Background: an optimization exercise with open tools, aiming at small area. Do not read the settings as production practice.
Where RTL was checked, it was by simulation tests only, not by an equivalence proof against the original.
Some runs may be left out. An edit can pass the tests and still lose a function that they never use.
No functional check of the RTL was part of runs 4 and 5.
No activity file was given, so power comes from the tool's default toggle rates.

$ cat run.sh
#!/bin/bash
# synth_recipe.tcl (not shown) runs the flow's synth.tcl, then flattens the netlist and writes it again
# the make line also repeats each setting of config.mk as NAME=value (left out here)
make -C /OpenROAD-flow-scripts/flow DESIGN_CONFIG=/design/flow/config.mk WORK_HOME=/design/flow/orfs CLKGATE_MAP_FILE= SYNTH_SCRIPT=/design/flow/synth_recipe.tcl finish
$ cat config.mk
export PLATFORM = sky130hd
export DESIGN_NAME = snn_wrapper
export DESIGN_NICKNAME = snn_wrapper
export VERILOG_FILES = /design/flow/design.v
export SDC_FILE = /design/flow/constraint.sdc
export NUM_CORES = 4
export LEC_CHECK = 0
export CAP_MARGIN = 20
export CORE_MARGIN = 2
export CORE_UTILIZATION = 40
export PLACE_DENSITY = 0.6
export SLEW_MARGIN = 20
export SYNTH_MEMORY_MAX_BITS = 16384
$ cat constraint.sdc
create_clock -name core_clock -period 10.0 [get_ports {clk}]
set_input_delay 2.0000 -clock core_clock [delete_from_list [all_inputs] [get_ports {clk}]]
set_output_delay 2.0000 -clock core_clock [all_outputs]
set_load 0.01 [all_outputs]
$ cat design.v
`timescale 1ns / 1ps
module clock_divider #(
    parameter DIV_FACTOR = 2   
)(
    input wire clk,            
    input wire reset,          
    output reg clk_out        
);
    reg [$clog2(DIV_FACTOR)-1:0] counter; 
    always @(posedge clk) begin
        if (reset) begin
            counter <= 0;
            clk_out <= 0;
        end else begin
            if (clk_out) begin
                clk_out <= 0;
            end else if (counter == DIV_FACTOR - 1) begin
                counter <= 0;
                clk_out <= 1;
            end else begin
                counter <= counter + 1;
            end
        end
    end
endmodule
`timescale 1ns / 1ps
`timescale 1ns / 1ps
module input_layer (
    input sys_clk,              
    input snn_clk,              
    input rst,
    input din,                  
    output reg spike        
);
always @(posedge sys_clk) begin
    if (rst)
        spike <= 0;
    else if (snn_clk)
        spike <= din;   
    else
        spike <= 0;     
end
endmodule
`timescale 1ns / 1ps
module hidden_layer   #(
        parameter SHIFT_VALUE = 2,
        parameter signed THRESHOLD = 100
    )
    (
        input sys_clk,
        input snn_clk,
        input boot_mode,
        input data_ready,
        input rst,
        input signed [15:0] din,
        output reg spike
    );
    localparam signed [20:0] THRESHOLD_S = THRESHOLD;  
    reg signed [20:0] saved_value;
    reg signed [15:0] bias;
    reg signed [20:0] v_mem;
    always @(posedge sys_clk) begin
        if(rst)begin
            saved_value <= 32'sd0;
            v_mem <= 32'sd0;
            spike <= 0;
        end
        else if (boot_mode && data_ready)  bias <= din;      
        else if (snn_clk) begin  
            v_mem <= v_mem + ((saved_value + bias - v_mem) >>> SHIFT_VALUE);
            saved_value <= 32'sd0;
            if (v_mem >= THRESHOLD_S) begin  
                spike <= 1;
                v_mem <= 32'sd0;
            end
            else spike <= 0;
        end      
        else if(data_ready) begin
            spike <= 0;
            saved_value <= saved_value + din;
        end
        else spike <= 0;
    end
endmodule
`timescale 1ns / 1ps
module output_layer
    #(
        parameter SHIFT_VALUE = 2,
        parameter signed THRESHOLD = 100
    )
    (
        input sys_clk,
        input snn_clk,
        input boot_mode,
        input data_ready,
        input rst,
        input signed [15:0] din,
        output reg spike
    );
    localparam signed [20:0] THRESHOLD_S = THRESHOLD;  
    reg signed [20:0] saved_value;
    reg signed [15:0] bias;
    reg signed [20:0] vth;
    always @(posedge sys_clk) begin
        if(rst)begin
            saved_value <= 32'sd0;
            vth <= 32'sd0;
            spike <= 0;
        end
        else if (boot_mode && data_ready) begin
            bias <= din;
        end
        else if (snn_clk) begin
            vth <= vth + ((saved_value + bias - vth) >>> SHIFT_VALUE);  
            saved_value <= 32'sd0;
            if (vth >= THRESHOLD_S) begin
                spike <= 1;
                vth <= 32'sd0;
            end
            else spike <= 0;
        end      
        else if(data_ready) begin
            spike <= 0;
            saved_value <= saved_value + din;
        end
        else spike <= 0;
    end
endmodule
`timescale 1ns / 1ps
module neuron_top #(
        parameter CLK_DIV_FACTOR = 1000,
        parameter NUM_INPUT_NEURONS = 8,
        parameter NUM_HIDDEN_NEURONS = 30,
        parameter NUM_OUTPUT_NEURONS = 4,
        parameter THRESHOLD = 16'h2000,
        parameter SHIFT_VALUE = 7
    )
    (
        input sys_clk,
        input rst,
        input boot_mode,
        input signed [31 :0]  i_output_neurons,
        input signed [31 :0]  i_hidden_neurons,
        input [NUM_INPUT_NEURONS - 1:0]  i_input_neurons,
        input data_ready_a,
        input data_ready_b,
        input data_start_a,
        input data_start_b,
        output [NUM_HIDDEN_NEURONS - 1:0] o_hidden_spike,
        output [NUM_OUTPUT_NEURONS - 1:0] o_output_spike,
        output [NUM_INPUT_NEURONS - 1: 0] o_input_spike
    );
    wire snn_clk;  
    wire spike_o_test;
    reg [63: 0]  i_output_packed;
    reg [479:0]  i_hidden_packed;
    reg hidden_in_filling;
    reg save_data_a;
    always @(posedge sys_clk) begin
        if (rst) begin
            hidden_in_filling <= 0;
            save_data_a <= 0;
        end
        else if(data_start_a) begin
            hidden_in_filling <= 1;
            i_hidden_packed[479:448] <= i_hidden_neurons;
            save_data_a <= 0;
        end 
        else if (data_ready_a) begin
            save_data_a <= 1;
            hidden_in_filling <= 0;       
        end
        else if (hidden_in_filling) begin
            i_hidden_packed <= i_hidden_packed >> 32;
            i_hidden_packed[479:448] <= i_hidden_neurons;
        end
        else save_data_a <= 0;
    end
    reg output_in_filling;
    reg save_data_b;
    always @(posedge sys_clk) begin
        if (rst) begin
            output_in_filling <= 0;
            save_data_b <= 0;
        end
        else if(data_start_b) begin
            output_in_filling <= 1;
            i_output_packed[31: 0] <= i_output_neurons;
            save_data_b <= 0;
        end 
        else if (data_ready_b) begin
            save_data_b <= 1;
            output_in_filling <= 0;       
        end
        else if (output_in_filling) begin
            i_output_packed[63: 32] <= i_output_neurons;
        end
        else save_data_b <= 0;
    end
    genvar i;
    generate
    for (i = 0; i < NUM_OUTPUT_NEURONS; i = i+1) begin
        output_layer
        #(
            .SHIFT_VALUE(SHIFT_VALUE),
            .THRESHOLD(THRESHOLD)
        ) output_neuron_inst
        (
            .sys_clk(sys_clk),
            .snn_clk(snn_clk),
            .boot_mode(boot_mode),
            .data_ready(save_data_b),
            .rst(rst),
            .din(i_output_packed[i*16 + 15 : i*16]),
            .spike(o_output_spike[i])
        );
    end
    for (i = 0; i < NUM_HIDDEN_NEURONS; i = i+1) begin
        hidden_layer
        #(
            .SHIFT_VALUE(SHIFT_VALUE),
            .THRESHOLD(THRESHOLD)
        ) hidden_neuron_inst
        (
            .sys_clk(sys_clk),
            .snn_clk(snn_clk),
            .boot_mode(boot_mode),
            .data_ready(save_data_a),
            .rst(rst),
            .din(i_hidden_packed[i*16 + 15 : i*16]),
            .spike(o_hidden_spike[i])
        );
    end
    for (i = 0; i < NUM_INPUT_NEURONS; i = i+1) begin
        input_layer input_neuron_inst
        (
            .sys_clk(sys_clk),
            .snn_clk(snn_clk),
            .rst(rst),
            .din(i_input_neurons[i]),
            .spike(o_input_spike[i])
        );
    end
    endgenerate
    clock_divider#(
                    .DIV_FACTOR(CLK_DIV_FACTOR)   
    )   clk_div_inst(
                    .clk(sys_clk),            
                    .reset(rst),          
                    .clk_out(snn_clk)        
                    );
endmodule
`timescale 1ns / 1ps
module edge_detection(
    input clk,  
    input rst,  
    input boot_mode,
    input [29:0] hidden_neuron_spike_out,  
    input [7:0] input_neuron_spike_out,    
    output reg [29:0] hidden_layer_edge,  
    output reg [7:0] input_layer_edge     
);
    reg [7:0]  input_prev_state;
    reg [29:0] hidden_prev_state;
    always @(posedge clk) begin
        if(rst) begin
            hidden_layer_edge   <= 0;
            hidden_prev_state   <= 0;
            input_layer_edge    <= 0;
            input_prev_state    <= 0;
        end
        else if (!boot_mode) begin
            hidden_layer_edge <= hidden_neuron_spike_out & ~hidden_prev_state;  
            hidden_prev_state <= hidden_neuron_spike_out;  
            input_layer_edge <= input_neuron_spike_out & ~input_prev_state;  
            input_prev_state <= input_neuron_spike_out;  
        end
    end
endmodule
`timescale 1ns / 1ps
module port_a_addr(
        input clk,
        input rst,
        input boot_mode,  
        input [7:0] edge_detected,
        output reg [9:0] addr_a,
        output reg port_a_start_out,  
        output reg port_a_done  
    );
    reg [7:0] port_a_queue;
    reg start_port_a_access;
    reg port_a_accessing_memory;
    reg [12:0] base_addr;
    reg [7:0] port_a_counter;
    reg [7:0] port_a_outputting_counter;
    reg fetch_start;
    reg fetch_ready;
    always @(posedge clk) begin 
        if(rst) begin
            port_a_counter <= 0;
            port_a_accessing_memory <= 0;
            addr_a <= 0;
            fetch_ready <= 1;
            fetch_start <= 0;
        end 
        else if(fetch_ready) begin
            fetch_ready <= 0;
            fetch_start <= 1;
        end
        else if (start_port_a_access || (boot_mode == 1 && fetch_start)) begin 
            port_a_accessing_memory <= 1;  
            addr_a <= base_addr;  
            port_a_counter <= 1;  
            fetch_start <= 0;
        end
        else if (port_a_counter > 14 || !port_a_accessing_memory) begin
             port_a_counter <= 0;  
             port_a_accessing_memory <= 0;  
             addr_a <= 0;
        end
        else begin
            addr_a <= base_addr + port_a_counter;  
            port_a_counter <= port_a_counter + 1;  
        end
    end
    always @(posedge clk) begin
        if (rst) begin
            port_a_start_out <= 0;
            port_a_done <= 0;
            port_a_outputting_counter <= 0;
        end
        else if(port_a_counter == 2) begin
            port_a_start_out <= 1;
            port_a_done <= 0;
            port_a_outputting_counter <= 1;
        end
        else if (port_a_outputting_counter > 14) begin
            port_a_start_out <= 0;
            port_a_done <= 1;
            port_a_outputting_counter <= 0;
        end
        else if (port_a_outputting_counter != 0) begin
            port_a_start_out <= 0;
            port_a_outputting_counter <= port_a_outputting_counter + 1;
        end
        else begin 
            port_a_done <= 0;
            port_a_outputting_counter <= 0;
            port_a_start_out <= 0;
        end
    end
    always @(posedge clk) begin
        if (rst) begin
                port_a_queue <= 0;
                base_addr <= 120;
                start_port_a_access <= 0;
            end
        else if (edge_detected != 0 && !boot_mode)
            port_a_queue <= port_a_queue | edge_detected;
        else if(!boot_mode && !start_port_a_access && !port_a_accessing_memory && port_a_queue != 0 && !port_a_accessing_memory) begin
            start_port_a_access <= 1;
            casex (port_a_queue)
                8'bxxxxxxx1: begin 
                                base_addr <= 0;
                                port_a_queue[0] <= 0;
                            end
                8'bxxxxxx1x: begin
                                base_addr <= 15;
                                port_a_queue[1] <= 0;
                            end
                8'bxxxxx1xx: begin
                                base_addr <= 30;
                                port_a_queue[2] <= 0;
                            end
                8'bxxxx1xxx: begin 
                                base_addr <= 45;
                                port_a_queue[3] <= 0;
                            end
                8'bxxx1xxxx: begin
                                base_addr <= 60;
                                port_a_queue[4] <= 0;
                            end
                8'bxx1xxxxx: begin 
                                base_addr <= 75;
                                port_a_queue[5] <= 0;
                            end
                8'bx1xxxxxx: begin 
                                base_addr <= 90;
                                port_a_queue[6] <= 0;
                            end
                8'b1xxxxxxx: begin 
                                base_addr <= 105;
                                port_a_queue[7] <= 0;
                            end
                default : base_addr <= 0;
            endcase
        end
        else start_port_a_access <= 0;
    end 
endmodule
`timescale 1ns / 1ps
module port_b_addr(
        input clk,
        input rst,
        input boot_mode,  
        input [29:0] edge_detected,
        output reg [9:0] addr_b,
        output reg port_b_start_out,  
        output reg port_b_done  
    );
    reg [29:0] port_b_queue;
    reg start_port_b_access;
    reg port_b_accessing_memory;
    reg [12:0] base_addr;
    reg [1:0] port_b_counter;
    reg [1:0] port_b_outputting_counter;
    reg fetch_start;
    reg fetch_ready;
    always @(posedge clk) begin
        if(rst) begin
            port_b_counter <= 0;
            port_b_accessing_memory <= 0;
            addr_b <= 0;
            fetch_ready <= 1;
            fetch_start <= 0;
        end
        else if(fetch_ready) begin
            fetch_ready <= 0;
            fetch_start <= 1;
        end
        else if (start_port_b_access || (boot_mode == 1 && fetch_start)) begin
            port_b_accessing_memory <= 1;  
            addr_b <= base_addr;  
            port_b_counter <= 1;  
            fetch_start <= 0;
        end
        else if (port_b_counter > 1 || !port_b_accessing_memory) begin
             port_b_counter <= 0;  
             port_b_accessing_memory <= 0;  
             addr_b <= 0;
        end
        else begin
            addr_b <= base_addr + port_b_counter;  
            port_b_counter <= port_b_counter + 1;  
        end
    end
    always @(posedge clk) begin
        if (rst) begin
            port_b_start_out <= 0;
            port_b_done <= 0;
            port_b_outputting_counter <= 0;
        end
        if(port_b_counter == 2) begin
            port_b_start_out <= 1;
            port_b_done <= 0;
            port_b_outputting_counter <= 1;
        end
        else if (port_b_outputting_counter > 1) begin
            port_b_start_out <= 0;
            port_b_done <= 1;
            port_b_outputting_counter <= 0;
        end
        else if (port_b_outputting_counter != 0) begin
            port_b_outputting_counter <= port_b_outputting_counter + 1;
            port_b_start_out <= 0;
        end
        else begin 
            port_b_done <= 0;
            port_b_outputting_counter <= 0;
            port_b_start_out<= 0;
        end
    end
    always @(posedge clk) begin
        if (rst) begin
            port_b_queue <= 0;
            base_addr <= 60;
            start_port_b_access <= 0;
        end
        else if (edge_detected != 0)
            port_b_queue <= port_b_queue | edge_detected;
    else if(!start_port_b_access && !port_b_accessing_memory && port_b_queue != 0 && !port_b_accessing_memory) begin
        start_port_b_access <= 1;
        casex (port_b_queue)
            30'bxxxxxxxxxxxxxxxxxxxxxxxxxxxxx1: begin
                base_addr <= 0;
                port_b_queue[0] <= 0;
            end
            30'bxxxxxxxxxxxxxxxxxxxxxxxxxxxx1x: begin
                base_addr <= 2;
                port_b_queue[1] <= 0;
            end
            30'bxxxxxxxxxxxxxxxxxxxxxxxxxxx1xx: begin
                base_addr <= 4;
                port_b_queue[2] <= 0;
            end
            30'bxxxxxxxxxxxxxxxxxxxxxxxxxx1xxx: begin
                base_addr <= 6;
                port_b_queue[3] <= 0;
            end
            30'bxxxxxxxxxxxxxxxxxxxxxxxxx1xxxx: begin
                base_addr <= 8;
                port_b_queue[4] <= 0;
            end
            30'bxxxxxxxxxxxxxxxxxxxxxxxx1xxxxx: begin
                base_addr <= 10;
                port_b_queue[5] <= 0;
            end
            30'bxxxxxxxxxxxxxxxxxxxxxxx1xxxxxx: begin
                base_addr <= 12;
                port_b_queue[6] <= 0;
            end
            30'bxxxxxxxxxxxxxxxxxxxxxx1xxxxxxx: begin
                base_addr <= 14;
                port_b_queue[7] <= 0;
            end
            30'bxxxxxxxxxxxxxxxxxxxxx1xxxxxxxx: begin
                base_addr <= 16;
                port_b_queue[8] <= 0;
            end
            30'bxxxxxxxxxxxxxxxxxxxx1xxxxxxxxx: begin
                base_addr <= 18;
                port_b_queue[9] <= 0;
            end
            30'bxxxxxxxxxxxxxxxxxxx1xxxxxxxxxx: begin
                base_addr <= 20;
                port_b_queue[10] <= 0;
            end
            30'bxxxxxxxxxxxxxxxxxx1xxxxxxxxxxx: begin
                base_addr <= 22;
                port_b_queue[11] <= 0;
            end
            30'bxxxxxxxxxxxxxxxxx1xxxxxxxxxxxx: begin
                base_addr <= 24;
                port_b_queue[12] <= 0;
            end
            30'bxxxxxxxxxxxxxxxx1xxxxxxxxxxxxx: begin
                base_addr <= 26;
                port_b_queue[13] <= 0;
            end
            30'bxxxxxxxxxxxxxxx1xxxxxxxxxxxxxx: begin
                base_addr <= 28;
                port_b_queue[14] <= 0;
            end
            30'bxxxxxxxxxxxxxx1xxxxxxxxxxxxxxx: begin
                base_addr <= 30;
                port_b_queue[15] <= 0;
            end
            30'bxxxxxxxxxxxxx1xxxxxxxxxxxxxxxx: begin
                base_addr <= 32;
                port_b_queue[16] <= 0;
            end
            30'bxxxxxxxxxxxx1xxxxxxxxxxxxxxxxx: begin
                base_addr <= 34;
                port_b_queue[17] <= 0;
            end
            30'bxxxxxxxxxxx1xxxxxxxxxxxxxxxxxx: begin
                base_addr <= 36;
                port_b_queue[18] <= 0;
            end
            30'bxxxxxxxxxx1xxxxxxxxxxxxxxxxxxx: begin
                base_addr <= 38;
                port_b_queue[19] <= 0;
            end
            30'bxxxxxxxxx1xxxxxxxxxxxxxxxxxxxx: begin
                base_addr <= 40;
                port_b_queue[20] <= 0;
            end
            30'bxxxxxxxx1xxxxxxxxxxxxxxxxxxxxx: begin
                base_addr <= 42;
                port_b_queue[21] <= 0;
            end
            30'bxxxxxxx1xxxxxxxxxxxxxxxxxxxxxx: begin
                base_addr <= 44;
                port_b_queue[22] <= 0;
            end
            30'bxxxxxx1xxxxxxxxxxxxxxxxxxxxxxx: begin
                base_addr <= 46;
                port_b_queue[23] <= 0;
            end
            30'bxxxxx1xxxxxxxxxxxxxxxxxxxxxxxx: begin
                base_addr <= 48;
                port_b_queue[24] <= 0;
            end
            30'bxxxx1xxxxxxxxxxxxxxxxxxxxxxxxx: begin
                base_addr <= 50;
                port_b_queue[25] <= 0;
            end
            30'bxxx1xxxxxxxxxxxxxxxxxxxxxxxxxx: begin
                base_addr <= 52;
                port_b_queue[26] <= 0;
            end
            30'bxx1xxxxxxxxxxxxxxxxxxxxxxxxxxx: begin
                base_addr <= 54;
                port_b_queue[27] <= 0;
            end
            30'bx1xxxxxxxxxxxxxxxxxxxxxxxxxxxx: begin
                base_addr <= 56;
                port_b_queue[28] <= 0;
            end
            30'b1xxxxxxxxxxxxxxxxxxxxxxxxxxxxx: begin
                base_addr <= 58;
                port_b_queue[29] <= 0;
            end
            default: base_addr <= 0;
            endcase
        end
        else start_port_b_access <= 0;
    end
endmodule
`timescale 1ns / 1ps
module bram_wrapper(
    input clk,
    input [9:0] addr_a,
    input [9:0] addr_b,
    input we,
    output reg [31:0] dout_a,
    output reg [31:0] dout_b
);
    reg [9:0] addr_a_q;
    reg [9:0] addr_b_q;
    function [31:0] rom_word;
        input [9:0] addr;
        begin
            case (addr)
            10'd0: rom_word = 32'h299af70d;
            10'd1: rom_word = 32'hec8602a6;
            10'd2: rom_word = 32'h1c8d1bfd;
            10'd3: rom_word = 32'hf4e30a2a;
            10'd4: rom_word = 32'h1fc71d74;
            10'd5: rom_word = 32'hf204f8f9;
            10'd6: rom_word = 32'h078cfba9;
            10'd7: rom_word = 32'hf92f1c89;
            10'd8: rom_word = 32'hf2c52120;
            10'd9: rom_word = 32'h2dc6f009;
            10'd10: rom_word = 32'h0555f505;
            10'd11: rom_word = 32'hefe004b4;
            10'd12: rom_word = 32'h1f5c09a4;
            10'd13: rom_word = 32'h19d72762;
            10'd14: rom_word = 32'hfaa6f063;
            10'd15: rom_word = 32'h071d05d3;
            10'd16: rom_word = 32'h0ba1fc14;
            10'd17: rom_word = 32'hfb53f09d;
            10'd18: rom_word = 32'h1b91fde4;
            10'd19: rom_word = 32'h276df78d;
            10'd20: rom_word = 32'h25251005;
            10'd21: rom_word = 32'h15f40301;
            10'd22: rom_word = 32'h26e525a4;
            10'd23: rom_word = 32'hf5bb1f8e;
            10'd24: rom_word = 32'hf01c23b6;
            10'd25: rom_word = 32'h0bc916de;
            10'd26: rom_word = 32'h09821888;
            10'd27: rom_word = 32'h01111469;
            10'd28: rom_word = 32'h16dc104d;
            10'd29: rom_word = 32'h1aae1222;
            10'd30: rom_word = 32'hff41f622;
            10'd31: rom_word = 32'h0f9b0fc1;
            10'd32: rom_word = 32'hec83ff76;
            10'd33: rom_word = 32'h00261966;
            10'd34: rom_word = 32'h1d942cc3;
            10'd35: rom_word = 32'h2e45186a;
            10'd36: rom_word = 32'h13c20c00;
            10'd37: rom_word = 32'h2d23ef9a;
            10'd38: rom_word = 32'hf0b620a9;
            10'd39: rom_word = 32'h06f606cc;
            10'd40: rom_word = 32'h07c906ad;
            10'd41: rom_word = 32'h253bfed3;
            10'd42: rom_word = 32'h0d8dffd1;
            10'd43: rom_word = 32'hedec2dc1;
            10'd44: rom_word = 32'h2401f890;
            10'd45: rom_word = 32'hfeae057a;
            10'd46: rom_word = 32'h0b030286;
            10'd47: rom_word = 32'h0daa14cc;
            10'd48: rom_word = 32'h1569fdf0;
            10'd49: rom_word = 32'hffbd1afa;
            10'd50: rom_word = 32'h09ce1efd;
            10'd51: rom_word = 32'h0410262b;
            10'd52: rom_word = 32'h2dbef663;
            10'd53: rom_word = 32'h0b420015;
            10'd54: rom_word = 32'h14d42213;
            10'd55: rom_word = 32'hedbe09ad;
            10'd56: rom_word = 32'h2e9319a7;
            10'd57: rom_word = 32'h1bbf1a34;
            10'd58: rom_word = 32'h29552eb4;
            10'd59: rom_word = 32'h0dbb1631;
            10'd60: rom_word = 32'hff95f500;
            10'd61: rom_word = 32'h2d6413d6;
            10'd62: rom_word = 32'h231b268e;
            10'd63: rom_word = 32'h16d821e2;
            10'd64: rom_word = 32'hfb8a16d6;
            10'd65: rom_word = 32'h00640c52;
            10'd66: rom_word = 32'hfb010d6a;
            10'd67: rom_word = 32'h0a1a173d;
            10'd68: rom_word = 32'h2be1ff5d;
            10'd69: rom_word = 32'h2e4003de;
            10'd70: rom_word = 32'hf97ef5cb;
            10'd71: rom_word = 32'h0e1003f1;
            10'd72: rom_word = 32'hf4251956;
            10'd73: rom_word = 32'hfc05ed64;
            10'd74: rom_word = 32'h12841786;
            10'd75: rom_word = 32'h0df90954;
            10'd76: rom_word = 32'h05220ee8;
            10'd77: rom_word = 32'h1f8bf36d;
            10'd78: rom_word = 32'h10cf23e5;
            10'd79: rom_word = 32'h15290e81;
            10'd80: rom_word = 32'h0fe905d6;
            10'd81: rom_word = 32'hf3722736;
            10'd82: rom_word = 32'hef771a3c;
            10'd83: rom_word = 32'hff93281d;
            10'd84: rom_word = 32'h1e85f92b;
            10'd85: rom_word = 32'h193e1fa4;
            10'd86: rom_word = 32'hf2bc21ee;
            10'd87: rom_word = 32'h1151f7d4;
            10'd88: rom_word = 32'hf944f7c4;
            10'd89: rom_word = 32'h2b64232b;
            10'd90: rom_word = 32'hf82b1bd2;
            10'd91: rom_word = 32'hfb1b0ce7;
            10'd92: rom_word = 32'h1b64178e;
            10'd93: rom_word = 32'heffc2ede;
            10'd94: rom_word = 32'h274cfd16;
            10'd95: rom_word = 32'hfae013cd;
            10'd96: rom_word = 32'h0d711892;
            10'd97: rom_word = 32'hfc6d0dae;
            10'd98: rom_word = 32'hec9d2afd;
            10'd99: rom_word = 32'h128214fe;
            10'd100: rom_word = 32'hf24f0d2f;
            10'd101: rom_word = 32'hed52edf4;
            10'd102: rom_word = 32'h134b136d;
            10'd103: rom_word = 32'hf13f242e;
            10'd104: rom_word = 32'h1c2f0251;
            10'd105: rom_word = 32'h19da16d3;
            10'd106: rom_word = 32'hfdf4fda7;
            10'd107: rom_word = 32'h0a7f0010;
            10'd108: rom_word = 32'hf00c0e63;
            10'd109: rom_word = 32'h29732c42;
            10'd110: rom_word = 32'h041e2899;
            10'd111: rom_word = 32'h0aca063f;
            10'd112: rom_word = 32'h2197fa69;
            10'd113: rom_word = 32'hff551077;
            10'd114: rom_word = 32'h0ffefbb5;
            10'd115: rom_word = 32'h0b030f22;
            10'd116: rom_word = 32'h2216f3d1;
            10'd117: rom_word = 32'h1c7dfd8b;
            10'd118: rom_word = 32'h072a085b;
            10'd119: rom_word = 32'h2e67f239;
            10'd120: rom_word = 32'h0089fa2a;
            10'd121: rom_word = 32'hff9105ea;
            10'd122: rom_word = 32'hf66d02bf;
            10'd123: rom_word = 32'hffcff7df;
            10'd124: rom_word = 32'hf6fafa94;
            10'd125: rom_word = 32'h017cfcc5;
            10'd126: rom_word = 32'hfeccfaf9;
            10'd127: rom_word = 32'h0a70ff72;
            10'd128: rom_word = 32'hfa45f6b9;
            10'd129: rom_word = 32'hfab0f895;
            10'd130: rom_word = 32'hf68b0c56;
            10'd131: rom_word = 32'hfd16fab0;
            10'd132: rom_word = 32'h05c0fb27;
            10'd133: rom_word = 32'h08f00a03;
            10'd134: rom_word = 32'hf94dfb01;
            10'd135: rom_word = 32'heb432aca;
            10'd136: rom_word = 32'h2bc1feb6;
            10'd137: rom_word = 32'hf2f6f861;
            10'd138: rom_word = 32'h0dbbece1;
            10'd139: rom_word = 32'h35f8fec7;
            10'd140: rom_word = 32'hf4b21368;
            10'd141: rom_word = 32'h2e8b0cd4;
            10'd142: rom_word = 32'h242e19b3;
            10'd143: rom_word = 32'hfa09042d;
            10'd144: rom_word = 32'h2baa0ea4;
            10'd145: rom_word = 32'h33e1fd7d;
            10'd146: rom_word = 32'h0ba600b7;
            10'd147: rom_word = 32'h002a29a2;
            10'd148: rom_word = 32'h0cd20bdb;
            10'd149: rom_word = 32'hf8b53670;
            10'd150: rom_word = 32'h20982d2e;
            10'd151: rom_word = 32'h1c6313ba;
            10'd152: rom_word = 32'h35c2e8ed;
            10'd153: rom_word = 32'hf5e2fb46;
            10'd154: rom_word = 32'h3615f3d3;
            10'd155: rom_word = 32'heac5fd41;
            10'd156: rom_word = 32'h0b5d0fd5;
            10'd157: rom_word = 32'h2cedf654;
            10'd158: rom_word = 32'hfed02980;
            10'd159: rom_word = 32'h257b2193;
            10'd160: rom_word = 32'h205d19a7;
            10'd161: rom_word = 32'h35c832bd;
            10'd162: rom_word = 32'h1766f38a;
            10'd163: rom_word = 32'h1e590dcb;
            10'd164: rom_word = 32'hf3f1f511;
            10'd165: rom_word = 32'hfac91169;
            10'd166: rom_word = 32'h3501f329;
            10'd167: rom_word = 32'h0ffe2f52;
            10'd168: rom_word = 32'h3060f1ec;
            10'd169: rom_word = 32'he5d1e70c;
            10'd170: rom_word = 32'heed5060b;
            10'd171: rom_word = 32'h09cd0c7d;
            10'd172: rom_word = 32'hf61a0d38;
            10'd173: rom_word = 32'h1eb2e53d;
            10'd174: rom_word = 32'hedc026bc;
            10'd175: rom_word = 32'hffa82cdc;
            10'd176: rom_word = 32'hea0f312d;
            10'd177: rom_word = 32'hf5b20ff9;
            10'd178: rom_word = 32'h270128c6;
            10'd179: rom_word = 32'h355011ec;
            10'd180: rom_word = 32'h2b0c0f58;
            10'd181: rom_word = 32'hfd9a04ea;
            10'd182: rom_word = 32'hf40133d3;
            10'd183: rom_word = 32'h1fd6f45d;
            10'd184: rom_word = 32'h2fd4fc74;
            10'd185: rom_word = 32'h2749eb3c;
            10'd186: rom_word = 32'hf18c0c4f;
            10'd187: rom_word = 32'h0014f716;
            10'd188: rom_word = 32'hfc100d6a;
            10'd189: rom_word = 32'h1c272650;
            10'd190: rom_word = 32'h176cfbd9;
            10'd191: rom_word = 32'hf42222b5;
            10'd192: rom_word = 32'hfcb608db;
            10'd193: rom_word = 32'hfd34f9ff;
            10'd194: rom_word = 32'h36552fd3;
            10'd195: rom_word = 32'hfb150477;
            10'd196: rom_word = 32'hfabf0120;
            default: rom_word = 32'h00000000;
            endcase
        end
    endfunction
    always @(posedge clk) begin
        addr_a_q <= addr_a;
        addr_b_q <= addr_b;
        dout_a <= rom_word(addr_a_q);
        dout_b <= rom_word(addr_b_q);
    end
endmodule
`timescale 1ns / 1ps
module bram_ctrl_wrapper_24(
    input clk,  
    input rst,  
    input [29:0] hidden_neuron_spike_out,  
    input [7:0] input_neuron_spike_out,    
    input boot_mode,
    output [31:0] dout_a,
    output [31:0] dout_b,
    output port_a_start,
    output port_a_done,
    output port_b_start,
    output port_b_done
);
    parameter BOOT_CYCLES = 100;
    parameter PORTB_ADDR_START = 135;
    wire [29:0]     hidden_layer_edge;
    wire [7:0]      input_layer_edge;
    wire [9:0]     addr_a;
    wire [9:0]     addr_b;
    edge_detection spike_train_edge_detection_inst(
            .clk(clk),                      
            .rst(rst),                      
            .boot_mode(boot_mode),          
            .hidden_neuron_spike_out(hidden_neuron_spike_out),  
            .input_neuron_spike_out(input_neuron_spike_out),   
            .hidden_layer_edge(hidden_layer_edge),        
            .input_layer_edge(input_layer_edge)          
    );
    port_a_addr port_a_addr_inst (
            .clk(clk),  
            .rst(rst),  
            .boot_mode(boot_mode),          
            .edge_detected(input_layer_edge),  
            .addr_a(addr_a),  
            .port_a_start_out(port_a_start),  
            .port_a_done(port_a_done)  
    );
    port_b_addr port_b_addr_inst (
            .clk(clk),  
            .rst(rst),  
            .boot_mode(boot_mode),
            .edge_detected(hidden_layer_edge),  
            .addr_b(addr_b),  
            .port_b_start_out(port_b_start),  
            .port_b_done(port_b_done)  
  );
    wire [9:0] addrb_shifted;
    assign addrb_shifted = addr_b + PORTB_ADDR_START;
      bram_wrapper bram_i
   (.addr_a(addr_a),
    .addr_b(addrb_shifted),
    .clk(clk),
    .dout_a(dout_a),
    .dout_b(dout_b),
    .we(1'b0)
    );
endmodule
`timescale 1ns / 1ps
module snn_wrapper(
        input clk,
        input rst,
        input [7:0] i_input_neurons,
        output [3:0] o_output_spike,
        output [29:0] o_hidden_spike
    );
    parameter CLK_DIV_FACTOR = 1000;
    parameter NUM_INPUT_NEURONS = 8;
    parameter NUM_HIDDEN_NEURONS = 30;
    parameter NUM_OUTPUT_NEURONS = 4;
    parameter THRESHOLD = 16'h1000;
    parameter SHIFT_VALUE = 4;
    wire [7:0] o_input_spike;  
    wire signed [31:0] dout_a;  
    wire signed [31:0] dout_b;  
    wire port_a_start, data_ready_b, port_b_start, data_ready_a;  
    reg boot_mode;
    reg [7:0] boot_counter;
    always @(posedge clk) begin 
        if (rst) begin
            boot_mode <= 1;
            boot_counter <= 0; 
        end
        else if(boot_mode == 1 && boot_counter < 100)
            boot_counter <= boot_counter + 1;
        else begin
            boot_mode <= 0;
            boot_counter <= 0;
        end
    end 
    bram_ctrl_wrapper_24 u_bram_ctrl_wrapper_24 (
    .clk                (clk),                   
    .rst                (rst),                   
    .boot_mode          (boot_mode),              
    .hidden_neuron_spike_out (o_hidden_spike),  
    .input_neuron_spike_out  (o_input_spike),   
    .dout_a                  (dout_a),                 
    .dout_b                  (dout_b),                 
    .port_a_start            (port_a_start),           
    .port_a_done             (data_ready_a),            
    .port_b_start            (port_b_start),           
    .port_b_done             (data_ready_b)             
);
    neuron_top #(
    .CLK_DIV_FACTOR(CLK_DIV_FACTOR),         
    .NUM_INPUT_NEURONS(NUM_INPUT_NEURONS),         
    .NUM_HIDDEN_NEURONS(NUM_HIDDEN_NEURONS),       
    .NUM_OUTPUT_NEURONS(NUM_OUTPUT_NEURONS),         
    .THRESHOLD(THRESHOLD),
    .SHIFT_VALUE(SHIFT_VALUE)
) u_neuron_top (
    .sys_clk(clk),                      
    .rst(rst),                              
    .boot_mode(boot_mode),                  
    .i_output_neurons(dout_b),    
    .i_hidden_neurons(dout_a),    
    .i_input_neurons(i_input_neurons),      
    .data_start_a(port_a_start),            
    .data_ready_a(data_ready_a),           
    .data_start_b(port_b_start),
    .data_ready_b(data_ready_b),
    .o_hidden_spike(o_hidden_spike),        
    .o_output_spike(o_output_spike),        
    .o_input_spike(o_input_spike)           
);
endmodule
==> run_1/pdn.png <==
Pins as bars on the die edge. Tap cells in gray.
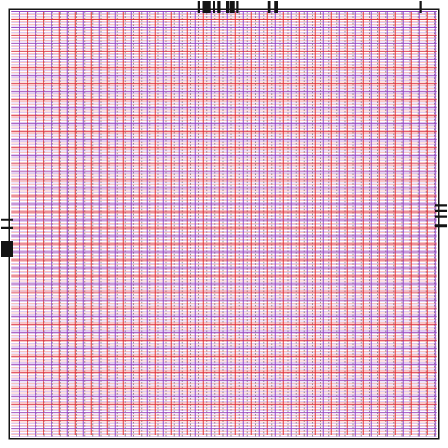
Purple stands for VSS. Red stands for VDD.
6,942 tap cells. 53 straps on met5.
total core area: 520,000 um^2
Worst VDD drop: 0.000136 V
DIE WIDTH: 726 um

==> run_1/cell_classes.png <==
The bar under the picture is 200 um long. Fill, decap, tap and diode cells in gray.
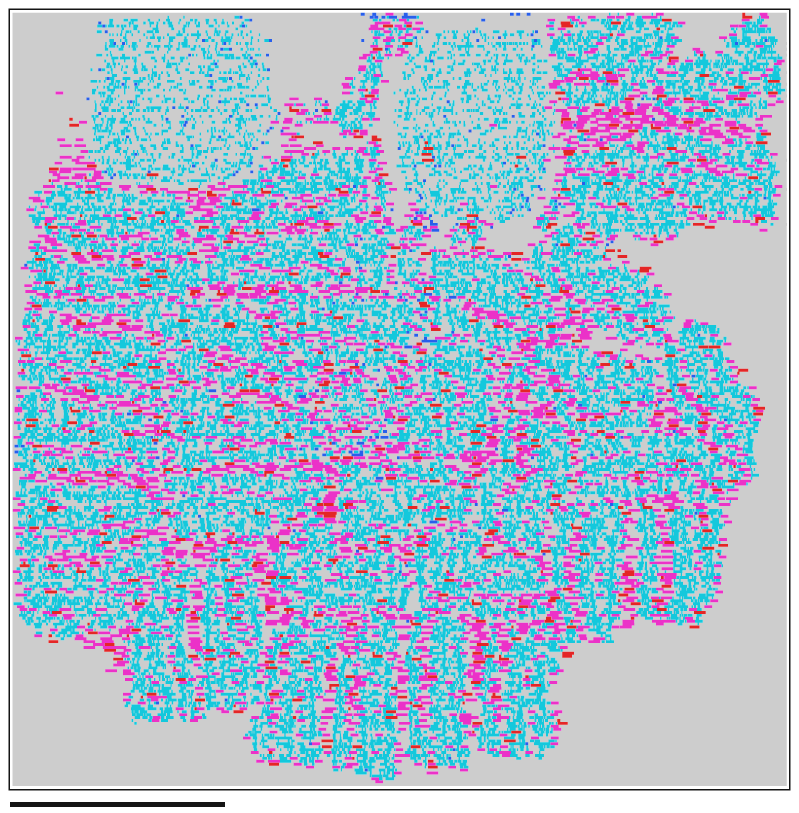
Cyan stands for all other logic, cells 20,490. Blue stands for other buffers and delay cells, cells 275. Red stands for clock drivers and dummy loads, cells 637. Magenta stands for flops, cells 2,765.

==> flow_summary.ini, run 1 <==
[clock_tree]
clock_path_buffers = 4
cts_tree = done
clkSinkCount = 2765
clkTransAtPathRegs_ps = 60
cts_setup_buffers = 0
cts_resized = 0
cts_made_buffers = 340
holdBufCountCts = 0
cts_root_buf = clkbuf_16
clock_latency_ps = 990

[grt]
grt_pass1_wl_um = 966000
grt_overflow_total = 0
grt_pass1_vias = 168000
grt_max_degree = 197
grt_usage_pct = 22.7

[yosys]
synth_compound_area_share_pct = 20.3
synth_edf_count = 1020
synth_warnings = 10
synth.top_cell.area_share_pct = 16.7
ys_seq_area_share_pct = 31.4
yosys-top-cells-area = dfxtp_1 (17%), edfxtp_1 (15%), ha_1 (13%), fa_1 (6.9%), inv_1 (5.1%)
synth_top_family_by_area = compound AO/OA/AOI/OAI gates
synthArstFlopShare_pct = 0
synth-simple-area-share_pct = 14.9
yosys.area.top_type = dfxtp_1
synth_cells = 24100
synth-main-ff-cell = dfxtp_1
avgSynthCellArea_um2 = 8.64
synth_area_um2 = 209000
synthXorXnorAreaFrac_pct = 6.79
synth_seq_cells = 2765
yosysUniqueCellTypes = 97

[sta]
fin_crit_ps = 5840
post-route-period-util_pct = 58.4
fmax_ghz = 0.171
finalHoldViolCount = 0
setup_ws_ps = 4160
setup_viol = 0
tns_ps = 0
rsz0062_at_grt = false
drv_slew = 0
hold_ws_ps = 347
relSlewSlack_pct = 19.0
tightest_slew_ps = 1210

[hold_path]
hold_class = reg -> reg
hold_depth = 0

[final_layout]
area_growth_syn_to_layout_pct = 9.54
stdcell_area_um2 = 229000
drive_gt1_share_pct = 4.34
fillers = 51000
nets = 26700
final_core_util_pct = 43.9

[worst_setup_path]
critPathCaptureType = flop
ff2ff_path_depth = 22
required_ps = 10900
crit_type = reg -> reg

[place]
dp_hpwl_um = 441000
gp_congestion = 1.02
port_buffers = 43
placed_area_um2 = 217000

[route]
antenna_left = 0
drc = 0
wl_per_cell_um = 19.9
vias = 174000
firstDrtPassIters = 10
viasPerCell = 5.59
drtIter0Drc = 13200
wl_um = 618000

[power_and_ir_drop]
power.density_nw_per_um2 = 130
power.internal_mw = 21.3
power.switching_mw = 8.33
combPwrFrac_pct = 15.0
p_seq_share_pct = 40.3
power.leakage_nw = 97.8
clkPwrFrac_pct = 44.7
switching_share_pct = 28.1

[floorplanning]
pin_count = 44
die_area_um2 = 527000

[outcome]
status = timing/DRC/antenna clean

[job]
drv_cap = 0
==> run_1/clock_map.png <==
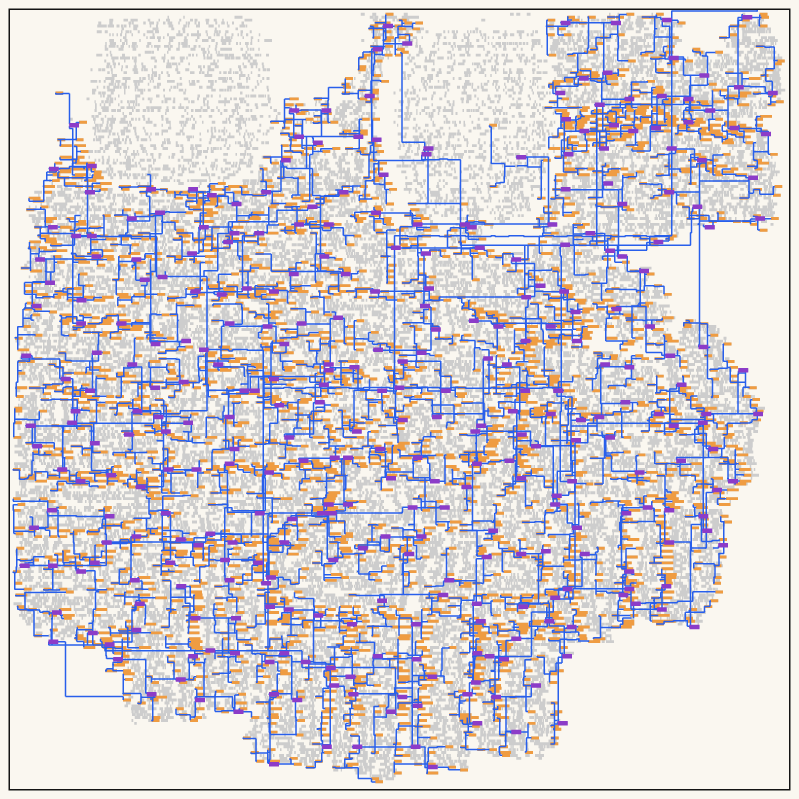
Blue stands for clock wires, length 43.8 mm. Orange stands for flip-flops, count 2,765. Purple stands for cells driving clock nets, count 340.
Position of the flops: all over the die.
Clk. pwr: 13.2 mW
Final Skew: 59.4 ps

run 1: layout make-up:
class                   instances  area (um^2)  area share (%)
clock buffers                 446         9360            4.09
clock inverters               191         2570            1.13
multi-input cells           17600       129000            56.5
repair buffers                275         2420            1.06
well taps                    6942         8690            3.80
inverters                    2867        10800            4.71
flip-flops and latches       2765        65600            28.7
diodes                          5         12.5         0.00548
run 1: per-layer routing:
metal  GRT usage, %  share of wire [%]  vias up
met5              0              0.014        -
met4           8.26                4.1       12
met1           30.5                 45    83200
li1               -                  -    84700
met3           4.05                6.7     1290
met2           36.5                 44     4634
run 1: final timing paths:
check | slack [ps] | to
setup / recovery | 4160 | flop
hold / removal | 350 | u_bram_ctrl_wrapper_24.bram_i.addr_a_q[2]
setup reg to reg | 4160 | flop
hold reg to reg | 350 | u_bram_ctrl_wrapper_24.bram_i.addr_a_q[2]
run 1: synth_stat cells, drive strengths merged, types with 715 or more instances:
master and instances:
inv 2859, nor2 2805, ha 2111, dfxtp 1745, a21oi 1634, nand2 1196
xnor2 1103, o21ai 1095, edfxtp 1020, a22oi 907, clkbuf 761, nor3 723
fa 715
run 1: power by group through the flow:
stage                     combinational [mW]  clock, mW  sequential [mW]
after global routing                    4.90       14.0             11.9
after detailed placement                4.33          0             12.2
final                                   4.44       13.2             11.9
after floorplan                         3.28          0             12.1
after global placement                  4.30          0             12.2
after CTS                               4.36       13.6             11.9
run 1: sequential cells by signal, summed over array words and instances, names as in the netlist, 5 cells and up, named ones only:
| signal | flops |
|---|---|
| boot_counter | 8 |
| u_bram_ctrl_wrapper_24.bram_i.dout_b | 30 |
| u_neuron_top.i_output_packed | 60 |
| u_neuron_top.genblk2.hidden_neuron_inst.v_mem | 630 |
| u_neuron_top.genblk2.hidden_neuron_inst.spike | 30 |
| u_bram_ctrl_wrapper_24.bram_i.addr_b_q | 9 |
| u_bram_ctrl_wrapper_24.port_a_addr_inst.port_a_counter | 8 |
| u_bram_ctrl_wrapper_24.bram_i.addr_a_q | 9 |
| u_bram_ctrl_wrapper_24.port_b_addr_inst.base_addr | 5 |
| u_neuron_top.clk_div_inst.counter | 10 |
| u_neuron_top.genblk1.output_neuron_inst.vth | 84 |
| u_bram_ctrl_wrapper_24.port_b_addr_inst.addr_b | 7 |
| u_bram_ctrl_wrapper_24.port_a_addr_inst.port_a_queue | 8 |
| u_neuron_top.genblk1.output_neuron_inst.bias | 60 |
| u_bram_ctrl_wrapper_24.port_a_addr_inst.base_addr | 7 |
| u_bram_ctrl_wrapper_24.port_b_addr_inst.port_b_queue | 30 |
| u_bram_ctrl_wrapper_24.bram_i.dout_a | 30 |
| u_neuron_top.i_hidden_packed | 450 |
| u_bram_ctrl_wrapper_24.port_a_addr_inst.addr_a | 9 |
| u_neuron_top.genblk3.input_neuron_inst.spike | 8 |
| u_neuron_top.genblk2.hidden_neuron_inst.saved_value | 630 |
| u_neuron_top.genblk1.output_neuron_inst.saved_value | 84 |
| u_neuron_top.genblk2.hidden_neuron_inst.bias | 450 |
run 1: metrics by stage:
step	total power, mW	std cells
after global routing	30.9	31100
final	29.6	31100
after floorplan	15.4	24100
after CTS	29.9	31100
after global placement	16.5	30500
after detailed placement	16.5	30500
run 1: worst max-delay path, stage by stage, from the launching register on:
cell	delay (ps)
dfxtp_1	390
inv_1	90
fa_1	540
inv_1	40
ha_1	250
and3b_1	150
o21ai_0	230
a21oi_1	150
or3_1	390
a21o_1	220
a21o_1	200
a21oi_1	180
xnor2_1	90
ha_1	230
a2111oi_1	570
nor4_1	170
nor4_1	390
o31ai_1	190
o41ai_1	470
o21ai_0	210
xnor2_1	150
or3_1	310
a21oi_1	140
run 1: layout by cell type, fill, tap and decap left out, drive strengths merged, types with 432 or more instances in the layout:
cell type  Yosys  final
edfxtp      1020   1020
a21o         507    507
xnor2       1103   1103
ha          2111   2111
a21oi       1634   1634
nand2       1196   1196
xor2         515    515
a22oi        907    907
nor2        2805   2805
inv         2859   2881
clkbuf       761    446
fa           715    715
nor3         723    723
dfxtp       1745   1745
o21ai       1095   1095
nand3        432    432
==> run_1/final_congestion.png <==
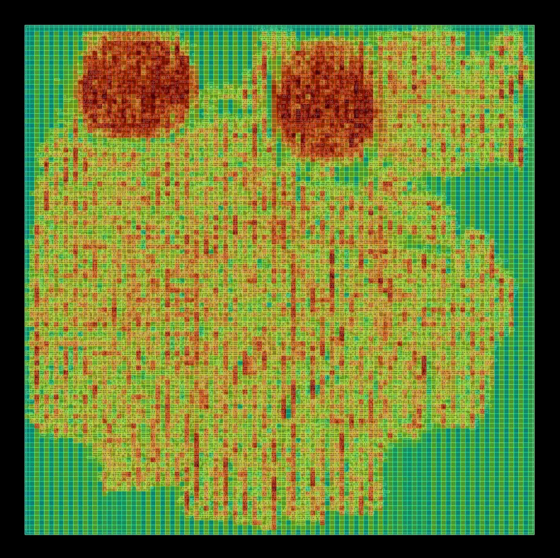

--- run 2 (changed files replaced; the others as in run 1) ---
==> design.v <==
module lif_serial #(
    parameter N   = 30,    
    parameter W   = 15,    
    parameter NK  = 8,     
    parameter CB  = 4,     
    parameter JB  = 5,
    parameter IB  = 4,
    parameter ANY = 0,     
    parameter ARM0 = 0     
) (
    input               clk,
    input               rst,
    input               fresh,
    input               start,      
    input  [NK-1:0]     g,          
    input  [NK:0]       rom,        
    output reg [JB-1:0] j,
    output reg [IB-1:0] i,
    output              p,          
    output              pwe,
    output              done        
);
    localparam L  = N * W;
    localparam ZI = (12 + 4) % W;   
    reg [L-5:0] F;         
    reg [3:0]   dl;        
    reg         rd_act, wr_act, armed;
    reg [1:0]   wc;        
    reg [CB-1:0] creg;     
    reg         breg;      
    reg         yreg;      
    reg [3:0]   dh;        
    reg         preg;      
    wire bnd  = (i == W - 1);
    wire last = ANY ? (wc == N - 1) : (j == N - 1);
    wire u = (fresh && rd_act) ? (i == 12) : F[0];
    integer k;
    reg [CB:0] col;
    always @* begin
        col = rom[NK];
        for (k = 0; k < NK; k = k + 1)
            col = col + (g[k] & rom[k]);
    end
    wire [CB:0]   sum  = col + ((i == 0) ? {CB{1'b0}} : creg);
    wire [CB-1:0] cnxt = sum[CB:1];
    wire          xb   = sum[0];
    wire [1:0]    ds   = xb + !u + ((i == 0) ? 1'b1 : breg);
    wire [CB+1:0] dhi  = {2'b00, cnxt} - {1'b0, col} + u - 1'b1 + ds[1];
    wire dd = (i < 4) ? dh[i[1:0]] : ds[0];
    wire ud = dl[3];
    wire [1:0] ys = ud + dd + ((i == 4) ? 1'b0 : yreg);
    wire wbit = preg ? (i == ZI) : ys[0];
    wire rin  = wr_act ? wbit : ud;
    generate
        if (W == 15) begin : g15
            assign p = !fresh && !F[11] && F[10];               
        end else begin : g16
            assign p = !fresh && !F[12] && (F[11] || F[10]);    
        end
    endgenerate
    assign pwe  = rd_act && (i == 3);
    assign done = rd_act && bnd && last;
    always @(posedge clk) begin
        F    <= {rin, F[L-5:1]};
        dl   <= {dl[2:0], u};
        creg <= cnxt;
        breg <= ds[1];
        yreg <= ys[1];
        if (bnd) dh <= dhi[3:0];
        if (i == 3) preg <= p;
        if (rst) begin
            i <= 0;
            j <= 0;
            rd_act <= 1'b0;
            wr_act <= 1'b0;
            armed  <= ARM0;
            wc     <= 2'd0;
        end else begin
            i <= bnd ? {IB{1'b0}} : i + 1'b1;
            if (bnd) j <= (j == N - 1) ? {JB{1'b0}} : j + 1'b1;
            if (i == 3) wr_act <= rd_act;
            if (start) armed <= 1'b1;
            if (bnd) begin
                if (ANY) begin
                    if (rd_act) begin
                        wc <= wc + 1'b1;
                        if (last) rd_act <= 1'b0;
                    end else if (armed) begin
                        rd_act <= 1'b1;
                        armed  <= 1'b0;
                        wc     <= 2'd0;
                    end
                end else if (j == N - 1) begin
                    rd_act <= armed;
                    if (armed) armed <= 1'b0;
                end
            end
        end
    end
endmodule
module snn_rom_h(
    input [4:0] j,
    input [3:0] i,
    output reg [8:0] d
);
    always @* begin
        case ({j, i})
        9'd0: d = 9'h083;
        9'd1: d = 9'h1ce;
        9'd2: d = 9'h021;
        9'd3: d = 9'h109;
        9'd4: d = 9'h0ea;
        9'd5: d = 9'h10c;
        9'd6: d = 9'h0ea;
        9'd7: d = 9'h0c2;
        9'd8: d = 9'h07b;
        9'd9: d = 9'h1c5;
        9'd10: d = 9'h09f;
        9'd11: d = 9'h160;
        9'd12: d = 9'h0d5;
        9'd13: d = 9'h015;
        9'd14: d = 9'h015;
        9'd16: d = 9'h176;
        9'd17: d = 9'h0c9;
        9'd18: d = 9'h01a;
        9'd19: d = 9'h1eb;
        9'd20: d = 9'h0b3;
        9'd21: d = 9'h068;
        9'd22: d = 9'h0a4;
        9'd23: d = 9'h1b9;
        9'd24: d = 9'h0b7;
        9'd25: d = 9'h01e;
        9'd26: d = 9'h03e;
        9'd27: d = 9'h0fd;
        9'd28: d = 9'h1dc;
        9'd29: d = 9'h05d;
        9'd30: d = 9'h05c;
        9'd32: d = 9'h0c4;
        9'd33: d = 9'h1d9;
        9'd34: d = 9'h0db;
        9'd35: d = 9'h120;
        9'd36: d = 9'h012;
        9'd37: d = 9'h1e1;
        9'd38: d = 9'h174;
        9'd39: d = 9'h1fd;
        9'd40: d = 9'h194;
        9'd41: d = 9'h03d;
        9'd42: d = 9'h1e6;
        9'd43: d = 9'h0e6;
        9'd44: d = 9'h192;
        9'd45: d = 9'h082;
        9'd46: d = 9'h082;
        9'd48: d = 9'h14e;
        9'd49: d = 9'h06d;
        9'd50: d = 9'h091;
        9'd51: d = 9'h044;
        9'd52: d = 9'h1c4;
        9'd53: d = 9'h0b2;
        9'd54: d = 9'h090;
        9'd55: d = 9'h187;
        9'd56: d = 9'h1fe;
        9'd57: d = 9'h14e;
        9'd58: d = 9'h1b5;
        9'd59: d = 9'h1df;
        9'd60: d = 9'h0c0;
        9'd61: d = 9'h0d1;
        9'd62: d = 9'h0c1;
        9'd64: d = 9'h123;
        9'd65: d = 9'h154;
        9'd66: d = 9'h17f;
        9'd67: d = 9'h17b;
        9'd68: d = 9'h187;
        9'd69: d = 9'h125;
        9'd70: d = 9'h02d;
        9'd71: d = 9'h15b;
        9'd72: d = 9'h065;
        9'd73: d = 9'h175;
        9'd74: d = 9'h05c;
        9'd75: d = 9'h005;
        9'd76: d = 9'h16f;
        9'd77: d = 9'h036;
        9'd78: d = 9'h026;
        9'd80: d = 9'h1b7;
        9'd81: d = 9'h0be;
        9'd82: d = 9'h1c1;
        9'd83: d = 9'h1b9;
        9'd84: d = 9'h092;
        9'd85: d = 9'h1c8;
        9'd86: d = 9'h1c2;
        9'd87: d = 9'h02d;
        9'd88: d = 9'h07a;
        9'd89: d = 9'h1f2;
        9'd90: d = 9'h12d;
        9'd91: d = 9'h0ef;
        9'd92: d = 9'h063;
        9'd93: d = 9'h016;
        9'd94: d = 9'h006;
        9'd96: d = 9'h1a0;
        9'd97: d = 9'h1d5;
        9'd98: d = 9'h166;
        9'd99: d = 9'h141;
        9'd100: d = 9'h148;
        9'd101: d = 9'h0bf;
        9'd102: d = 9'h1fe;
        9'd103: d = 9'h17a;
        9'd104: d = 9'h13e;
        9'd105: d = 9'h1e1;
        9'd106: d = 9'h1ca;
        9'd107: d = 9'h0cf;
        9'd108: d = 9'h00e;
        9'd109: d = 9'h07a;
        9'd110: d = 9'h00a;
        9'd112: d = 9'h12b;
        9'd113: d = 9'h125;
        9'd114: d = 9'h1e4;
        9'd115: d = 9'h1f8;
        9'd116: d = 9'h052;
        9'd117: d = 9'h04d;
        9'd118: d = 9'h179;
        9'd119: d = 9'h173;
        9'd120: d = 9'h14a;
        9'd121: d = 9'h152;
        9'd122: d = 9'h159;
        9'd123: d = 9'h142;
        9'd124: d = 9'h0bb;
        9'd125: d = 9'h0c1;
        9'd126: d = 9'h0c1;
        9'd128: d = 9'h026;
        9'd129: d = 9'h0dc;
        9'd130: d = 9'h153;
        9'd131: d = 9'h00a;
        9'd132: d = 9'h159;
        9'd133: d = 9'h009;
        9'd134: d = 9'h09d;
        9'd135: d = 9'h13e;
        9'd136: d = 9'h043;
        9'd137: d = 9'h13a;
        9'd138: d = 9'h0f7;
        9'd139: d = 9'h1ed;
        9'd140: d = 9'h05b;
        9'd141: d = 9'h0c6;
        9'd142: d = 9'h042;
        9'd144: d = 9'h0ab;
        9'd145: d = 9'h191;
        9'd146: d = 9'h04f;
        9'd147: d = 9'h17a;
        9'd148: d = 9'h18c;
        9'd149: d = 9'h1aa;
        9'd150: d = 9'h1c3;
        9'd151: d = 9'h11d;
        9'd152: d = 9'h0ff;
        9'd153: d = 9'h15b;
        9'd154: d = 9'h16f;
        9'd155: d = 9'h09d;
        9'd156: d = 9'h03d;
        9'd157: d = 9'h0da;
        9'd158: d = 9'h018;
        9'd160: d = 9'h1cb;
        9'd161: d = 9'h034;
        9'd162: d = 9'h16a;
        9'd163: d = 9'h0cd;
        9'd164: d = 9'h0b9;
        9'd165: d = 9'h00d;
        9'd166: d = 9'h17d;
        9'd167: d = 9'h1e9;
        9'd168: d = 9'h060;
        9'd169: d = 9'h048;
        9'd170: d = 9'h138;
        9'd171: d = 9'h19d;
        9'd172: d = 9'h04f;
        9'd173: d = 9'h081;
        9'd174: d = 9'h001;
        9'd176: d = 9'h026;
        9'd177: d = 9'h088;
        9'd178: d = 9'h19f;
        9'd179: d = 9'h1a8;
        9'd180: d = 9'h180;
        9'd181: d = 9'h172;
        9'd182: d = 9'h17c;
        9'd183: d = 9'h068;
        9'd184: d = 9'h12a;
        9'd185: d = 9'h065;
        9'd186: d = 9'h0a6;
        9'd187: d = 9'h06c;
        9'd188: d = 9'h141;
        9'd189: d = 9'h047;
        9'd190: d = 9'h041;
        9'd192: d = 9'h18b;
        9'd193: d = 9'h0f8;
        9'd194: d = 9'h0a0;
        9'd195: d = 9'h199;
        9'd196: d = 9'h1e0;
        9'd197: d = 9'h1b9;
        9'd198: d = 9'h110;
        9'd199: d = 9'h141;
        9'd200: d = 9'h033;
        9'd201: d = 9'h1ab;
        9'd202: d = 9'h0bc;
        9'd203: d = 9'h155;
        9'd204: d = 9'h041;
        9'd205: d = 9'h029;
        9'd206: d = 9'h001;
        9'd208: d = 9'h050;
        9'd209: d = 9'h0a4;
        9'd210: d = 9'h103;
        9'd211: d = 9'h181;
        9'd212: d = 9'h06a;
        9'd213: d = 9'h062;
        9'd214: d = 9'h1e6;
        9'd215: d = 9'h187;
        9'd216: d = 9'h077;
        9'd217: d = 9'h1b5;
        9'd218: d = 9'h14b;
        9'd219: d = 9'h1d0;
        9'd220: d = 9'h036;
        9'd221: d = 9'h030;
        9'd222: d = 9'h030;
        9'd224: d = 9'h099;
        9'd225: d = 9'h14c;
        9'd226: d = 9'h072;
        9'd227: d = 9'h0f5;
        9'd228: d = 9'h134;
        9'd229: d = 9'h1fa;
        9'd230: d = 9'h188;
        9'd231: d = 9'h047;
        9'd232: d = 9'h156;
        9'd233: d = 9'h1bc;
        9'd234: d = 9'h15f;
        9'd235: d = 9'h1e5;
        9'd236: d = 9'h0b9;
        9'd237: d = 9'h08e;
        9'd238: d = 9'h08c;
        9'd240: d = 9'h0e7;
        9'd241: d = 9'h0bd;
        9'd242: d = 9'h0eb;
        9'd243: d = 9'h059;
        9'd244: d = 9'h1b8;
        9'd245: d = 9'h16f;
        9'd246: d = 9'h162;
        9'd247: d = 9'h08a;
        9'd248: d = 9'h0ad;
        9'd249: d = 9'h132;
        9'd250: d = 9'h06e;
        9'd251: d = 9'h17d;
        9'd252: d = 9'h141;
        9'd253: d = 9'h0ef;
        9'd254: d = 9'h061;
        9'd256: d = 9'h1fc;
        9'd257: d = 9'h082;
        9'd258: d = 9'h0fa;
        9'd259: d = 9'h176;
        9'd260: d = 9'h1f8;
        9'd261: d = 9'h1c5;
        9'd262: d = 9'h0d0;
        9'd263: d = 9'h146;
        9'd264: d = 9'h013;
        9'd265: d = 9'h152;
        9'd266: d = 9'h112;
        9'd267: d = 9'h072;
        9'd268: d = 9'h092;
        9'd269: d = 9'h075;
        9'd270: d = 9'h010;
        9'd272: d = 9'h1f3;
        9'd273: d = 9'h02e;
        9'd274: d = 9'h1c5;
        9'd275: d = 9'h042;
        9'd276: d = 9'h0e6;
        9'd277: d = 9'h016;
        9'd278: d = 9'h199;
        9'd279: d = 9'h077;
        9'd280: d = 9'h0ba;
        9'd281: d = 9'h1b9;
        9'd282: d = 9'h0e2;
        9'd283: d = 9'h1f8;
        9'd284: d = 9'h0a7;
        9'd285: d = 9'h0f7;
        9'd286: d = 9'h0e7;
        9'd288: d = 9'h1a9;
        9'd289: d = 9'h07a;
        9'd290: d = 9'h1d6;
        9'd291: d = 9'h075;
        9'd292: d = 9'h1da;
        9'd293: d = 9'h0e2;
        9'd294: d = 9'h054;
        9'd295: d = 9'h1d6;
        9'd296: d = 9'h0b2;
        9'd297: d = 9'h09e;
        9'd298: d = 9'h044;
        9'd299: d = 9'h1a0;
        9'd300: d = 9'h0e1;
        9'd301: d = 9'h0ab;
        9'd302: d = 9'h0a1;
        9'd304: d = 9'h020;
        9'd305: d = 9'h0c5;
        9'd306: d = 9'h0af;
        9'd307: d = 9'h082;
        9'd308: d = 9'h18e;
        9'd309: d = 9'h184;
        9'd310: d = 9'h09d;
        9'd311: d = 9'h1ed;
        9'd312: d = 9'h081;
        9'd313: d = 9'h1f4;
        9'd314: d = 9'h0bd;
        9'd315: d = 9'h1b1;
        9'd316: d = 9'h06a;
        9'd317: d = 9'h013;
        9'd318: d = 9'h002;
        9'd320: d = 9'h05d;
        9'd321: d = 9'h1d2;
        9'd322: d = 9'h16f;
        9'd323: d = 9'h05e;
        9'd324: d = 9'h102;
        9'd325: d = 9'h0ec;
        9'd326: d = 9'h112;
        9'd327: d = 9'h03e;
        9'd328: d = 9'h0f9;
        9'd329: d = 9'h0a6;
        9'd330: d = 9'h1f7;
        9'd331: d = 9'h1e8;
        9'd332: d = 9'h133;
        9'd333: d = 9'h011;
        9'd334: d = 9'h011;
        9'd336: d = 9'h1c7;
        9'd337: d = 9'h1f8;
        9'd338: d = 9'h079;
        9'd339: d = 9'h17e;
        9'd340: d = 9'h039;
        9'd341: d = 9'h038;
        9'd342: d = 9'h057;
        9'd343: d = 9'h10e;
        9'd344: d = 9'h0bf;
        9'd345: d = 9'h1c6;
        9'd346: d = 9'h10d;
        9'd347: d = 9'h0ba;
        9'd348: d = 9'h070;
        9'd349: d = 9'h058;
        9'd350: d = 9'h058;
        9'd352: d = 9'h09c;
        9'd353: d = 9'h02c;
        9'd354: d = 9'h069;
        9'd355: d = 9'h022;
        9'd356: d = 9'h1d5;
        9'd357: d = 9'h179;
        9'd358: d = 9'h0f4;
        9'd359: d = 9'h1ff;
        9'd360: d = 9'h0f8;
        9'd361: d = 9'h194;
        9'd362: d = 9'h045;
        9'd363: d = 9'h14e;
        9'd364: d = 9'h08e;
        9'd365: d = 9'h0e4;
        9'd366: d = 9'h0c4;
        9'd368: d = 9'h00c;
        9'd369: d = 9'h1ce;
        9'd370: d = 9'h1a0;
        9'd371: d = 9'h024;
        9'd372: d = 9'h1fc;
        9'd373: d = 9'h025;
        9'd374: d = 9'h041;
        9'd375: d = 9'h02b;
        9'd376: d = 9'h147;
        9'd377: d = 9'h0b9;
        9'd378: d = 9'h15d;
        9'd379: d = 9'h15b;
        9'd380: d = 9'h020;
        9'd381: d = 9'h0ed;
        9'd382: d = 9'h061;
        9'd384: d = 9'h1c6;
        9'd385: d = 9'h190;
        9'd386: d = 9'h179;
        9'd387: d = 9'h0c2;
        9'd388: d = 9'h03c;
        9'd389: d = 9'h14b;
        9'd390: d = 9'h076;
        9'd391: d = 9'h0a5;
        9'd392: d = 9'h1f5;
        9'd393: d = 9'h16c;
        9'd394: d = 9'h0a6;
        9'd395: d = 9'h19d;
        9'd396: d = 9'h0fe;
        9'd397: d = 9'h0a4;
        9'd398: d = 9'h0a4;
        9'd400: d = 9'h0fe;
        9'd401: d = 9'h048;
        9'd402: d = 9'h09d;
        9'd403: d = 9'h0cd;
        9'd404: d = 9'h0ab;
        9'd405: d = 9'h098;
        9'd406: d = 9'h1e1;
        9'd407: d = 9'h10c;
        9'd408: d = 9'h16f;
        9'd409: d = 9'h049;
        9'd410: d = 9'h195;
        9'd411: d = 9'h08d;
        9'd412: d = 9'h1f9;
        9'd413: d = 9'h010;
        9'd414: d = 9'h010;
        9'd416: d = 9'h186;
        9'd417: d = 9'h1c1;
        9'd418: d = 9'h07a;
        9'd419: d = 9'h0c2;
        9'd420: d = 9'h088;
        9'd421: d = 9'h059;
        9'd422: d = 9'h0b7;
        9'd423: d = 9'h02c;
        9'd424: d = 9'h035;
        9'd425: d = 9'h129;
        9'd426: d = 9'h07d;
        9'd427: d = 9'h19c;
        9'd428: d = 9'h122;
        9'd429: d = 9'h07d;
        9'd430: d = 9'h030;
        9'd432: d = 9'h059;
        9'd433: d = 9'h0c1;
        9'd434: d = 9'h07f;
        9'd435: d = 9'h0c6;
        9'd436: d = 9'h14b;
        9'd437: d = 9'h1c4;
        9'd438: d = 9'h12f;
        9'd439: d = 9'h107;
        9'd440: d = 9'h0ed;
        9'd441: d = 9'h082;
        9'd442: d = 9'h096;
        9'd443: d = 9'h13d;
        9'd444: d = 9'h173;
        9'd445: d = 9'h07c;
        9'd446: d = 9'h074;
        9'd448: d = 9'h1e9;
        9'd449: d = 9'h033;
        9'd450: d = 9'h010;
        9'd451: d = 9'h0a0;
        9'd452: d = 9'h0cc;
        9'd453: d = 9'h0ab;
        9'd454: d = 9'h041;
        9'd455: d = 9'h014;
        9'd456: d = 9'h130;
        9'd457: d = 9'h1fa;
        9'd458: d = 9'h018;
        9'd459: d = 9'h104;
        9'd460: d = 9'h09f;
        9'd461: d = 9'h0a5;
        9'd462: d = 9'h085;
        9'd464: d = 9'h1cc;
        9'd465: d = 9'h0cb;
        9'd466: d = 9'h1f3;
        9'd467: d = 9'h14a;
        9'd468: d = 9'h008;
        9'd469: d = 9'h0eb;
        9'd470: d = 9'h1a0;
        9'd471: d = 9'h01b;
        9'd472: d = 9'h128;
        9'd473: d = 9'h0b3;
        9'd474: d = 9'h0cc;
        9'd475: d = 9'h1eb;
        9'd476: d = 9'h053;
        9'd477: d = 9'h0a5;
        9'd478: d = 9'h001;
        default: d = 9'h0;
        endcase
    end
endmodule
module snn_rom_o(
    input [1:0] j,
    input [3:0] i,
    output reg [30:0] d
);
    always @* begin
        case ({j, i})
        6'd0: d = 31'h712cf436;
        6'd1: d = 31'h64815345;
        6'd2: d = 31'h775e2a3c;
        6'd3: d = 31'h23fee131;
        6'd4: d = 31'h7f3d39a8;
        6'd5: d = 31'h72eca1f2;
        6'd6: d = 31'h69f5ceaf;
        6'd7: d = 31'h30f0714d;
        6'd8: d = 31'h266bd760;
        6'd9: d = 31'h1e232b85;
        6'd10: d = 31'h4dbf4cbc;
        6'd11: d = 31'h2235466f;
        6'd12: d = 31'h6540afa6;
        6'd13: d = 31'h3f1b3ee7;
        6'd14: d = 31'h270a0e26;
        6'd15: d = 31'h270a0e26;
        6'd16: d = 31'h4a06ddb9;
        6'd17: d = 31'h19a9134b;
        6'd18: d = 31'h6d050c82;
        6'd19: d = 31'h0295f85c;
        6'd20: d = 31'h65eb5086;
        6'd21: d = 31'h38391be6;
        6'd22: d = 31'h0347ff27;
        6'd23: d = 31'h01bfaeae;
        6'd24: d = 31'h63f73225;
        6'd25: d = 31'h4319c43b;
        6'd26: d = 31'h3bfb7b0c;
        6'd27: d = 31'h699dcd99;
        6'd28: d = 31'h39f8e3b6;
        6'd29: d = 31'h32f2bebf;
        6'd30: d = 31'h30b28693;
        6'd31: d = 31'h30b28693;
        6'd32: d = 31'h3a92d76a;
        6'd33: d = 31'h36a232e9;
        6'd34: d = 31'h033915b1;
        6'd35: d = 31'h1e5fa1c4;
        6'd36: d = 31'h39cc4669;
        6'd37: d = 31'h451d91bf;
        6'd38: d = 31'h3fe10746;
        6'd39: d = 31'h38a93f7b;
        6'd40: d = 31'h6cd5fecc;
        6'd41: d = 31'h28caa655;
        6'd42: d = 31'h274e4493;
        6'd43: d = 31'h3f641ddb;
        6'd44: d = 31'h4991f20d;
        6'd45: d = 31'h29b9eb83;
        6'd46: d = 31'h0901e303;
        6'd47: d = 31'h0901e303;
        6'd48: d = 31'h60b2d603;
        6'd49: d = 31'h5014217e;
        6'd50: d = 31'h7b523628;
        6'd51: d = 31'h4a54149a;
        6'd52: d = 31'h75065ec6;
        6'd53: d = 31'h5801603e;
        6'd54: d = 31'h290b7d41;
        6'd55: d = 31'h530a49f7;
        6'd56: d = 31'h0b68e533;
        6'd57: d = 31'h69766e31;
        6'd58: d = 31'h3daeab4e;
        6'd59: d = 31'h555a0c73;
        6'd60: d = 31'h3e85eb04;
        6'd61: d = 31'h37ffdb9d;
        6'd62: d = 31'h169e4804;
        6'd63: d = 31'h169e4804;
        default: d = 31'h0;
        endcase
    end
endmodule
`timescale 1ns / 1ps
module snn_wrapper(
        input clk,
        input rst,
        input [7:0] i_input_neurons,
        output [3:0] o_output_spike,
        output [29:0] o_hidden_spike
    );
    reg [9:0] tcnt;
    reg       tick_d;
    wire      tick = (tcnt == 10'd1000);
    always @(posedge clk) begin
        if (rst) begin
            tcnt   <= 10'd0;
            tick_d <= 1'b0;
        end else begin
            tcnt   <= tick ? 10'd0 : tcnt + 1'b1;
            tick_d <= tick;
        end
    end
    reg  [7:0]  in_s;      
    reg  [29:0] hs;        
    reg  [3:0]  os;        
    reg         fresh;     
    always @(posedge clk)
        if (tick) in_s <= i_input_neurons;
    assign o_hidden_spike = hs & {30{tick_d}};
    assign o_output_spike = os & {4{tick_d}};
    wire [1:0]  oj;
    wire [3:0]  oi;
    wire [30:0] orom;
    wire        op, opwe, odone;
    snn_rom_o u_rom_o (.j(oj), .i(oi), .d(orom));
    lif_serial #(.N(4), .W(16), .NK(30), .CB(5), .JB(2), .IB(4), .ANY(1), .ARM0(1)) u_out (
        .clk(clk), .rst(rst), .fresh(fresh),
        .start(tick_d),
        .g(hs & {30{!fresh}}), .rom(orom),
        .j(oj), .i(oi), .p(op), .pwe(opwe), .done(odone)
    );
    wire [4:0]  hj;
    wire [3:0]  hi;
    wire [8:0]  hrom;
    wire        hp, hpwe, hdone;
    snn_rom_h u_rom_h (.j(hj), .i(hi), .d(hrom));
    lif_serial #(.N(30), .W(15), .NK(8), .CB(4), .JB(5), .IB(4), .ANY(0)) u_hid (
        .clk(clk), .rst(rst), .fresh(fresh),
        .start(odone),
        .g(in_s & {8{!fresh}}), .rom(hrom),
        .j(hj), .i(hi), .p(hp), .pwe(hpwe), .done(hdone)
    );
    always @(posedge clk) begin
        if (opwe) os[oj] <= op;
        if (hpwe) hs[hj] <= hp;
        if (rst)
            fresh <= 1'b1;
        else if (hdone)
            fresh <= 1'b0;
    end
endmodule
==> config.mk <==
export PLATFORM = sky130hd
export DESIGN_NAME = snn_wrapper
export DESIGN_NICKNAME = snn_wrapper
export VERILOG_FILES = /design/flow/design.v
export SDC_FILE = /design/flow/constraint.sdc
export NUM_CORES = 4
export LEC_CHECK = 0
export ABC_AREA = 1
export CAP_MARGIN = 20
export CORE_MARGIN = 2
export CORE_UTILIZATION = 40
export CTS_BUF_LIST = sky130_fd_sc_hd__clkbuf_4
export PLACE_DENSITY = 0.6
export SLEW_MARGIN = 20
export SYNTH_MEMORY_MAX_BITS = 16384
==> run_2/final_congestion.png <==
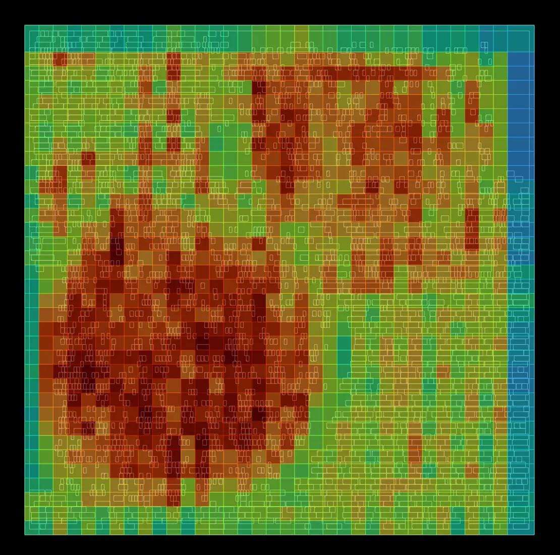
Total GRT Usage: 32.7%
met2 usage: 45.1%

==> run_2/metal_stack.png <==
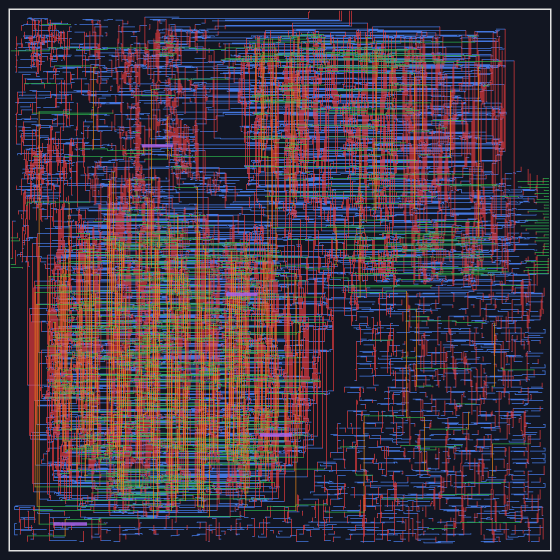
Purple stands for met5, wire length 52.4 um. Orange stands for met4, wire length 7,310 um. Blue stands for met1, wire length 41.9 mm. Green stands for met3, wire length 11,000 um. Red stands for met2, wire length 38.9 mm.
vias: 21,500
WL per Instance: 25.7 um
drt total wl: 99,100 um

==> run 2 against run 1 <==
Net effect: critical path depth up 10; hold slack worse by 81 ps; clock power down 84%; sequential share of layout area up 18 points; final area down 88%; clock-buffer cell count down 225; clock skew up 47 ps; register-to-register slack worse by 3400 ps; flip-flop and latch count down 2151; total power down 83%; highest routed layer unchanged; combinational power down 89%; final cell count down 88%; largest cell class is now sequential cells.
==> flow_summary.ini, run 2 <==
[sta]
setup_viol = 0
tns_ps = 0
rsz0062_at_grt = false
drv_slew = 0
post-route-period-util_pct = 92.2
hold_ws_ps = 266

[power_and_ir_drop]
switching_share_pct = 26.9
clkPwrFrac_pct = 41.2
power.switching_mw = 1.36
p_seq_share_pct = 49.0
power.density_nw_per_um2 = 186
power.internal_mw = 3.71
combPwrFrac_pct = 9.8

[clock_tree]
cts_root_buf = clkbuf_4
cts_tree = done
clkTransAtPathRegs_ps = 70
clock_latency_ps = 980
cts_made_buffers = 143
cts_resized = 0
clkSinkCount = 614

[yosys]
yosysUniqueCellTypes = 49
synth-main-ff-cell = dfxtp_1
synth_most_common_cell = nand2_1
ys_seq_area_share_pct = 54.0
avgSynthCellArea_um2 = 8.47
synth_top_cells_by_count = nand2_1 (713), dfxtp_1 (562), inv_1 (261)
synth_edf_count = 52

[route]
drtIter0Drc = 2450
firstDrtPassIters = 6
viasPerCell = 5.57
drc = 0

[grt]
grt_overflow_total = 0

[outcome]
status = timing/DRC/antenna clean

[final_layout]
top_register = u_hid.F
layout_commonest_cell = nand2_1

[hold_path]
hold_class = reg -> reg

[worst_setup_path]
required_ps = 10650
crit_slowest_cell = dfxtp_1

[place]
port_buffers = 43

[floorplanning]
die-width_um = 248
==> run_2/cell_classes.png <==
The bar under the picture is 50 um long. Fill, decap, tap and diode cells in gray.
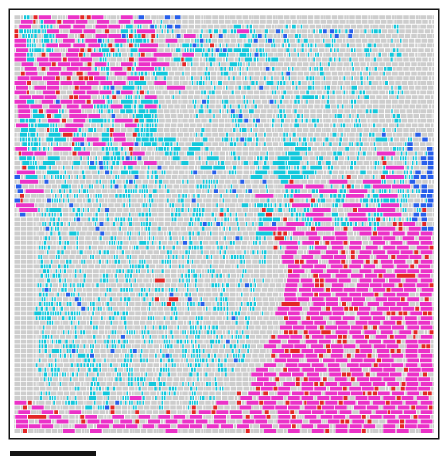
sequential cell area share: 46.9%
Core Util, Final: 46.5%
design area: 27,300 um^2

-- run 2: cells by family (layout without fill, tap and decap cells) --
family / count (synthesis) / after routing / share of synthesized area (%)
mux: 8 / 8 / 0.348
buf+inv: 383 / 656 / 6.30
other cells: 0 / 6 / 0
flops: 614 / 614 / 54.0
simple gates: 1270 / 1270 / 22.1
compound gates: 391 / 391 / 9.15
xor+xnor: 26 / 26 / 1.07
fa+ha+maj: 110 / 110 / 7.00
-- run 2: layout make-up --
class / count / area [um^2]
Fill cell: 5840 / 31500
Sequential cell: 614 / 12800
Multi-Input combinational cell: 1805 / 9450
Clock buffer: 221 / 1660
Timing Repair Buffer: 132 / 1100
Inverter: 269 / 1010
Tap cell: 773 / 967
Clock inverter: 34 / 330
Antenna cell: 6 / 15.0
-- run 2: layer usage --
layer  vias up  share of wire, %  track usage, %
met2      1383                39            45.1
met4         8               7.4            22.3
met1     10100                42            43.7
met5         -             0.052               0
li1       9524                 -               -
met3       417                11            9.70
-- run 2: through the flow --
step           setup slack [ps]  cells  total power, mW  area, um^2
6_report                    779   3854             5.07       27300
5_1_grt                     263   3851             5.32       27300
4_1_cts                     881   3848             5.13       27300
3_5_place_dp                958   3593             3.01       25300
3_3_place_gp                917   3593             3.03       25300
2_1_floorplan              2030   2802             2.80       23700
-- run 2: final timing paths --
path | start | end | slack [ps] | cells after the start
max | u_out.i[0] | u_out.dh[3] | 780 | 32
max reg2reg | u_out.i[0] | u_out.dh[3] | 780 | 32
min | u_hid.F[213] | u_hid.F[212] | 270 | 0
min reg2reg | u_hid.F[213] | u_hid.F[212] | 270 | 0
-- run 2: worst max-delay path: cells and delay by family (launching register included) --
| kind | cells | cell delay, ps |
|---|---|---|
| AO/OA/AOI/OAI | 5 | 730 |
| flip-flops | 1 | 650 |
| buffers and inverters | 6 | 860 |
| adder cells (fa/ha/maj) | 12 | 5220 |
| AND/OR/NAND/NOR | 5 | 650 |
| XOR/XNOR | 4 | 760 |
-- run 2: power groups by stage --
stage | combinational (mW) | clock [mW] | sequential (mW)
floorplan | 0.256 | 0 | 2.54
global placement | 0.485 | 0 | 2.54
detailed placement | 0.465 | 0 | 2.54
CTS | 0.467 | 2.18 | 2.49
global route | 0.517 | 2.32 | 2.49
finish | 0.497 | 2.09 | 2.49
==> run_2/pdn.png <==
Pins as bars on the die edge. Tap cells in gray.
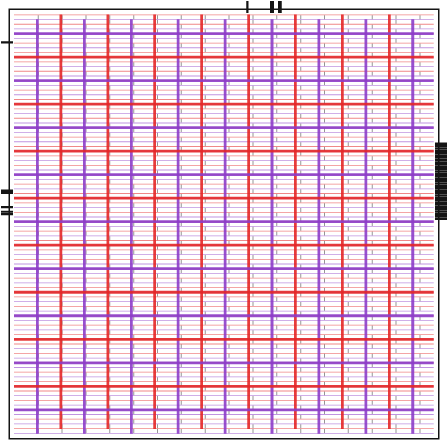

## Run 3: what changed since run 2
--- a/config.mk
+++ b/config.mk
@@ -6,9 +6,7 @@
 export NUM_CORES = 4
 export LEC_CHECK = 0
-export ABC_AREA = 1
 export CAP_MARGIN = 20
 export CORE_MARGIN = 2
 export CORE_UTILIZATION = 40
-export CTS_BUF_LIST = sky130_fd_sc_hd__clkbuf_4
 export PLACE_DENSITY = 0.6
 export SLEW_MARGIN = 20
==> run_3/pdn.png <==
Pins as bars on the die edge. Tap cells in gray.
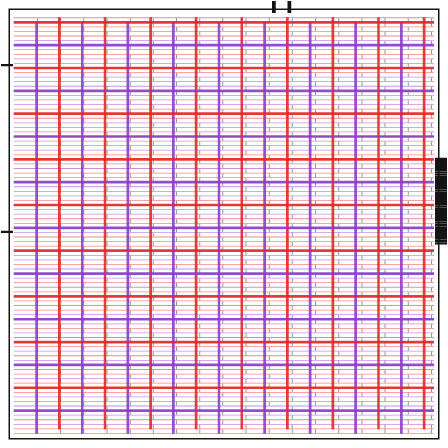
Purple stands for VSS. Red stands for VDD.
44 signal pins sit on the boundary. 92 met1 rails follow the rows. The core has 91 rows. 18 straps on met5. 18 straps on met4.
Die Height: 255 um
DIE WIDTH: 255 um

==> run_3/cell_classes.png <==
The bar under the picture is 100 um long. Fill, decap, tap and diode cells in gray.
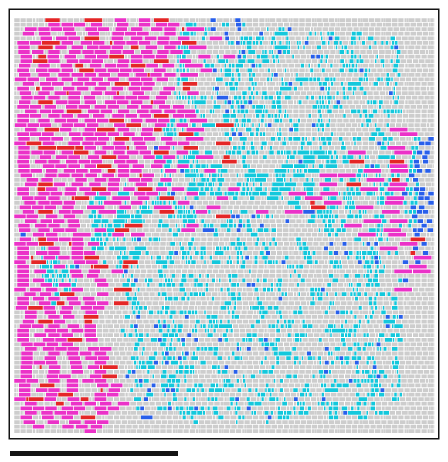
Cyan stands for all other logic, cells 1,684. Blue stands for other buffers and delay cells, cells 169. Magenta stands for flops, cells 614. Red stands for clock drivers and dummy loads, cells 102.

==> run 3 against run 2 <==
Net effect: final cell count decreased by 12%; register-to-register slack lost 70 ps; combinational power rose by 19%; routed wire length is 1.9% lower; total power up 4.6%; critical path depth decreased by 4; hold slack gained 28 ps; non-clock buffer count grew 37; flip-flop and latch count stayed put; final area grew 5.1%; critical endpoint unchanged; clock skew fell by 56 ps.
==> flow_summary.ini, run 3 <==
[worst_setup_path]
ff2ff_path_depth = 28
r2r-start = u_out.i[3]
reg2reg_slack_ps = 710
required_ps = 10350
critPathCaptureType = flop
crit_slowest_cell = dfxtp_2

[clock_tree]
cts_resized = 0
cts_made_buffers = 55
clock_path_buffers = 3
cts_tree = done
holdBufCountCts = 0
cts_root_buf = clkbuf_16

[power_and_ir_drop]
power.internal_mw = 3.99
irDropWorstVdd_v = 0.000232
switching_share_pct = 24.9
combPwrFrac_pct = 11.2
power.density_nw_per_um2 = 185

[yosys]
synth_top_cells_by_count = dfxtp_1 (562), nand2_1 (165), a21oi_1 (154)
synth_seq_cells = 614
avgSynthCellArea_um2 = 10.0
ys_seq_area_share_pct = 50.9
synth.top_cell.area_share_pct = 44.7
yosys.area.top_type = dfxtp_1

[sta]
setup_ws_ps = 710
finalHoldViolCount = 0
rsz0062_at_grt = false
relSlewSlack_pct = 24.9

[hold_path]
hold_depth = 0
hold_class = reg -> reg
hp-start = u_hid.F[50]
min_to = u_hid.F[49]

[floorplanning]
pin_count = 44
core_area_um2 = 61900
die_area_um2 = 64900

[grt]
grt_overflow_total = 0

[final_layout]
stdcell_area_um2 = 28700
drive_gt1_share_pct = 11.6
top_register = u_hid.F
largest_reg_flops = 446

[outcome]
status = timing/DRC/antenna clean

[route]
drc = 0
vias = 20800
wl_um = 97200

[job]
drv_cap = 0

[place]
dp_hpwl_um = 68700
gp_congestion = 1.08
==> run_3/final_congestion.png <==
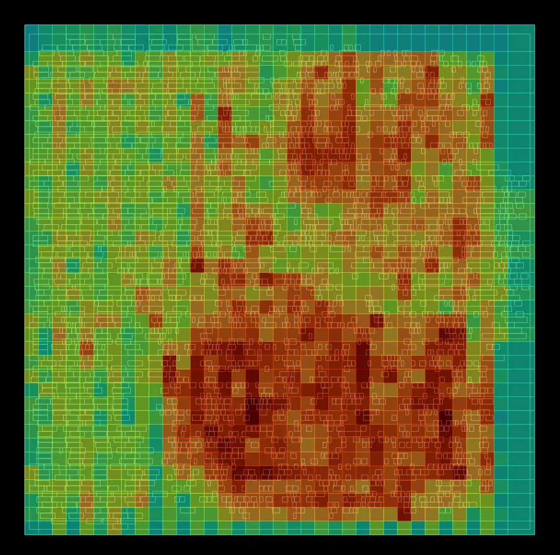
WL per Instance: 28.5 um
Core Util, Final: 46.4%
routing usage on met3: 9.84%
met1 Resource Use GR: 42.4%
busiest grt layer: met1

run 3: area by class of cell:
| cell class | instances | area (um^2) |
|---|---|---|
| Fill cell | 5829 | 33200 |
| Sequential cell | 614 | 12800 |
| Multi-Input combinational cell | 1589 | 11000 |
| Clock buffer | 83 | 1710 |
| Timing Repair Buffer | 169 | 1420 |
| Tap cell | 837 | 1050 |
| Inverter | 95 | 357 |
| Clock inverter | 19 | 318 |
| Antenna cell | 3 | 7.51 |
run 3: kinds of logic (layout without fill, tap and decap cells):
kind of cell | count (synthesis) | count (layout) | synth area share, %
muxes | 46 | 46 | 2.47
adders and majority gates | 110 | 110 | 6.60
xor gates and xnor gates | 36 | 36 | 1.25
buffers and inverters | 306 | 366 | 5.29
and+or+nand+nor | 694 | 694 | 14.1
AOI/OAI and AO/OA | 703 | 703 | 19.3
DFF | 614 | 614 | 50.9
other | 0 | 3 | 0
run 3: metrics by stage:
step	hold slack [ps]	total power, mW
2_1_floorplan	310	2.86
3_3_place_gp	312	3.12
3_5_place_dp	312	3.10
4_1_cts	288	5.33
5_1_grt	308	5.49
6_report	294	5.31
run 3: how the worst max path moves through the flow:
stage | start | end | slack, ps | depth (start not counted)
after floorplan | u_out.i[1] | u_out.dh[3] | 1460 | 30
after global placement | u_out.i[3] | u_out.dh[3] | 810 | 28
after detailed placement | u_out.i[3] | u_out.dh[3] | 840 | 28
after CTS | u_out.i[3] | u_out.dh[3] | 800 | 28
after global routing | u_out.i[3] | u_out.dh[3] | 290 | 28
final | u_out.i[3] | u_out.dh[3] | 710 | 28
run 3: routing by layer:
layer	global-route usage, %	wire [um]	part of all wire [%]
met1	42.4	42000	43
met2	40.6	37900	39
met3	9.84	12500	13
met4	12.7	4660	4.8
met5	0	146	0.15
run 3: power by group through the flow:
stage / Combinational [mW] / Clock (mW) / Sequential [mW]
after floorplan: 0.323 / 0 / 2.54
after CTS: 0.559 / 2.29 / 2.49
after global routing: 0.608 / 2.39 / 2.49
after detailed placement: 0.556 / 0 / 2.54
final: 0.593 / 2.23 / 2.49
after global placement: 0.574 / 0 / 2.54
==> run_3/clock_map.png <==
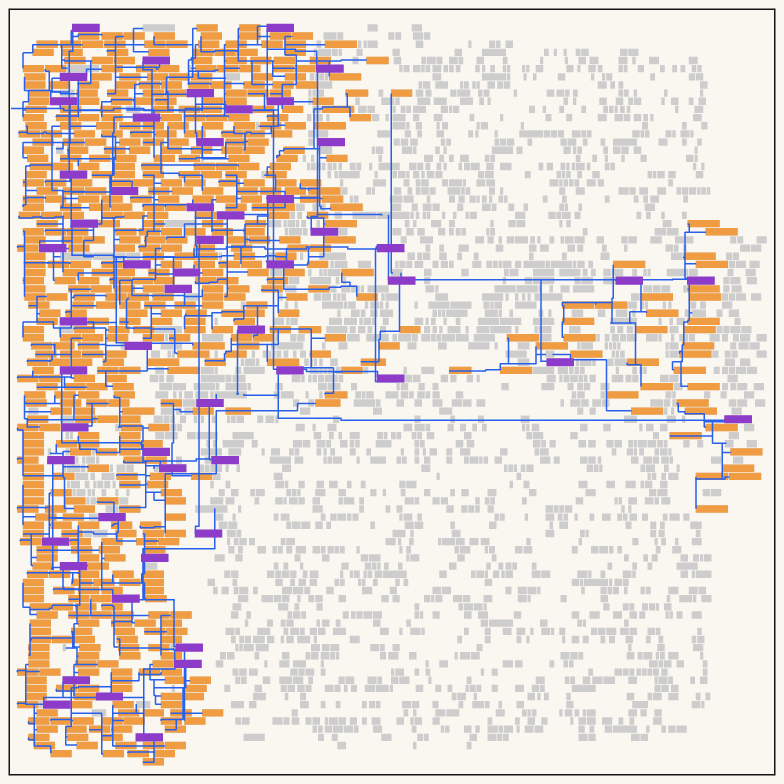

## Run 4: what changed since run 3
--- a/design.v
+++ b/design.v
@@ -1,2 +1,109 @@
+module snn_csa_h(
+    input  [8:0] b,
+    input  [3:0] c,
+    output [4:0] s
+);
+    wire w1 = b[0] ^ b[1] ^ b[2];
+    wire w2 = (b[0] & (b[1] | b[2])) | (b[1] & b[2]);
+    wire w3 = b[3] ^ b[4] ^ b[5];
+    wire w4 = (b[3] & (b[4] | b[5])) | (b[4] & b[5]);
+    wire w5 = b[6] ^ b[7] ^ b[8];
+    wire w6 = (b[6] & (b[7] | b[8])) | (b[7] & b[8]);
+    wire w7 = c[0] ^ w1 ^ w3;
+    wire w8 = (c[0] & (w1 | w3)) | (w1 & w3);
+    wire w9 = w5 ^ w7;
+    wire w10 = w5 & w7;
+    assign s[0] = w9;
+    wire w11 = c[1] ^ w2 ^ w4;
+    wire w12 = (c[1] & (w2 | w4)) | (w2 & w4);
+    wire w13 = w6 ^ w8 ^ w10;
+    wire w14 = (w6 & (w8 | w10)) | (w8 & w10);
+    wire w15 = w11 ^ w13;
+    wire w16 = w11 & w13;
+    assign s[1] = w15;
+    wire w17 = c[2] ^ w12 ^ w14;
+    wire w18 = (c[2] & (w12 | w14)) | (w12 & w14);
+    wire w19 = w16 ^ w17;
+    wire w20 = w16 & w17;
+    assign s[2] = w19;
+    wire w21 = c[3] ^ w18 ^ w20;
+    wire w22 = (c[3] & (w18 | w20)) | (w18 & w20);
+    assign s[3] = w21;
+    assign s[4] = w22;
+endmodule
+module snn_csa_o(
+    input  [30:0] b,
+    input  [4:0] c,
+    output [5:0] s
+);
+    wire w1 = b[0] ^ b[1] ^ b[2];
+    wire w2 = (b[0] & (b[1] | b[2])) | (b[1] & b[2]);
+    wire w3 = b[3] ^ b[4] ^ b[5];
+    wire w4 = (b[3] & (b[4] | b[5])) | (b[4] & b[5]);
+    wire w5 = b[6] ^ b[7] ^ b[8];
+    wire w6 = (b[6] & (b[7] | b[8])) | (b[7] & b[8]);
+    wire w7 = b[9] ^ b[10] ^ b[11];
+    wire w8 = (b[9] & (b[10] | b[11])) | (b[10] & b[11]);
+    wire w9 = b[12] ^ b[13] ^ b[14];
+    wire w10 = (b[12] & (b[13] | b[14])) | (b[13] & b[14]);
+    wire w11 = b[15] ^ b[16] ^ b[17];
+    wire w12 = (b[15] & (b[16] | b[17])) | (b[16] & b[17]);
+    wire w13 = b[18] ^ b[19] ^ b[20];
+    wire w14 = (b[18] & (b[19] | b[20])) | (b[19] & b[20]);
+    wire w15 = b[21] ^ b[22] ^ b[23];
+    wire w16 = (b[21] & (b[22] | b[23])) | (b[22] & b[23]);
+    wire w17 = b[24] ^ b[25] ^ b[26];
+    wire w18 = (b[24] & (b[25] | b[26])) | (b[25] & b[26]);
+    wire w19 = b[27] ^ b[28] ^ b[29];
+    wire w20 = (b[27] & (b[28] | b[29])) | (b[28] & b[29]);
+    wire w21 = b[30] ^ c[0] ^ w1;
+    wire w22 = (b[30] & (c[0] | w1)) | (c[0] & w1);
+    wire w23 = w3 ^ w5 ^ w7;
+    wire w24 = (w3 & (w5 | w7)) | (w5 & w7);
+    wire w25 = w9 ^ w11 ^ w13;
+    wire w26 = (w9 & (w11 | w13)) | (w11 & w13);
+    wire w27 = w15 ^ w17 ^ w19;
+    wire w28 = (w15 & (w17 | w19)) | (w17 & w19);
+    wire w29 = w21 ^ w23 ^ w25;
+    wire w30 = (w21 & (w23 | w25)) | (w23 & w25);
+    wire w31 = w27 ^ w29;
+    wire w32 = w27 & w29;
+    assign s[0] = w31;
+    wire w33 = c[1] ^ w2 ^ w4;
+    wire w34 = (c[1] & (w2 | w4)) | (w2 & w4);
+    wire w35 = w6 ^ w8 ^ w10;
+    wire w36 = (w6 & (w8 | w10)) | (w8 & w10);
+    wire w37 = w12 ^ w14 ^ w16;
+    wire w38 = (w12 & (w14 | w16)) | (w14 & w16);
+    wire w39 = w18 ^ w20 ^ w22;
+    wire w40 = (w18 & (w20 | w22)) | (w20 & w22);
+    wire w41 = w24 ^ w26 ^ w28;
+    wire w42 = (w24 & (w26 | w28)) | (w26 & w28);
+    wire w43 = w30 ^ w32 ^ w33;
+    wire w44 = (w30 & (w32 | w33)) | (w32 & w33);
+    wire w45 = w35 ^ w37 ^ w39;
+    wire w46 = (w35 & (w37 | w39)) | (w37 & w39);
+    wire w47 = w41 ^ w43 ^ w45;
+    wire w48 = (w41 & (w43 | w45)) | (w43 & w45);
+    assign s[1] = w47;
+    wire w49 = c[2] ^ w34 ^ w36;
+    wire w50 = (c[2] & (w34 | w36)) | (w34 & w36);
+    wire w51 = w38 ^ w40 ^ w42;
+    wire w52 = (w38 & (w40 | w42)) | (w40 & w42);
+    wire w53 = w44 ^ w46 ^ w48;
+    wire w54 = (w44 & (w46 | w48)) | (w46 & w48);
+    wire w55 = w49 ^ w51 ^ w53;
+    wire w56 = (w49 & (w51 | w53)) | (w51 & w53);
+    assign s[2] = w55;
+    wire w57 = c[3] ^ w50 ^ w52;
+    wire w58 = (c[3] & (w50 | w52)) | (w50 & w52);
+    wire w59 = w54 ^ w56 ^ w57;
+    wire w60 = (w54 & (w56 | w57)) | (w56 & w57);
+    assign s[3] = w59;
+    wire w61 = c[4] ^ w58 ^ w60;
+    wire w62 = (c[4] & (w58 | w60)) | (w58 & w60);
+    assign s[4] = w61;
+    assign s[5] = w62;
+endmodule
 module lif_serial #(
     parameter N   = 30,    
@@ -35,16 +142,18 @@
     wire last = ANY ? (wc == N - 1) : (j == N - 1);
     wire u = (fresh && rd_act) ? (i == 12) : F[0];
-    integer k;
-    reg [CB:0] col;
-    always @* begin
-        col = rom[NK];
-        for (k = 0; k < NK; k = k + 1)
-            col = col + (g[k] & rom[k]);
-    end
-    wire [CB:0]   sum  = col + ((i == 0) ? {CB{1'b0}} : creg);
+    wire [NK:0]   cb   = {rom[NK], g & rom[NK-1:0]};
+    wire [CB-1:0] cin  = (i == 0) ? {CB{1'b0}} : creg;
+    wire [CB:0]   sum;                  
+    generate
+        if (NK == 8) begin : h
+            snn_csa_h u_sum (.b(cb), .c(cin), .s(sum));
+        end else begin : o
+            snn_csa_o u_sum (.b(cb), .c(cin), .s(sum));
+        end
+    endgenerate
     wire [CB-1:0] cnxt = sum[CB:1];
     wire          xb   = sum[0];
     wire [1:0]    ds   = xb + !u + ((i == 0) ? 1'b1 : breg);
-    wire [CB+1:0] dhi  = {2'b00, cnxt} - {1'b0, col} + u - 1'b1 + ds[1];
+    wire [CB+1:0] dhi  = {2'b00, creg} - (({1'b0, sum} + 1'b1) >> 1) + u - 1'b1 + ds[1];
     wire dd = (i < 4) ? dh[i[1:0]] : ds[0];
     wire ud = dl[3];
@@ -687,5 +796,5 @@
     always @(posedge clk) begin
         if (opwe) os[oj] <= op;
-        if (hpwe) hs[hj] <= hp;
+        if (hpwe) hs <= {hp, hs[29:1]};    
         if (rst)
             fresh <= 1'b1;
==> flow/run.sh (new file) <==
#!/bin/bash
# Standard layout, with a smaller port buffer and a clock tree without dummy loads.
set -euo pipefail
bash standard.sh \
  "BUFFER_PORTS_ARGS=-buffer_cell sky130_fd_sc_hd__buf_1" \
  "CTS_ARGS=-sink_clustering_enable -repair_clock_nets -dont_use_dummy_load -buf_list sky130_fd_sc_hd__clkbuf_8 -sink_clustering_size 20 -sink_clustering_max_diameter 60" \
  finish > flow_make.log 2>&1
==> standard.sh (new file) <==
#!/bin/bash
# synth_recipe.tcl (not shown) runs the flow's synth.tcl, then flattens the netlist and writes it again
# the make line also repeats each setting of config.mk as NAME=value (left out here)
make -C /OpenROAD-flow-scripts/flow DESIGN_CONFIG=/design/flow/config.mk WORK_HOME=/design/flow/orfs CLKGATE_MAP_FILE= SYNTH_SCRIPT=/design/flow/synth_recipe.tcl "${@:-finish}"
--- a/config.mk
+++ b/config.mk
@@ -6,4 +6,5 @@
 export NUM_CORES = 4
 export LEC_CHECK = 0
+export ABC_AREA = 1
 export CAP_MARGIN = 20
 export CORE_MARGIN = 2
removed: run.sh
==> run_4/clock_map.png <==
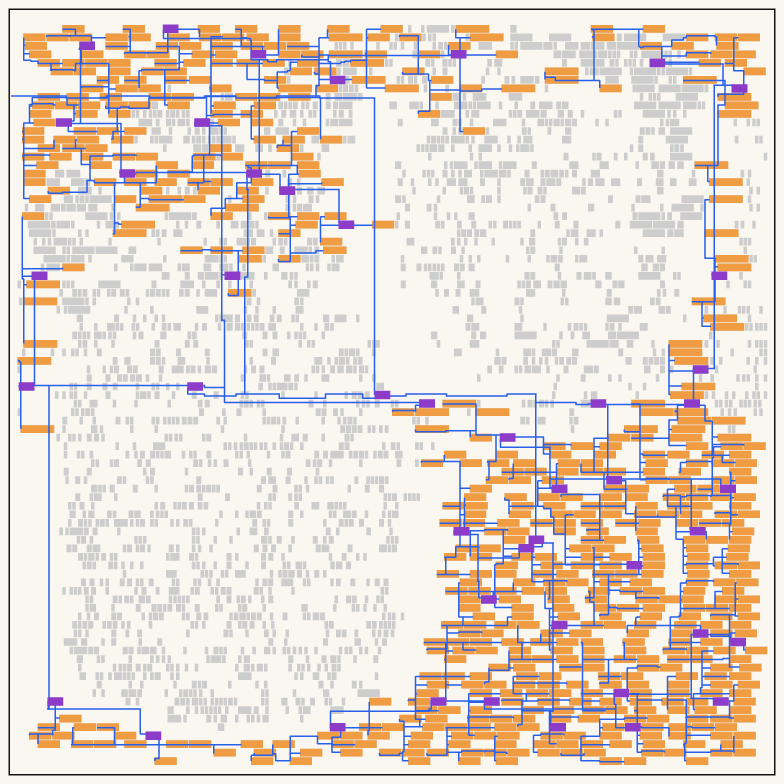
Orange stands for flip-flops, count 614. Purple stands for cells driving clock nets, count 45. Blue stands for clock wires, length 5,950 um.
Position of the flops: all over the die.
Final Skew: 68.6 ps
clock latency (worst-skew pair): 650 ps
Clock Power Share: 26.9%
Clk. pwr: 1.09 mW

==> run_4/metal_stack.png <==
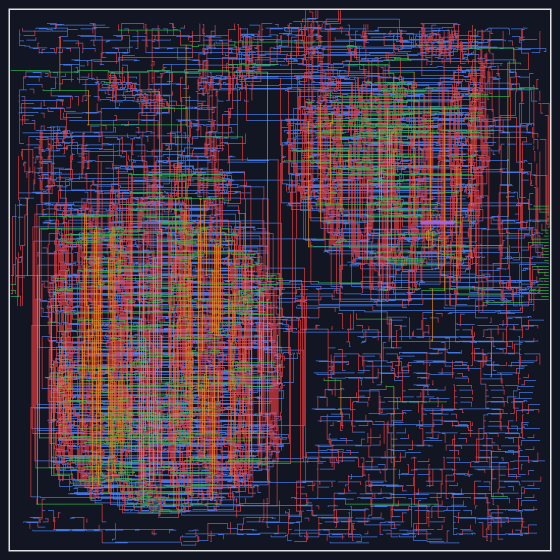
Total GRT Usage: 29.0%
WL per Instance: 25.6 um
vias: 19,100

==> run_4/final_congestion.png <==
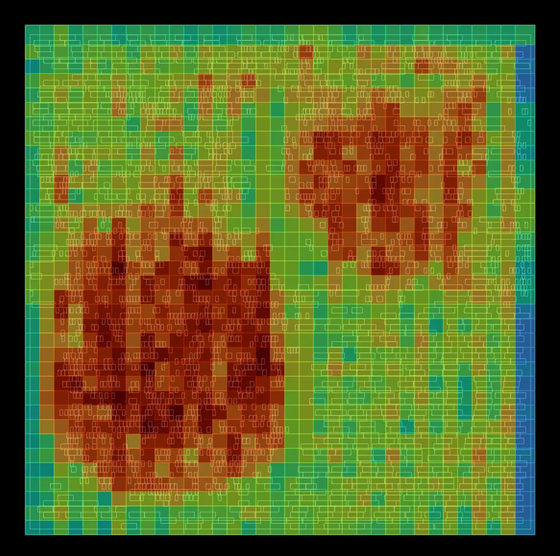
routing usage on met3: 6.38%
Core Util, Final: 43.3%

==> run 4 against run 3 <==
Net effect: register-to-register slack better by 410 ps; via count down 8.1%; global-route usage decreased by 0.68 points; clock power is 51% lower; synthesized cell count grew 3.9%; critical endpoint unchanged; largest cell class unchanged; highest routed layer unchanged.
==> flow_summary.ini, run 4 <==
[final_layout]
final_cell_mix = nand2_1 (647), dfxtp_1 (559), inv_1 (230)
top_regs = u_hid.F x446, u_out.F x60, hs x30
stdcell_area_um2 = 24600
drive_gt1_share_pct = 6.07
fillers = 5702
top_register = u_hid.F
nets = 2750
largest_reg_flops = 446
layout_commonest_cell = nand2_1
stdcell_count = 3391
n_antenna_cell = 0
area_growth_syn_to_layout_pct = 6.67

[place]
gp_congestion = 1.09
placed_area_um2 = 24000
post-place-cells = 3346
port_buffers = 43
dp_hpwl_um = 62100

[floorplanning]
die_area_um2 = 59500
pin_count = 44
chipHeight_um = 244
die-width_um = 244
core_area_um2 = 56700

[power_and_ir_drop]
irDropWorstVdd_v = 0.000154
power.internal_mw = 2.99
p_seq_share_pct = 61.5
combPwrFrac_pct = 11.6
switching_share_pct = 26.0
power.density_nw_per_um2 = 165
power.switching_mw = 1.05
power.leakage_nw = 10.8

[route]
wl_um = 86700
firstDrtPassIters = 6
viasPerCell = 5.64
drc = 0
drtIter0Drc = 2539
antenna_left = 0

[clock_tree]
cts_resized = 0
holdBufCountCts = 0
cts_setup_buffers = 0
clkSinkCount = 614
cts_tree = done
cts_root_buf = clkbuf_8
clock_path_buffers = 3
cts_made_buffers = 45

[grt]
grt_pass1_wl_um = 127000
grt_max_degree = 55
grt_overflow_total = 0
grt_pass1_vias = 18500

[yosys]
avgSynthCellArea_um2 = 8.84
yosys.area.top_type = dfxtp_1
ys_seq_area_share_pct = 55.6
synth_top_cells_by_count = nand2_1 (647), dfxtp_1 (562), inv_1 (230)
synth.top_cell.area_share_pct = 48.8
yosys-top-cells-area = dfxtp_1 (49%), nand2_1 (11%), edfxtp_1 (6.8%), nand3_1 (4.7%), fa_1 (4.0%)
synth-main-ff-cell = dfxtp_1
synth_most_common_cell = nand2_1
synthArstFlopShare_pct = 0
synth_area_um2 = 23000
synth_cells = 2608
synth_edf_count = 52

[worst_setup_path]
cp_num_buf_inv = 8
critPathCaptureType = flop
max_stage_delay_ps = 690
cp_common_cell = fa_1
crit_type = reg -> reg
crit_family = adder cells
ff2ff_path_depth = 28
reg2reg_slack_ps = 1120
r2r-end = u_out.dh[3]
r2r-start = u_out.i[0]
required_ps = 10370
crit_slowest_cell = o21ai_0

[outcome]
status = timing/DRC/antenna clean

[hold_path]
hold_class = reg -> reg
min_to = u_hid.F[436]

[sta]
rsz0062_at_grt = false
tns_ps = 0
fin_crit_ps = 8880
setup_viol = 0
post-route-period-util_pct = 88.8
relSlewSlack_pct = 29.0
fmax_ghz = 0.113
drv_slew = 0
tightest_slew_ps = 1060
finalHoldViolCount = 0

[job]
drv_cap = 0
[run 4: cell types whose count changed in the layout (fill, tap and decap cells not counted), moves of 48 or more]
cell	change
nand2_1	+482
nand3_1	+149
inv_1	+141
buf_4	-76
nor2_1	+70
clkbuf_16	-59
and2_1	-56
nor2b_1	-50
a21oi_1	-48
nand2b_1	-48
[run 4: how the worst max path moves through the flow]
stage | start | end | slack [ps] | cells past startpoint
3_5_place_dp | u_out.i[0] | u_out.dh[3] | 1230 | 28
3_3_place_gp | u_out.i[0] | u_out.dh[3] | 1190 | 27
2_1_floorplan | u_out.i[0] | u_out.dh[3] | 2420 | 33
5_1_grt | u_out.i[0] | u_out.dh[3] | 680 | 28
4_1_cts | u_out.i[0] | u_out.dh[3] | 1210 | 28
6_report | u_out.i[0] | u_out.dh[3] | 1120 | 28
[run 4: cells by family after synthesis]
| group | after synthesis | share of synthesized area, % |
|---|---|---|
| buffers and inverters | 355 | 6.49 |
| AO/OA/AOI/OAI | 326 | 8.03 |
| adder cells (fa/ha/maj) | 103 | 7.09 |
| AND/OR/NAND/NOR | 1191 | 22.1 |
| flip-flops | 614 | 55.6 |
| XOR/XNOR | 19 | 0.722 |
[run 4: area by class of cell]
cell class / instances / area (um^2) / area share, %
flip-flops and latches: 614 / 12800 / 52.1
inverters: 248 / 935 / 3.80
multi-input cells: 1639 / 8740 / 35.6
well taps: 756 / 946 / 3.85
clock buffers: 45 / 619 / 2.52
repair buffers: 89 / 519 / 2.11
[run 4: layer usage]
layer | up-vias | global-route usage [%] | wire [um]
li1 | 8437 | - | -
met1 | 9026 | 39.5 | 35600
met2 | 1304 | 42.2 | 35700
met3 | 357 | 6.38 | 9200
met4 | 2 | 17.4 | 6190
met5 | - | 0 | 13
[run 4: through the flow]
stage / hold WS, ps / setup WS (ps) / power [mW] / utilization, %
floorplan: 310 / 2420 / 2.81 / -
global placement: 310 / 1190 / 3.00 / 42.2
detailed placement: 312 / 1230 / 2.98 / 42.2
CTS: 270 / 1210 / 4.08 / 43.3
global route: 263 / 684 / 4.22 / 43.3
finish: 284 / 1120 / 4.05 / 43.3
[run 4: power groups by stage]
stage,clock network [mW],registers [mW],logic [mW]
2_1_floorplan,0,2.54,0.264
3_3_place_gp,0,2.54,0.458
3_5_place_dp,0,2.54,0.438
4_1_cts,1.15,2.49,0.440
5_1_grt,1.24,2.49,0.489
6_report,1.09,2.49,0.469
==> run_4/pdn.png <==
Pins as bars on the die edge. Tap cells in gray.
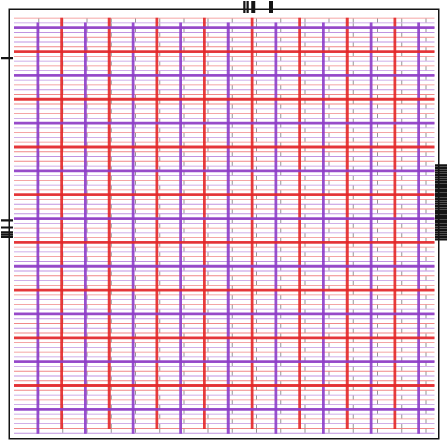

## Run 5: what changed since run 4
--- a/design.v
+++ b/design.v
@@ -1,35 +1,2 @@
-module snn_csa_h(
-    input  [8:0] b,
-    input  [3:0] c,
-    output [4:0] s
-);
-    wire w1 = b[0] ^ b[1] ^ b[2];
-    wire w2 = (b[0] & (b[1] | b[2])) | (b[1] & b[2]);
-    wire w3 = b[3] ^ b[4] ^ b[5];
-    wire w4 = (b[3] & (b[4] | b[5])) | (b[4] & b[5]);
-    wire w5 = b[6] ^ b[7] ^ b[8];
-    wire w6 = (b[6] & (b[7] | b[8])) | (b[7] & b[8]);
-    wire w7 = c[0] ^ w1 ^ w3;
-    wire w8 = (c[0] & (w1 | w3)) | (w1 & w3);
-    wire w9 = w5 ^ w7;
-    wire w10 = w5 & w7;
-    assign s[0] = w9;
-    wire w11 = c[1] ^ w2 ^ w4;
-    wire w12 = (c[1] & (w2 | w4)) | (w2 & w4);
-    wire w13 = w6 ^ w8 ^ w10;
-    wire w14 = (w6 & (w8 | w10)) | (w8 & w10);
-    wire w15 = w11 ^ w13;
-    wire w16 = w11 & w13;
-    assign s[1] = w15;
-    wire w17 = c[2] ^ w12 ^ w14;
-    wire w18 = (c[2] & (w12 | w14)) | (w12 & w14);
-    wire w19 = w16 ^ w17;
-    wire w20 = w16 & w17;
-    assign s[2] = w19;
-    wire w21 = c[3] ^ w18 ^ w20;
-    wire w22 = (c[3] & (w18 | w20)) | (w18 & w20);
-    assign s[3] = w21;
-    assign s[4] = w22;
-endmodule
 module snn_csa_o(
     input  [30:0] b,
@@ -106,12 +73,10 @@
     assign s[5] = w62;
 endmodule
-module lif_serial #(
-    parameter N   = 30,    
-    parameter W   = 15,    
-    parameter NK  = 8,     
-    parameter CB  = 4,     
-    parameter JB  = 5,
-    parameter IB  = 4,
-    parameter ANY = 0,     
+module snn_ring #(
+    parameter N    = 30,   
+    parameter W    = 15,   
+    parameter JB   = 5,
+    parameter IB   = 4,
+    parameter ANY  = 0,    
     parameter ARM0 = 0     
 ) (
@@ -120,45 +85,24 @@
     input               fresh,
     input               start,      
-    input  [NK-1:0]     g,          
-    input  [NK:0]       rom,        
+    input               wbit,       
     output reg [JB-1:0] j,
     output reg [IB-1:0] i,
+    output              u,          
+    output              ud,         
     output              p,          
-    output              pwe,
-    output              done        
+    output reg          rd,
+    output reg          wr,
+    output              done,       
+    output              wdone       
 );
-    localparam L  = N * W;
-    localparam ZI = (12 + 4) % W;   
+    localparam L = N * W;
     reg [L-5:0] F;         
     reg [3:0]   dl;        
-    reg         rd_act, wr_act, armed;
+    reg         armed;
     reg [1:0]   wc;        
-    reg [CB-1:0] creg;     
-    reg         breg;      
-    reg         yreg;      
-    reg [3:0]   dh;        
-    reg         preg;      
     wire bnd  = (i == W - 1);
     wire last = ANY ? (wc == N - 1) : (j == N - 1);
-    wire u = (fresh && rd_act) ? (i == 12) : F[0];
-    wire [NK:0]   cb   = {rom[NK], g & rom[NK-1:0]};
-    wire [CB-1:0] cin  = (i == 0) ? {CB{1'b0}} : creg;
-    wire [CB:0]   sum;                  
-    generate
-        if (NK == 8) begin : h
-            snn_csa_h u_sum (.b(cb), .c(cin), .s(sum));
-        end else begin : o
-            snn_csa_o u_sum (.b(cb), .c(cin), .s(sum));
-        end
-    endgenerate
-    wire [CB-1:0] cnxt = sum[CB:1];
-    wire          xb   = sum[0];
-    wire [1:0]    ds   = xb + !u + ((i == 0) ? 1'b1 : breg);
-    wire [CB+1:0] dhi  = {2'b00, creg} - (({1'b0, sum} + 1'b1) >> 1) + u - 1'b1 + ds[1];
-    wire dd = (i < 4) ? dh[i[1:0]] : ds[0];
-    wire ud = dl[3];
-    wire [1:0] ys = ud + dd + ((i == 4) ? 1'b0 : yreg);
-    wire wbit = preg ? (i == ZI) : ys[0];
-    wire rin  = wr_act ? wbit : ud;
+    assign u  = (fresh && rd) ? (i == 12) : F[0];
+    assign ud = dl[3];
     generate
         if (W == 15) begin : g15
@@ -168,38 +112,33 @@
         end
     endgenerate
-    assign pwe  = rd_act && (i == 3);
-    assign done = rd_act && bnd && last;
+    assign done  = rd && bnd && last;
+    assign wdone = wr && !rd && (i == 3);
     always @(posedge clk) begin
-        F    <= {rin, F[L-5:1]};
-        dl   <= {dl[2:0], u};
-        creg <= cnxt;
-        breg <= ds[1];
-        yreg <= ys[1];
-        if (bnd) dh <= dhi[3:0];
-        if (i == 3) preg <= p;
+        F  <= {wr ? wbit : ud, F[L-5:1]};
+        dl <= {dl[2:0], u};
         if (rst) begin
-            i <= 0;
-            j <= 0;
-            rd_act <= 1'b0;
-            wr_act <= 1'b0;
-            armed  <= ARM0;
-            wc     <= 2'd0;
+            i     <= 0;
+            j     <= 0;
+            rd    <= 1'b0;
+            wr    <= 1'b0;
+            armed <= ARM0;
+            wc    <= 2'd0;
         end else begin
             i <= bnd ? {IB{1'b0}} : i + 1'b1;
             if (bnd) j <= (j == N - 1) ? {JB{1'b0}} : j + 1'b1;
-            if (i == 3) wr_act <= rd_act;
+            if (i == 3) wr <= rd;
             if (start) armed <= 1'b1;
             if (bnd) begin
                 if (ANY) begin
-                    if (rd_act) begin
+                    if (rd) begin
                         wc <= wc + 1'b1;
-                        if (last) rd_act <= 1'b0;
+                        if (last) rd <= 1'b0;
                     end else if (armed) begin
-                        rd_act <= 1'b1;
-                        armed  <= 1'b0;
-                        wc     <= 2'd0;
+                        rd    <= 1'b1;
+                        armed <= 1'b0;
+                        wc    <= 2'd0;
                     end
                 end else if (j == N - 1) begin
-                    rd_act <= armed;
+                    rd <= armed;
                     if (armed) armed <= 1'b0;
                 end
@@ -754,13 +693,14 @@
     reg [9:0] tcnt;
     reg       tick_d;
-    wire      tick = (tcnt == 10'd1000);
+    wire      tick = (tcnt == 10'h3ac);
     always @(posedge clk) begin
-        if (rst) begin
-            tcnt   <= 10'd0;
+        if (rst || tick)
+            tcnt <= 10'h001;
+        else
+            tcnt <= {tcnt[8:0], tcnt[9] ^ tcnt[6]};
+        if (rst)
             tick_d <= 1'b0;
-        end else begin
-            tcnt   <= tick ? 10'd0 : tcnt + 1'b1;
+        else
             tick_d <= tick;
-        end
     end
     reg  [7:0]  in_s;      
@@ -772,29 +712,56 @@
     assign o_hidden_spike = hs & {30{tick_d}};
     assign o_output_spike = os & {4{tick_d}};
+    wire        wbit;
     wire [1:0]  oj;
     wire [3:0]  oi;
-    wire [30:0] orom;
-    wire        op, opwe, odone;
-    snn_rom_o u_rom_o (.j(oj), .i(oi), .d(orom));
-    lif_serial #(.N(4), .W(16), .NK(30), .CB(5), .JB(2), .IB(4), .ANY(1), .ARM0(1)) u_out (
-        .clk(clk), .rst(rst), .fresh(fresh),
-        .start(tick_d),
-        .g(hs & {30{!fresh}}), .rom(orom),
-        .j(oj), .i(oi), .p(op), .pwe(opwe), .done(odone)
+    wire        ou, oud, op, ord, owr, owdone;
+    snn_ring #(.N(4), .W(16), .JB(2), .IB(4), .ANY(1), .ARM0(1)) u_oring (
+        .clk(clk), .rst(rst), .fresh(fresh), .start(tick_d), .wbit(wbit),
+        .j(oj), .i(oi), .u(ou), .ud(oud), .p(op), .rd(ord), .wr(owr),
+        .done(), .wdone(owdone)
     );
     wire [4:0]  hj;
     wire [3:0]  hi;
+    wire        hu, hud, hp, hrd, hwr, hdone;
+    snn_ring #(.N(30), .W(15), .JB(5), .IB(4), .ANY(0), .ARM0(0)) u_hring (
+        .clk(clk), .rst(rst), .fresh(fresh), .start(owdone), .wbit(wbit),
+        .j(hj), .i(hi), .u(hu), .ud(hud), .p(hp), .rd(hrd), .wr(hwr),
+        .done(hdone), .wdone()
+    );
+    wire        om   = ord || owr;           
+    wire [3:0]  i    = om ? oi : hi;
+    wire        u    = om ? ou : hu;
+    wire        ud   = om ? oud : hud;
+    wire        bnd  = om ? (oi == 4'd15) : (hi == 4'd14);
+    wire        zi   = om ? (oi == 4'd0) : (hi == 4'd1);    
+    wire [30:0] orom;
     wire [8:0]  hrom;
-    wire        hp, hpwe, hdone;
+    snn_rom_o u_rom_o (.j(oj), .i(oi), .d(orom));
     snn_rom_h u_rom_h (.j(hj), .i(hi), .d(hrom));
-    lif_serial #(.N(30), .W(15), .NK(8), .CB(4), .JB(5), .IB(4), .ANY(0)) u_hid (
-        .clk(clk), .rst(rst), .fresh(fresh),
-        .start(odone),
-        .g(in_s & {8{!fresh}}), .rom(hrom),
-        .j(hj), .i(hi), .p(hp), .pwe(hpwe), .done(hdone)
-    );
+    wire [29:0] og = hs & orom[29:0] & {30{om && !fresh}};
+    wire [7:0]  hg = in_s & hrom[7:0] & {8{!om && !fresh}};
+    wire [30:0] cb = {om ? orom[30] : hrom[8], og[29:8], og[7:0] | hg};
+    reg  [4:0]  creg;      
+    reg         breg;      
+    reg         yreg;      
+    reg  [3:0]  dh;        
+    reg         preg;      
+    wire [4:0]  cin = (i == 4'd0) ? 5'd0 : creg;
+    wire [5:0]  sum;                     
+    snn_csa_o u_sum (.b(cb), .c(cin), .s(sum));
+    wire        xb  = sum[0];
+    wire [1:0]  ds  = xb + !u + ((i == 4'd0) ? 1'b1 : breg);
+    wire [6:0]  dhi = {2'b00, creg} - (({1'b0, sum} + 1'b1) >> 1) + u - 1'b1 + ds[1];
+    wire        dd  = (i < 4'd4) ? dh[i[1:0]] : ds[0];
+    wire [1:0]  ys  = ud + dd + ((i == 4'd4) ? 1'b0 : yreg);
+    assign wbit = preg ? zi : ys[0];
     always @(posedge clk) begin
-        if (opwe) os[oj] <= op;
-        if (hpwe) hs <= {hp, hs[29:1]};    
+        creg <= sum[5:1];
+        breg <= ds[1];
+        yreg <= ys[1];
+        if (bnd) dh <= dhi[3:0];
+        if (i == 4'd3) preg <= om ? op : hp;
+        if (ord && oi == 4'd3) os[oj] <= op;
+        if (hrd && hi == 4'd3) hs <= {hp, hs[29:1]};    
         if (rst)
             fresh <= 1'b1;
==> run_5/pdn.png <==
Pins as bars on the die edge. Tap cells in gray.
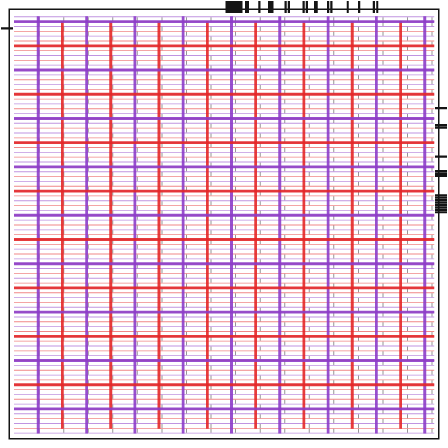
Red stands for VDD. Purple stands for VSS.
87 met1 rails follow the rows. 17 straps on met5. 44 signal pins sit on the boundary. 17 straps on met4.

==> run_5/clock_map.png <==
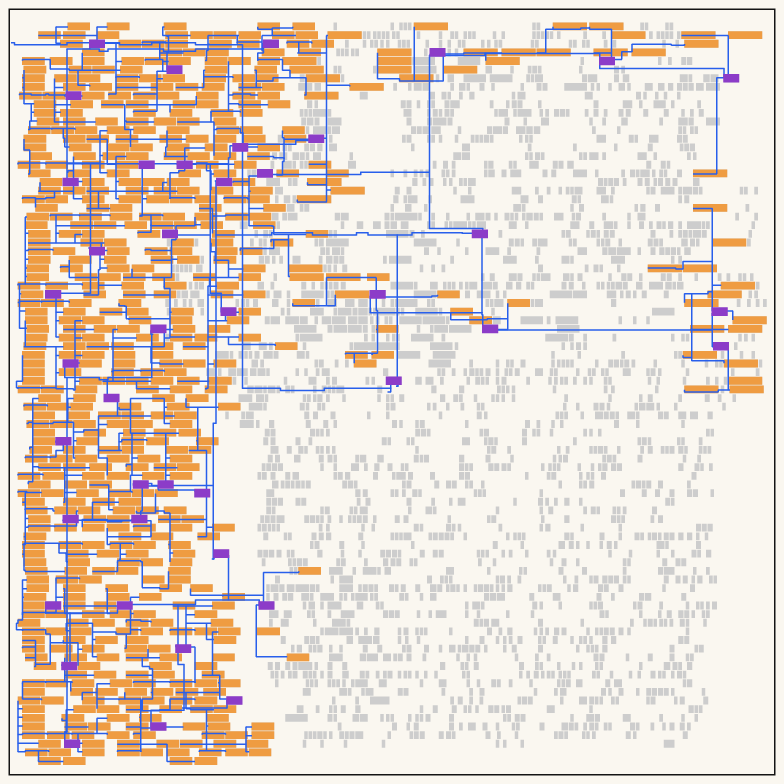
Purple stands for cells driving clock nets, count 42. Orange stands for flip-flops, count 603. Blue stands for clock wires, length 5,720 um.
There are 43 routed clock nets.

==> run 5 against run 4 <==
Net effect: maximum frequency down 5.8%; sequential power down 2%; setup slack worse by 550 ps; combinational power up 3%; final area down 2.3%; total power down 2.0%; first-iteration DRC count up 8.8%; still clean; hold slack worse by 19 ps; die area down 2.9%; register-to-register slack worse by 550 ps.
==> flow_summary.ini, run 5 <==
[route]
drc = 0
antenna_left = 0
firstDrtPassIters = 8
viasPerCell = 5.70
vias = 19200

[yosys]
synth-main-ff-cell = dfxtp_1
synth.top_cell.area_share_pct = 49.8
synth_cells = 2592
yosys-top-cells-area = dfxtp_1 (50%), nand2_1 (11%), nand3_1 (6.8%), edfxtp_1 (6.3%), inv_1 (3.7%)
synth_most_common_cell = nand2_1
yosys.area.top_type = dfxtp_1
synth_area_um2 = 22400
yosysUniqueCellTypes = 55
synth_seq_cells = 603
synth_warnings = 5
synthArstFlopShare_pct = 0

[floorplanning]
die-width_um = 240
die_area_um2 = 57800
chipHeight_um = 240
pin_count = 44

[sta]
post-route-period-util_pct = 94.4
worst_clock_skew_ps = 124
tns_ps = 0
fmax_ghz = 0.106
fin_crit_ps = 9440
drv_slew = 0
finalHoldViolCount = 0
relSlewSlack_pct = 27.1
setup_viol = 0

[worst_setup_path]
max_stage_delay_ps = 780
cp_common_cell = fa_1
ff2ff_path_depth = 34
required_ps = 10360
crit_slowest_cell = nand2_1
r2r-start = u_hring.i[1]
critPathCaptureType = flop
reg2reg_slack_ps = 560
r2r-end = dh[3]

[clock_tree]
clock_path_buffers = 3
cts_tree = done
cts_root_buf = clkbuf_8
holdBufCountCts = 0
clock_latency_ps = 640
clkSinkCount = 603
clkTransAtPathRegs_ps = 100
cts_setup_buffers = 0

[final_layout]
stdcell_count = 3378
drive_gt1_share_pct = 5.56
fillers = 5598
layout_commonest_cell = nand2_1
top_register = u_hring.F
largest_reg_flops = 446

[outcome]
status = timing/DRC/antenna clean

[grt]
grt_max_degree = 47
grt_overflow_total = 0
busiest_layer = met1
grt_pass1_wl_um = 126000
grt_pass1_vias = 18300
grt_usage_pct = 30.0

[power_and_ir_drop]
combPwrFrac_pct = 12.2
p_seq_share_pct = 61.5
irDropWorstVdd_v = 0.000156
power.internal_mw = 2.93
switching_share_pct = 26.3

[hold_path]
hold_depth = 0
min_to = u_hring.F[347]
hp-start = u_hring.F[348]

[place]
port_buffers = 43
dp_hpwl_um = 62900
gp_congestion = 1.12
placed_area_um2 = 23400
==> run_5/cell_classes.png <==
The bar under the picture is 50 um long. Fill, decap, tap and diode cells in gray.
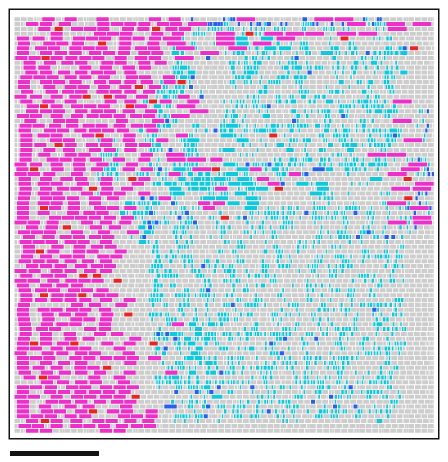
Red stands for cells driving clock nets, cells 42. Cyan stands for all other logic, cells 1,874. Blue stands for other buffers and delay cells, cells 109. Magenta stands for flops, cells 603.
sequential cell area share: 52.3%
total core area: 55,200 um^2
row count: 86
Core Util, Final: 43.5%
design area: 24,000 um^2

-- run 5: worst max path at each step --
stage	start	to	slack, ps	cells past startpoint
2_1_floorplan	u_hring.i[1]	dh[3]	2340	36
4_1_cts	u_hring.i[1]	dh[3]	810	34
3_5_place_dp	u_hring.i[1]	dh[3]	750	34
3_3_place_gp	u_hring.i[0]	dh[3]	820	34
6_report	u_hring.i[1]	dh[3]	560	34
5_1_grt	u_hring.i[0]	dh[3]	390	34
-- run 5: power groups by stage --
stage | registers (mW) | logic, mW | clock network (mW)
final | 2.44 | 0.485 | 1.04
after global placement | 2.49 | 0.469 | 0
after floorplan | 2.49 | 0.264 | 0
after CTS | 2.44 | 0.451 | 1.10
after global routing | 2.44 | 0.501 | 1.19
after detailed placement | 2.49 | 0.449 | 0
-- run 5: layout make-up --
type | count | area [um^2] | area share, %
antenna | 2 | 5.00 | 0.0208
sequential | 603 | 12500 | 52.3
multi-input combinational | 1645 | 8400 | 35.0
tap | 748 | 936 | 3.90
clock buffer | 42 | 578 | 2.41
inverter | 229 | 862 | 3.59
timing repair buffer | 109 | 682 | 2.84
-- run 5: worst max-delay path, delay by kind of cell (launching register included) --
family,cells,cell delay (ps)
AOI/OAI and AO/OA,1,190
xor gates and xnor gates,3,400
adders and majority gates,12,5070
buffers and inverters,7,780
DFF,1,720
and+or+nand+nor,11,2110
-- run 5: through the flow --
| stage | hold slack, ps | setup WS, ps | utilization, % | total power, mW |
|---|---|---|---|---|
| after floorplan | 310 | 2340 | - | 2.75 |
| after global placement | 310 | 817 | 42.4 | 2.96 |
| after detailed placement | 312 | 747 | 42.4 | 2.94 |
| after CTS | 256 | 814 | 43.5 | 3.99 |
| after global routing | 271 | 387 | 43.5 | 4.13 |
| final | 266 | 564 | 43.5 | 3.97 |
-- run 5: per-layer routing --
layer	up-vias	wire length [um]
met1	9155	37600
met4	0	5440
li1	8435	-
met2	1341	33600
met5	-	0
met3	312	10300
-- run 5: cells by family after synthesis --
logic type                 share of synthesized area [%]
and+or+nand+nor                                     23.9
AOI/OAI and AO/OA                                   7.48
buffers and inverters                               6.41
adders and majority gates                           5.62
muxes                                             0.0448
DFF                                                 56.1
xor gates and xnor gates                           0.431

## Gallery

Routed metal, one color a layer.
Plate I
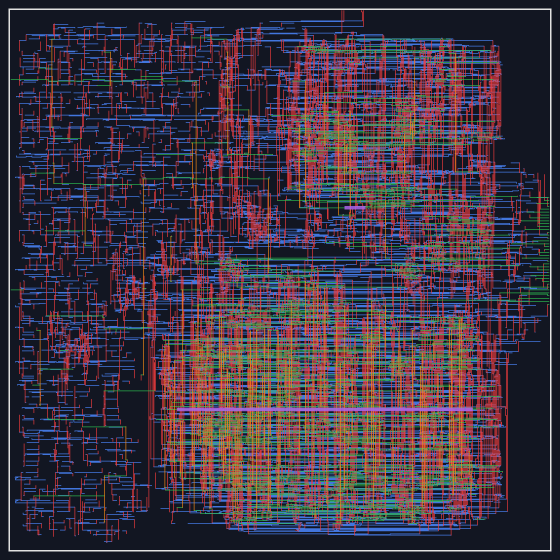
Plate II
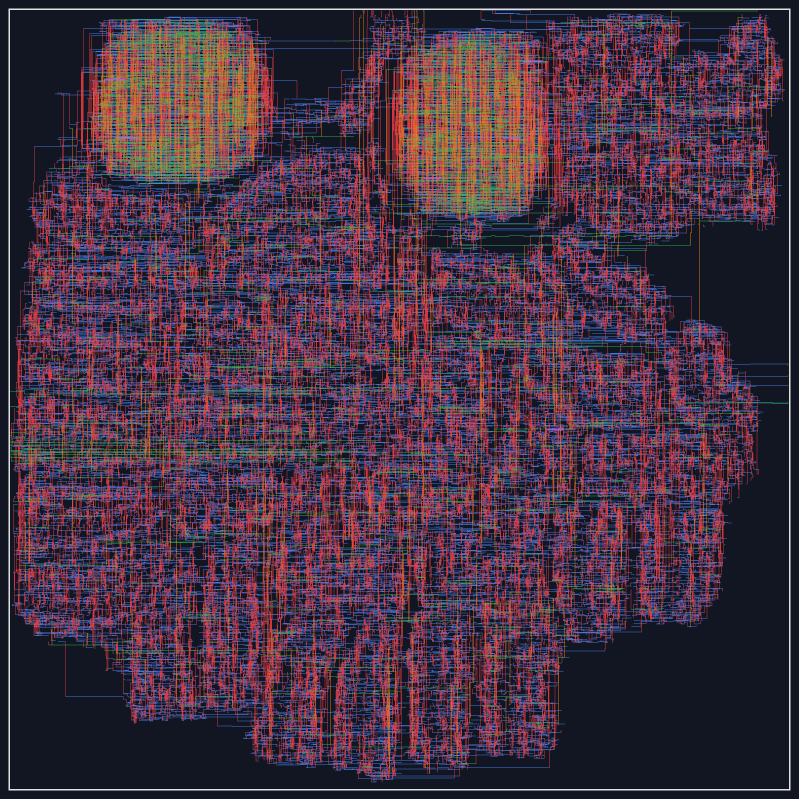
Plate III
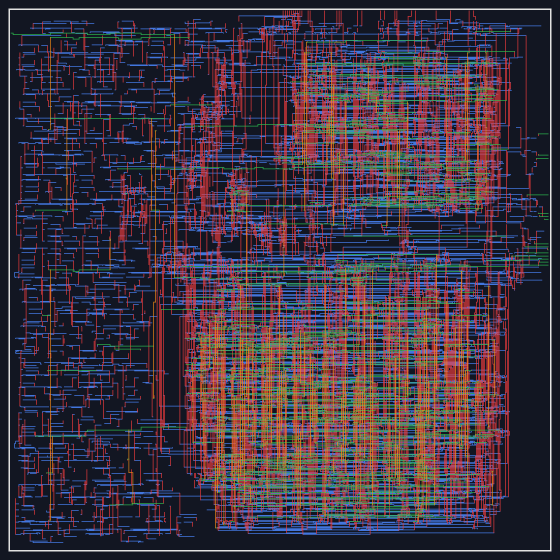
| picture | from |
|---|---|
| Plate II | run 1 |
| Plate I | run 3 |
| Plate III | run 5 |
Of these, most wire: Plate II

[re-timing with driven ports]
Ports are ideal in the flow. The routed layouts listed here were re-timed in OpenROAD.
Step 1 assumes that a clkbuf_16 drives the clock port and a buf_2 every other input.
Step 2 also shifts input and output timing later by t, the mid clock arrival at the registers, as if the neighbouring blocks saw the same clock.
Three values: ideal, step 1, step 2; two values: the first two.
run	t (ns)	setup slack, ns	worst setup path after step 2	slew at the worst register clock pin (ns)	worst slew at a driven data input, ns
run 1	1.085	4.160 / 4.160 / 4.160	register to register	0.08 / 0.08	0.08
run 2	0.977	0.779 / 0.779 / 0.779	register to register	0.07 / 0.07	0.06
run 3	0.649	0.710 / 0.710 / 0.710	register to register	0.07 / 0.07	0.06
run 4	0.647	1.115 / 1.115 / 1.115	register to register	0.11 / 0.11	0.04
run 5	0.637	0.564 / 0.564 / 0.564	register to register	0.11 / 0.11	0.04
After both steps every run listed still meets setup and hold.
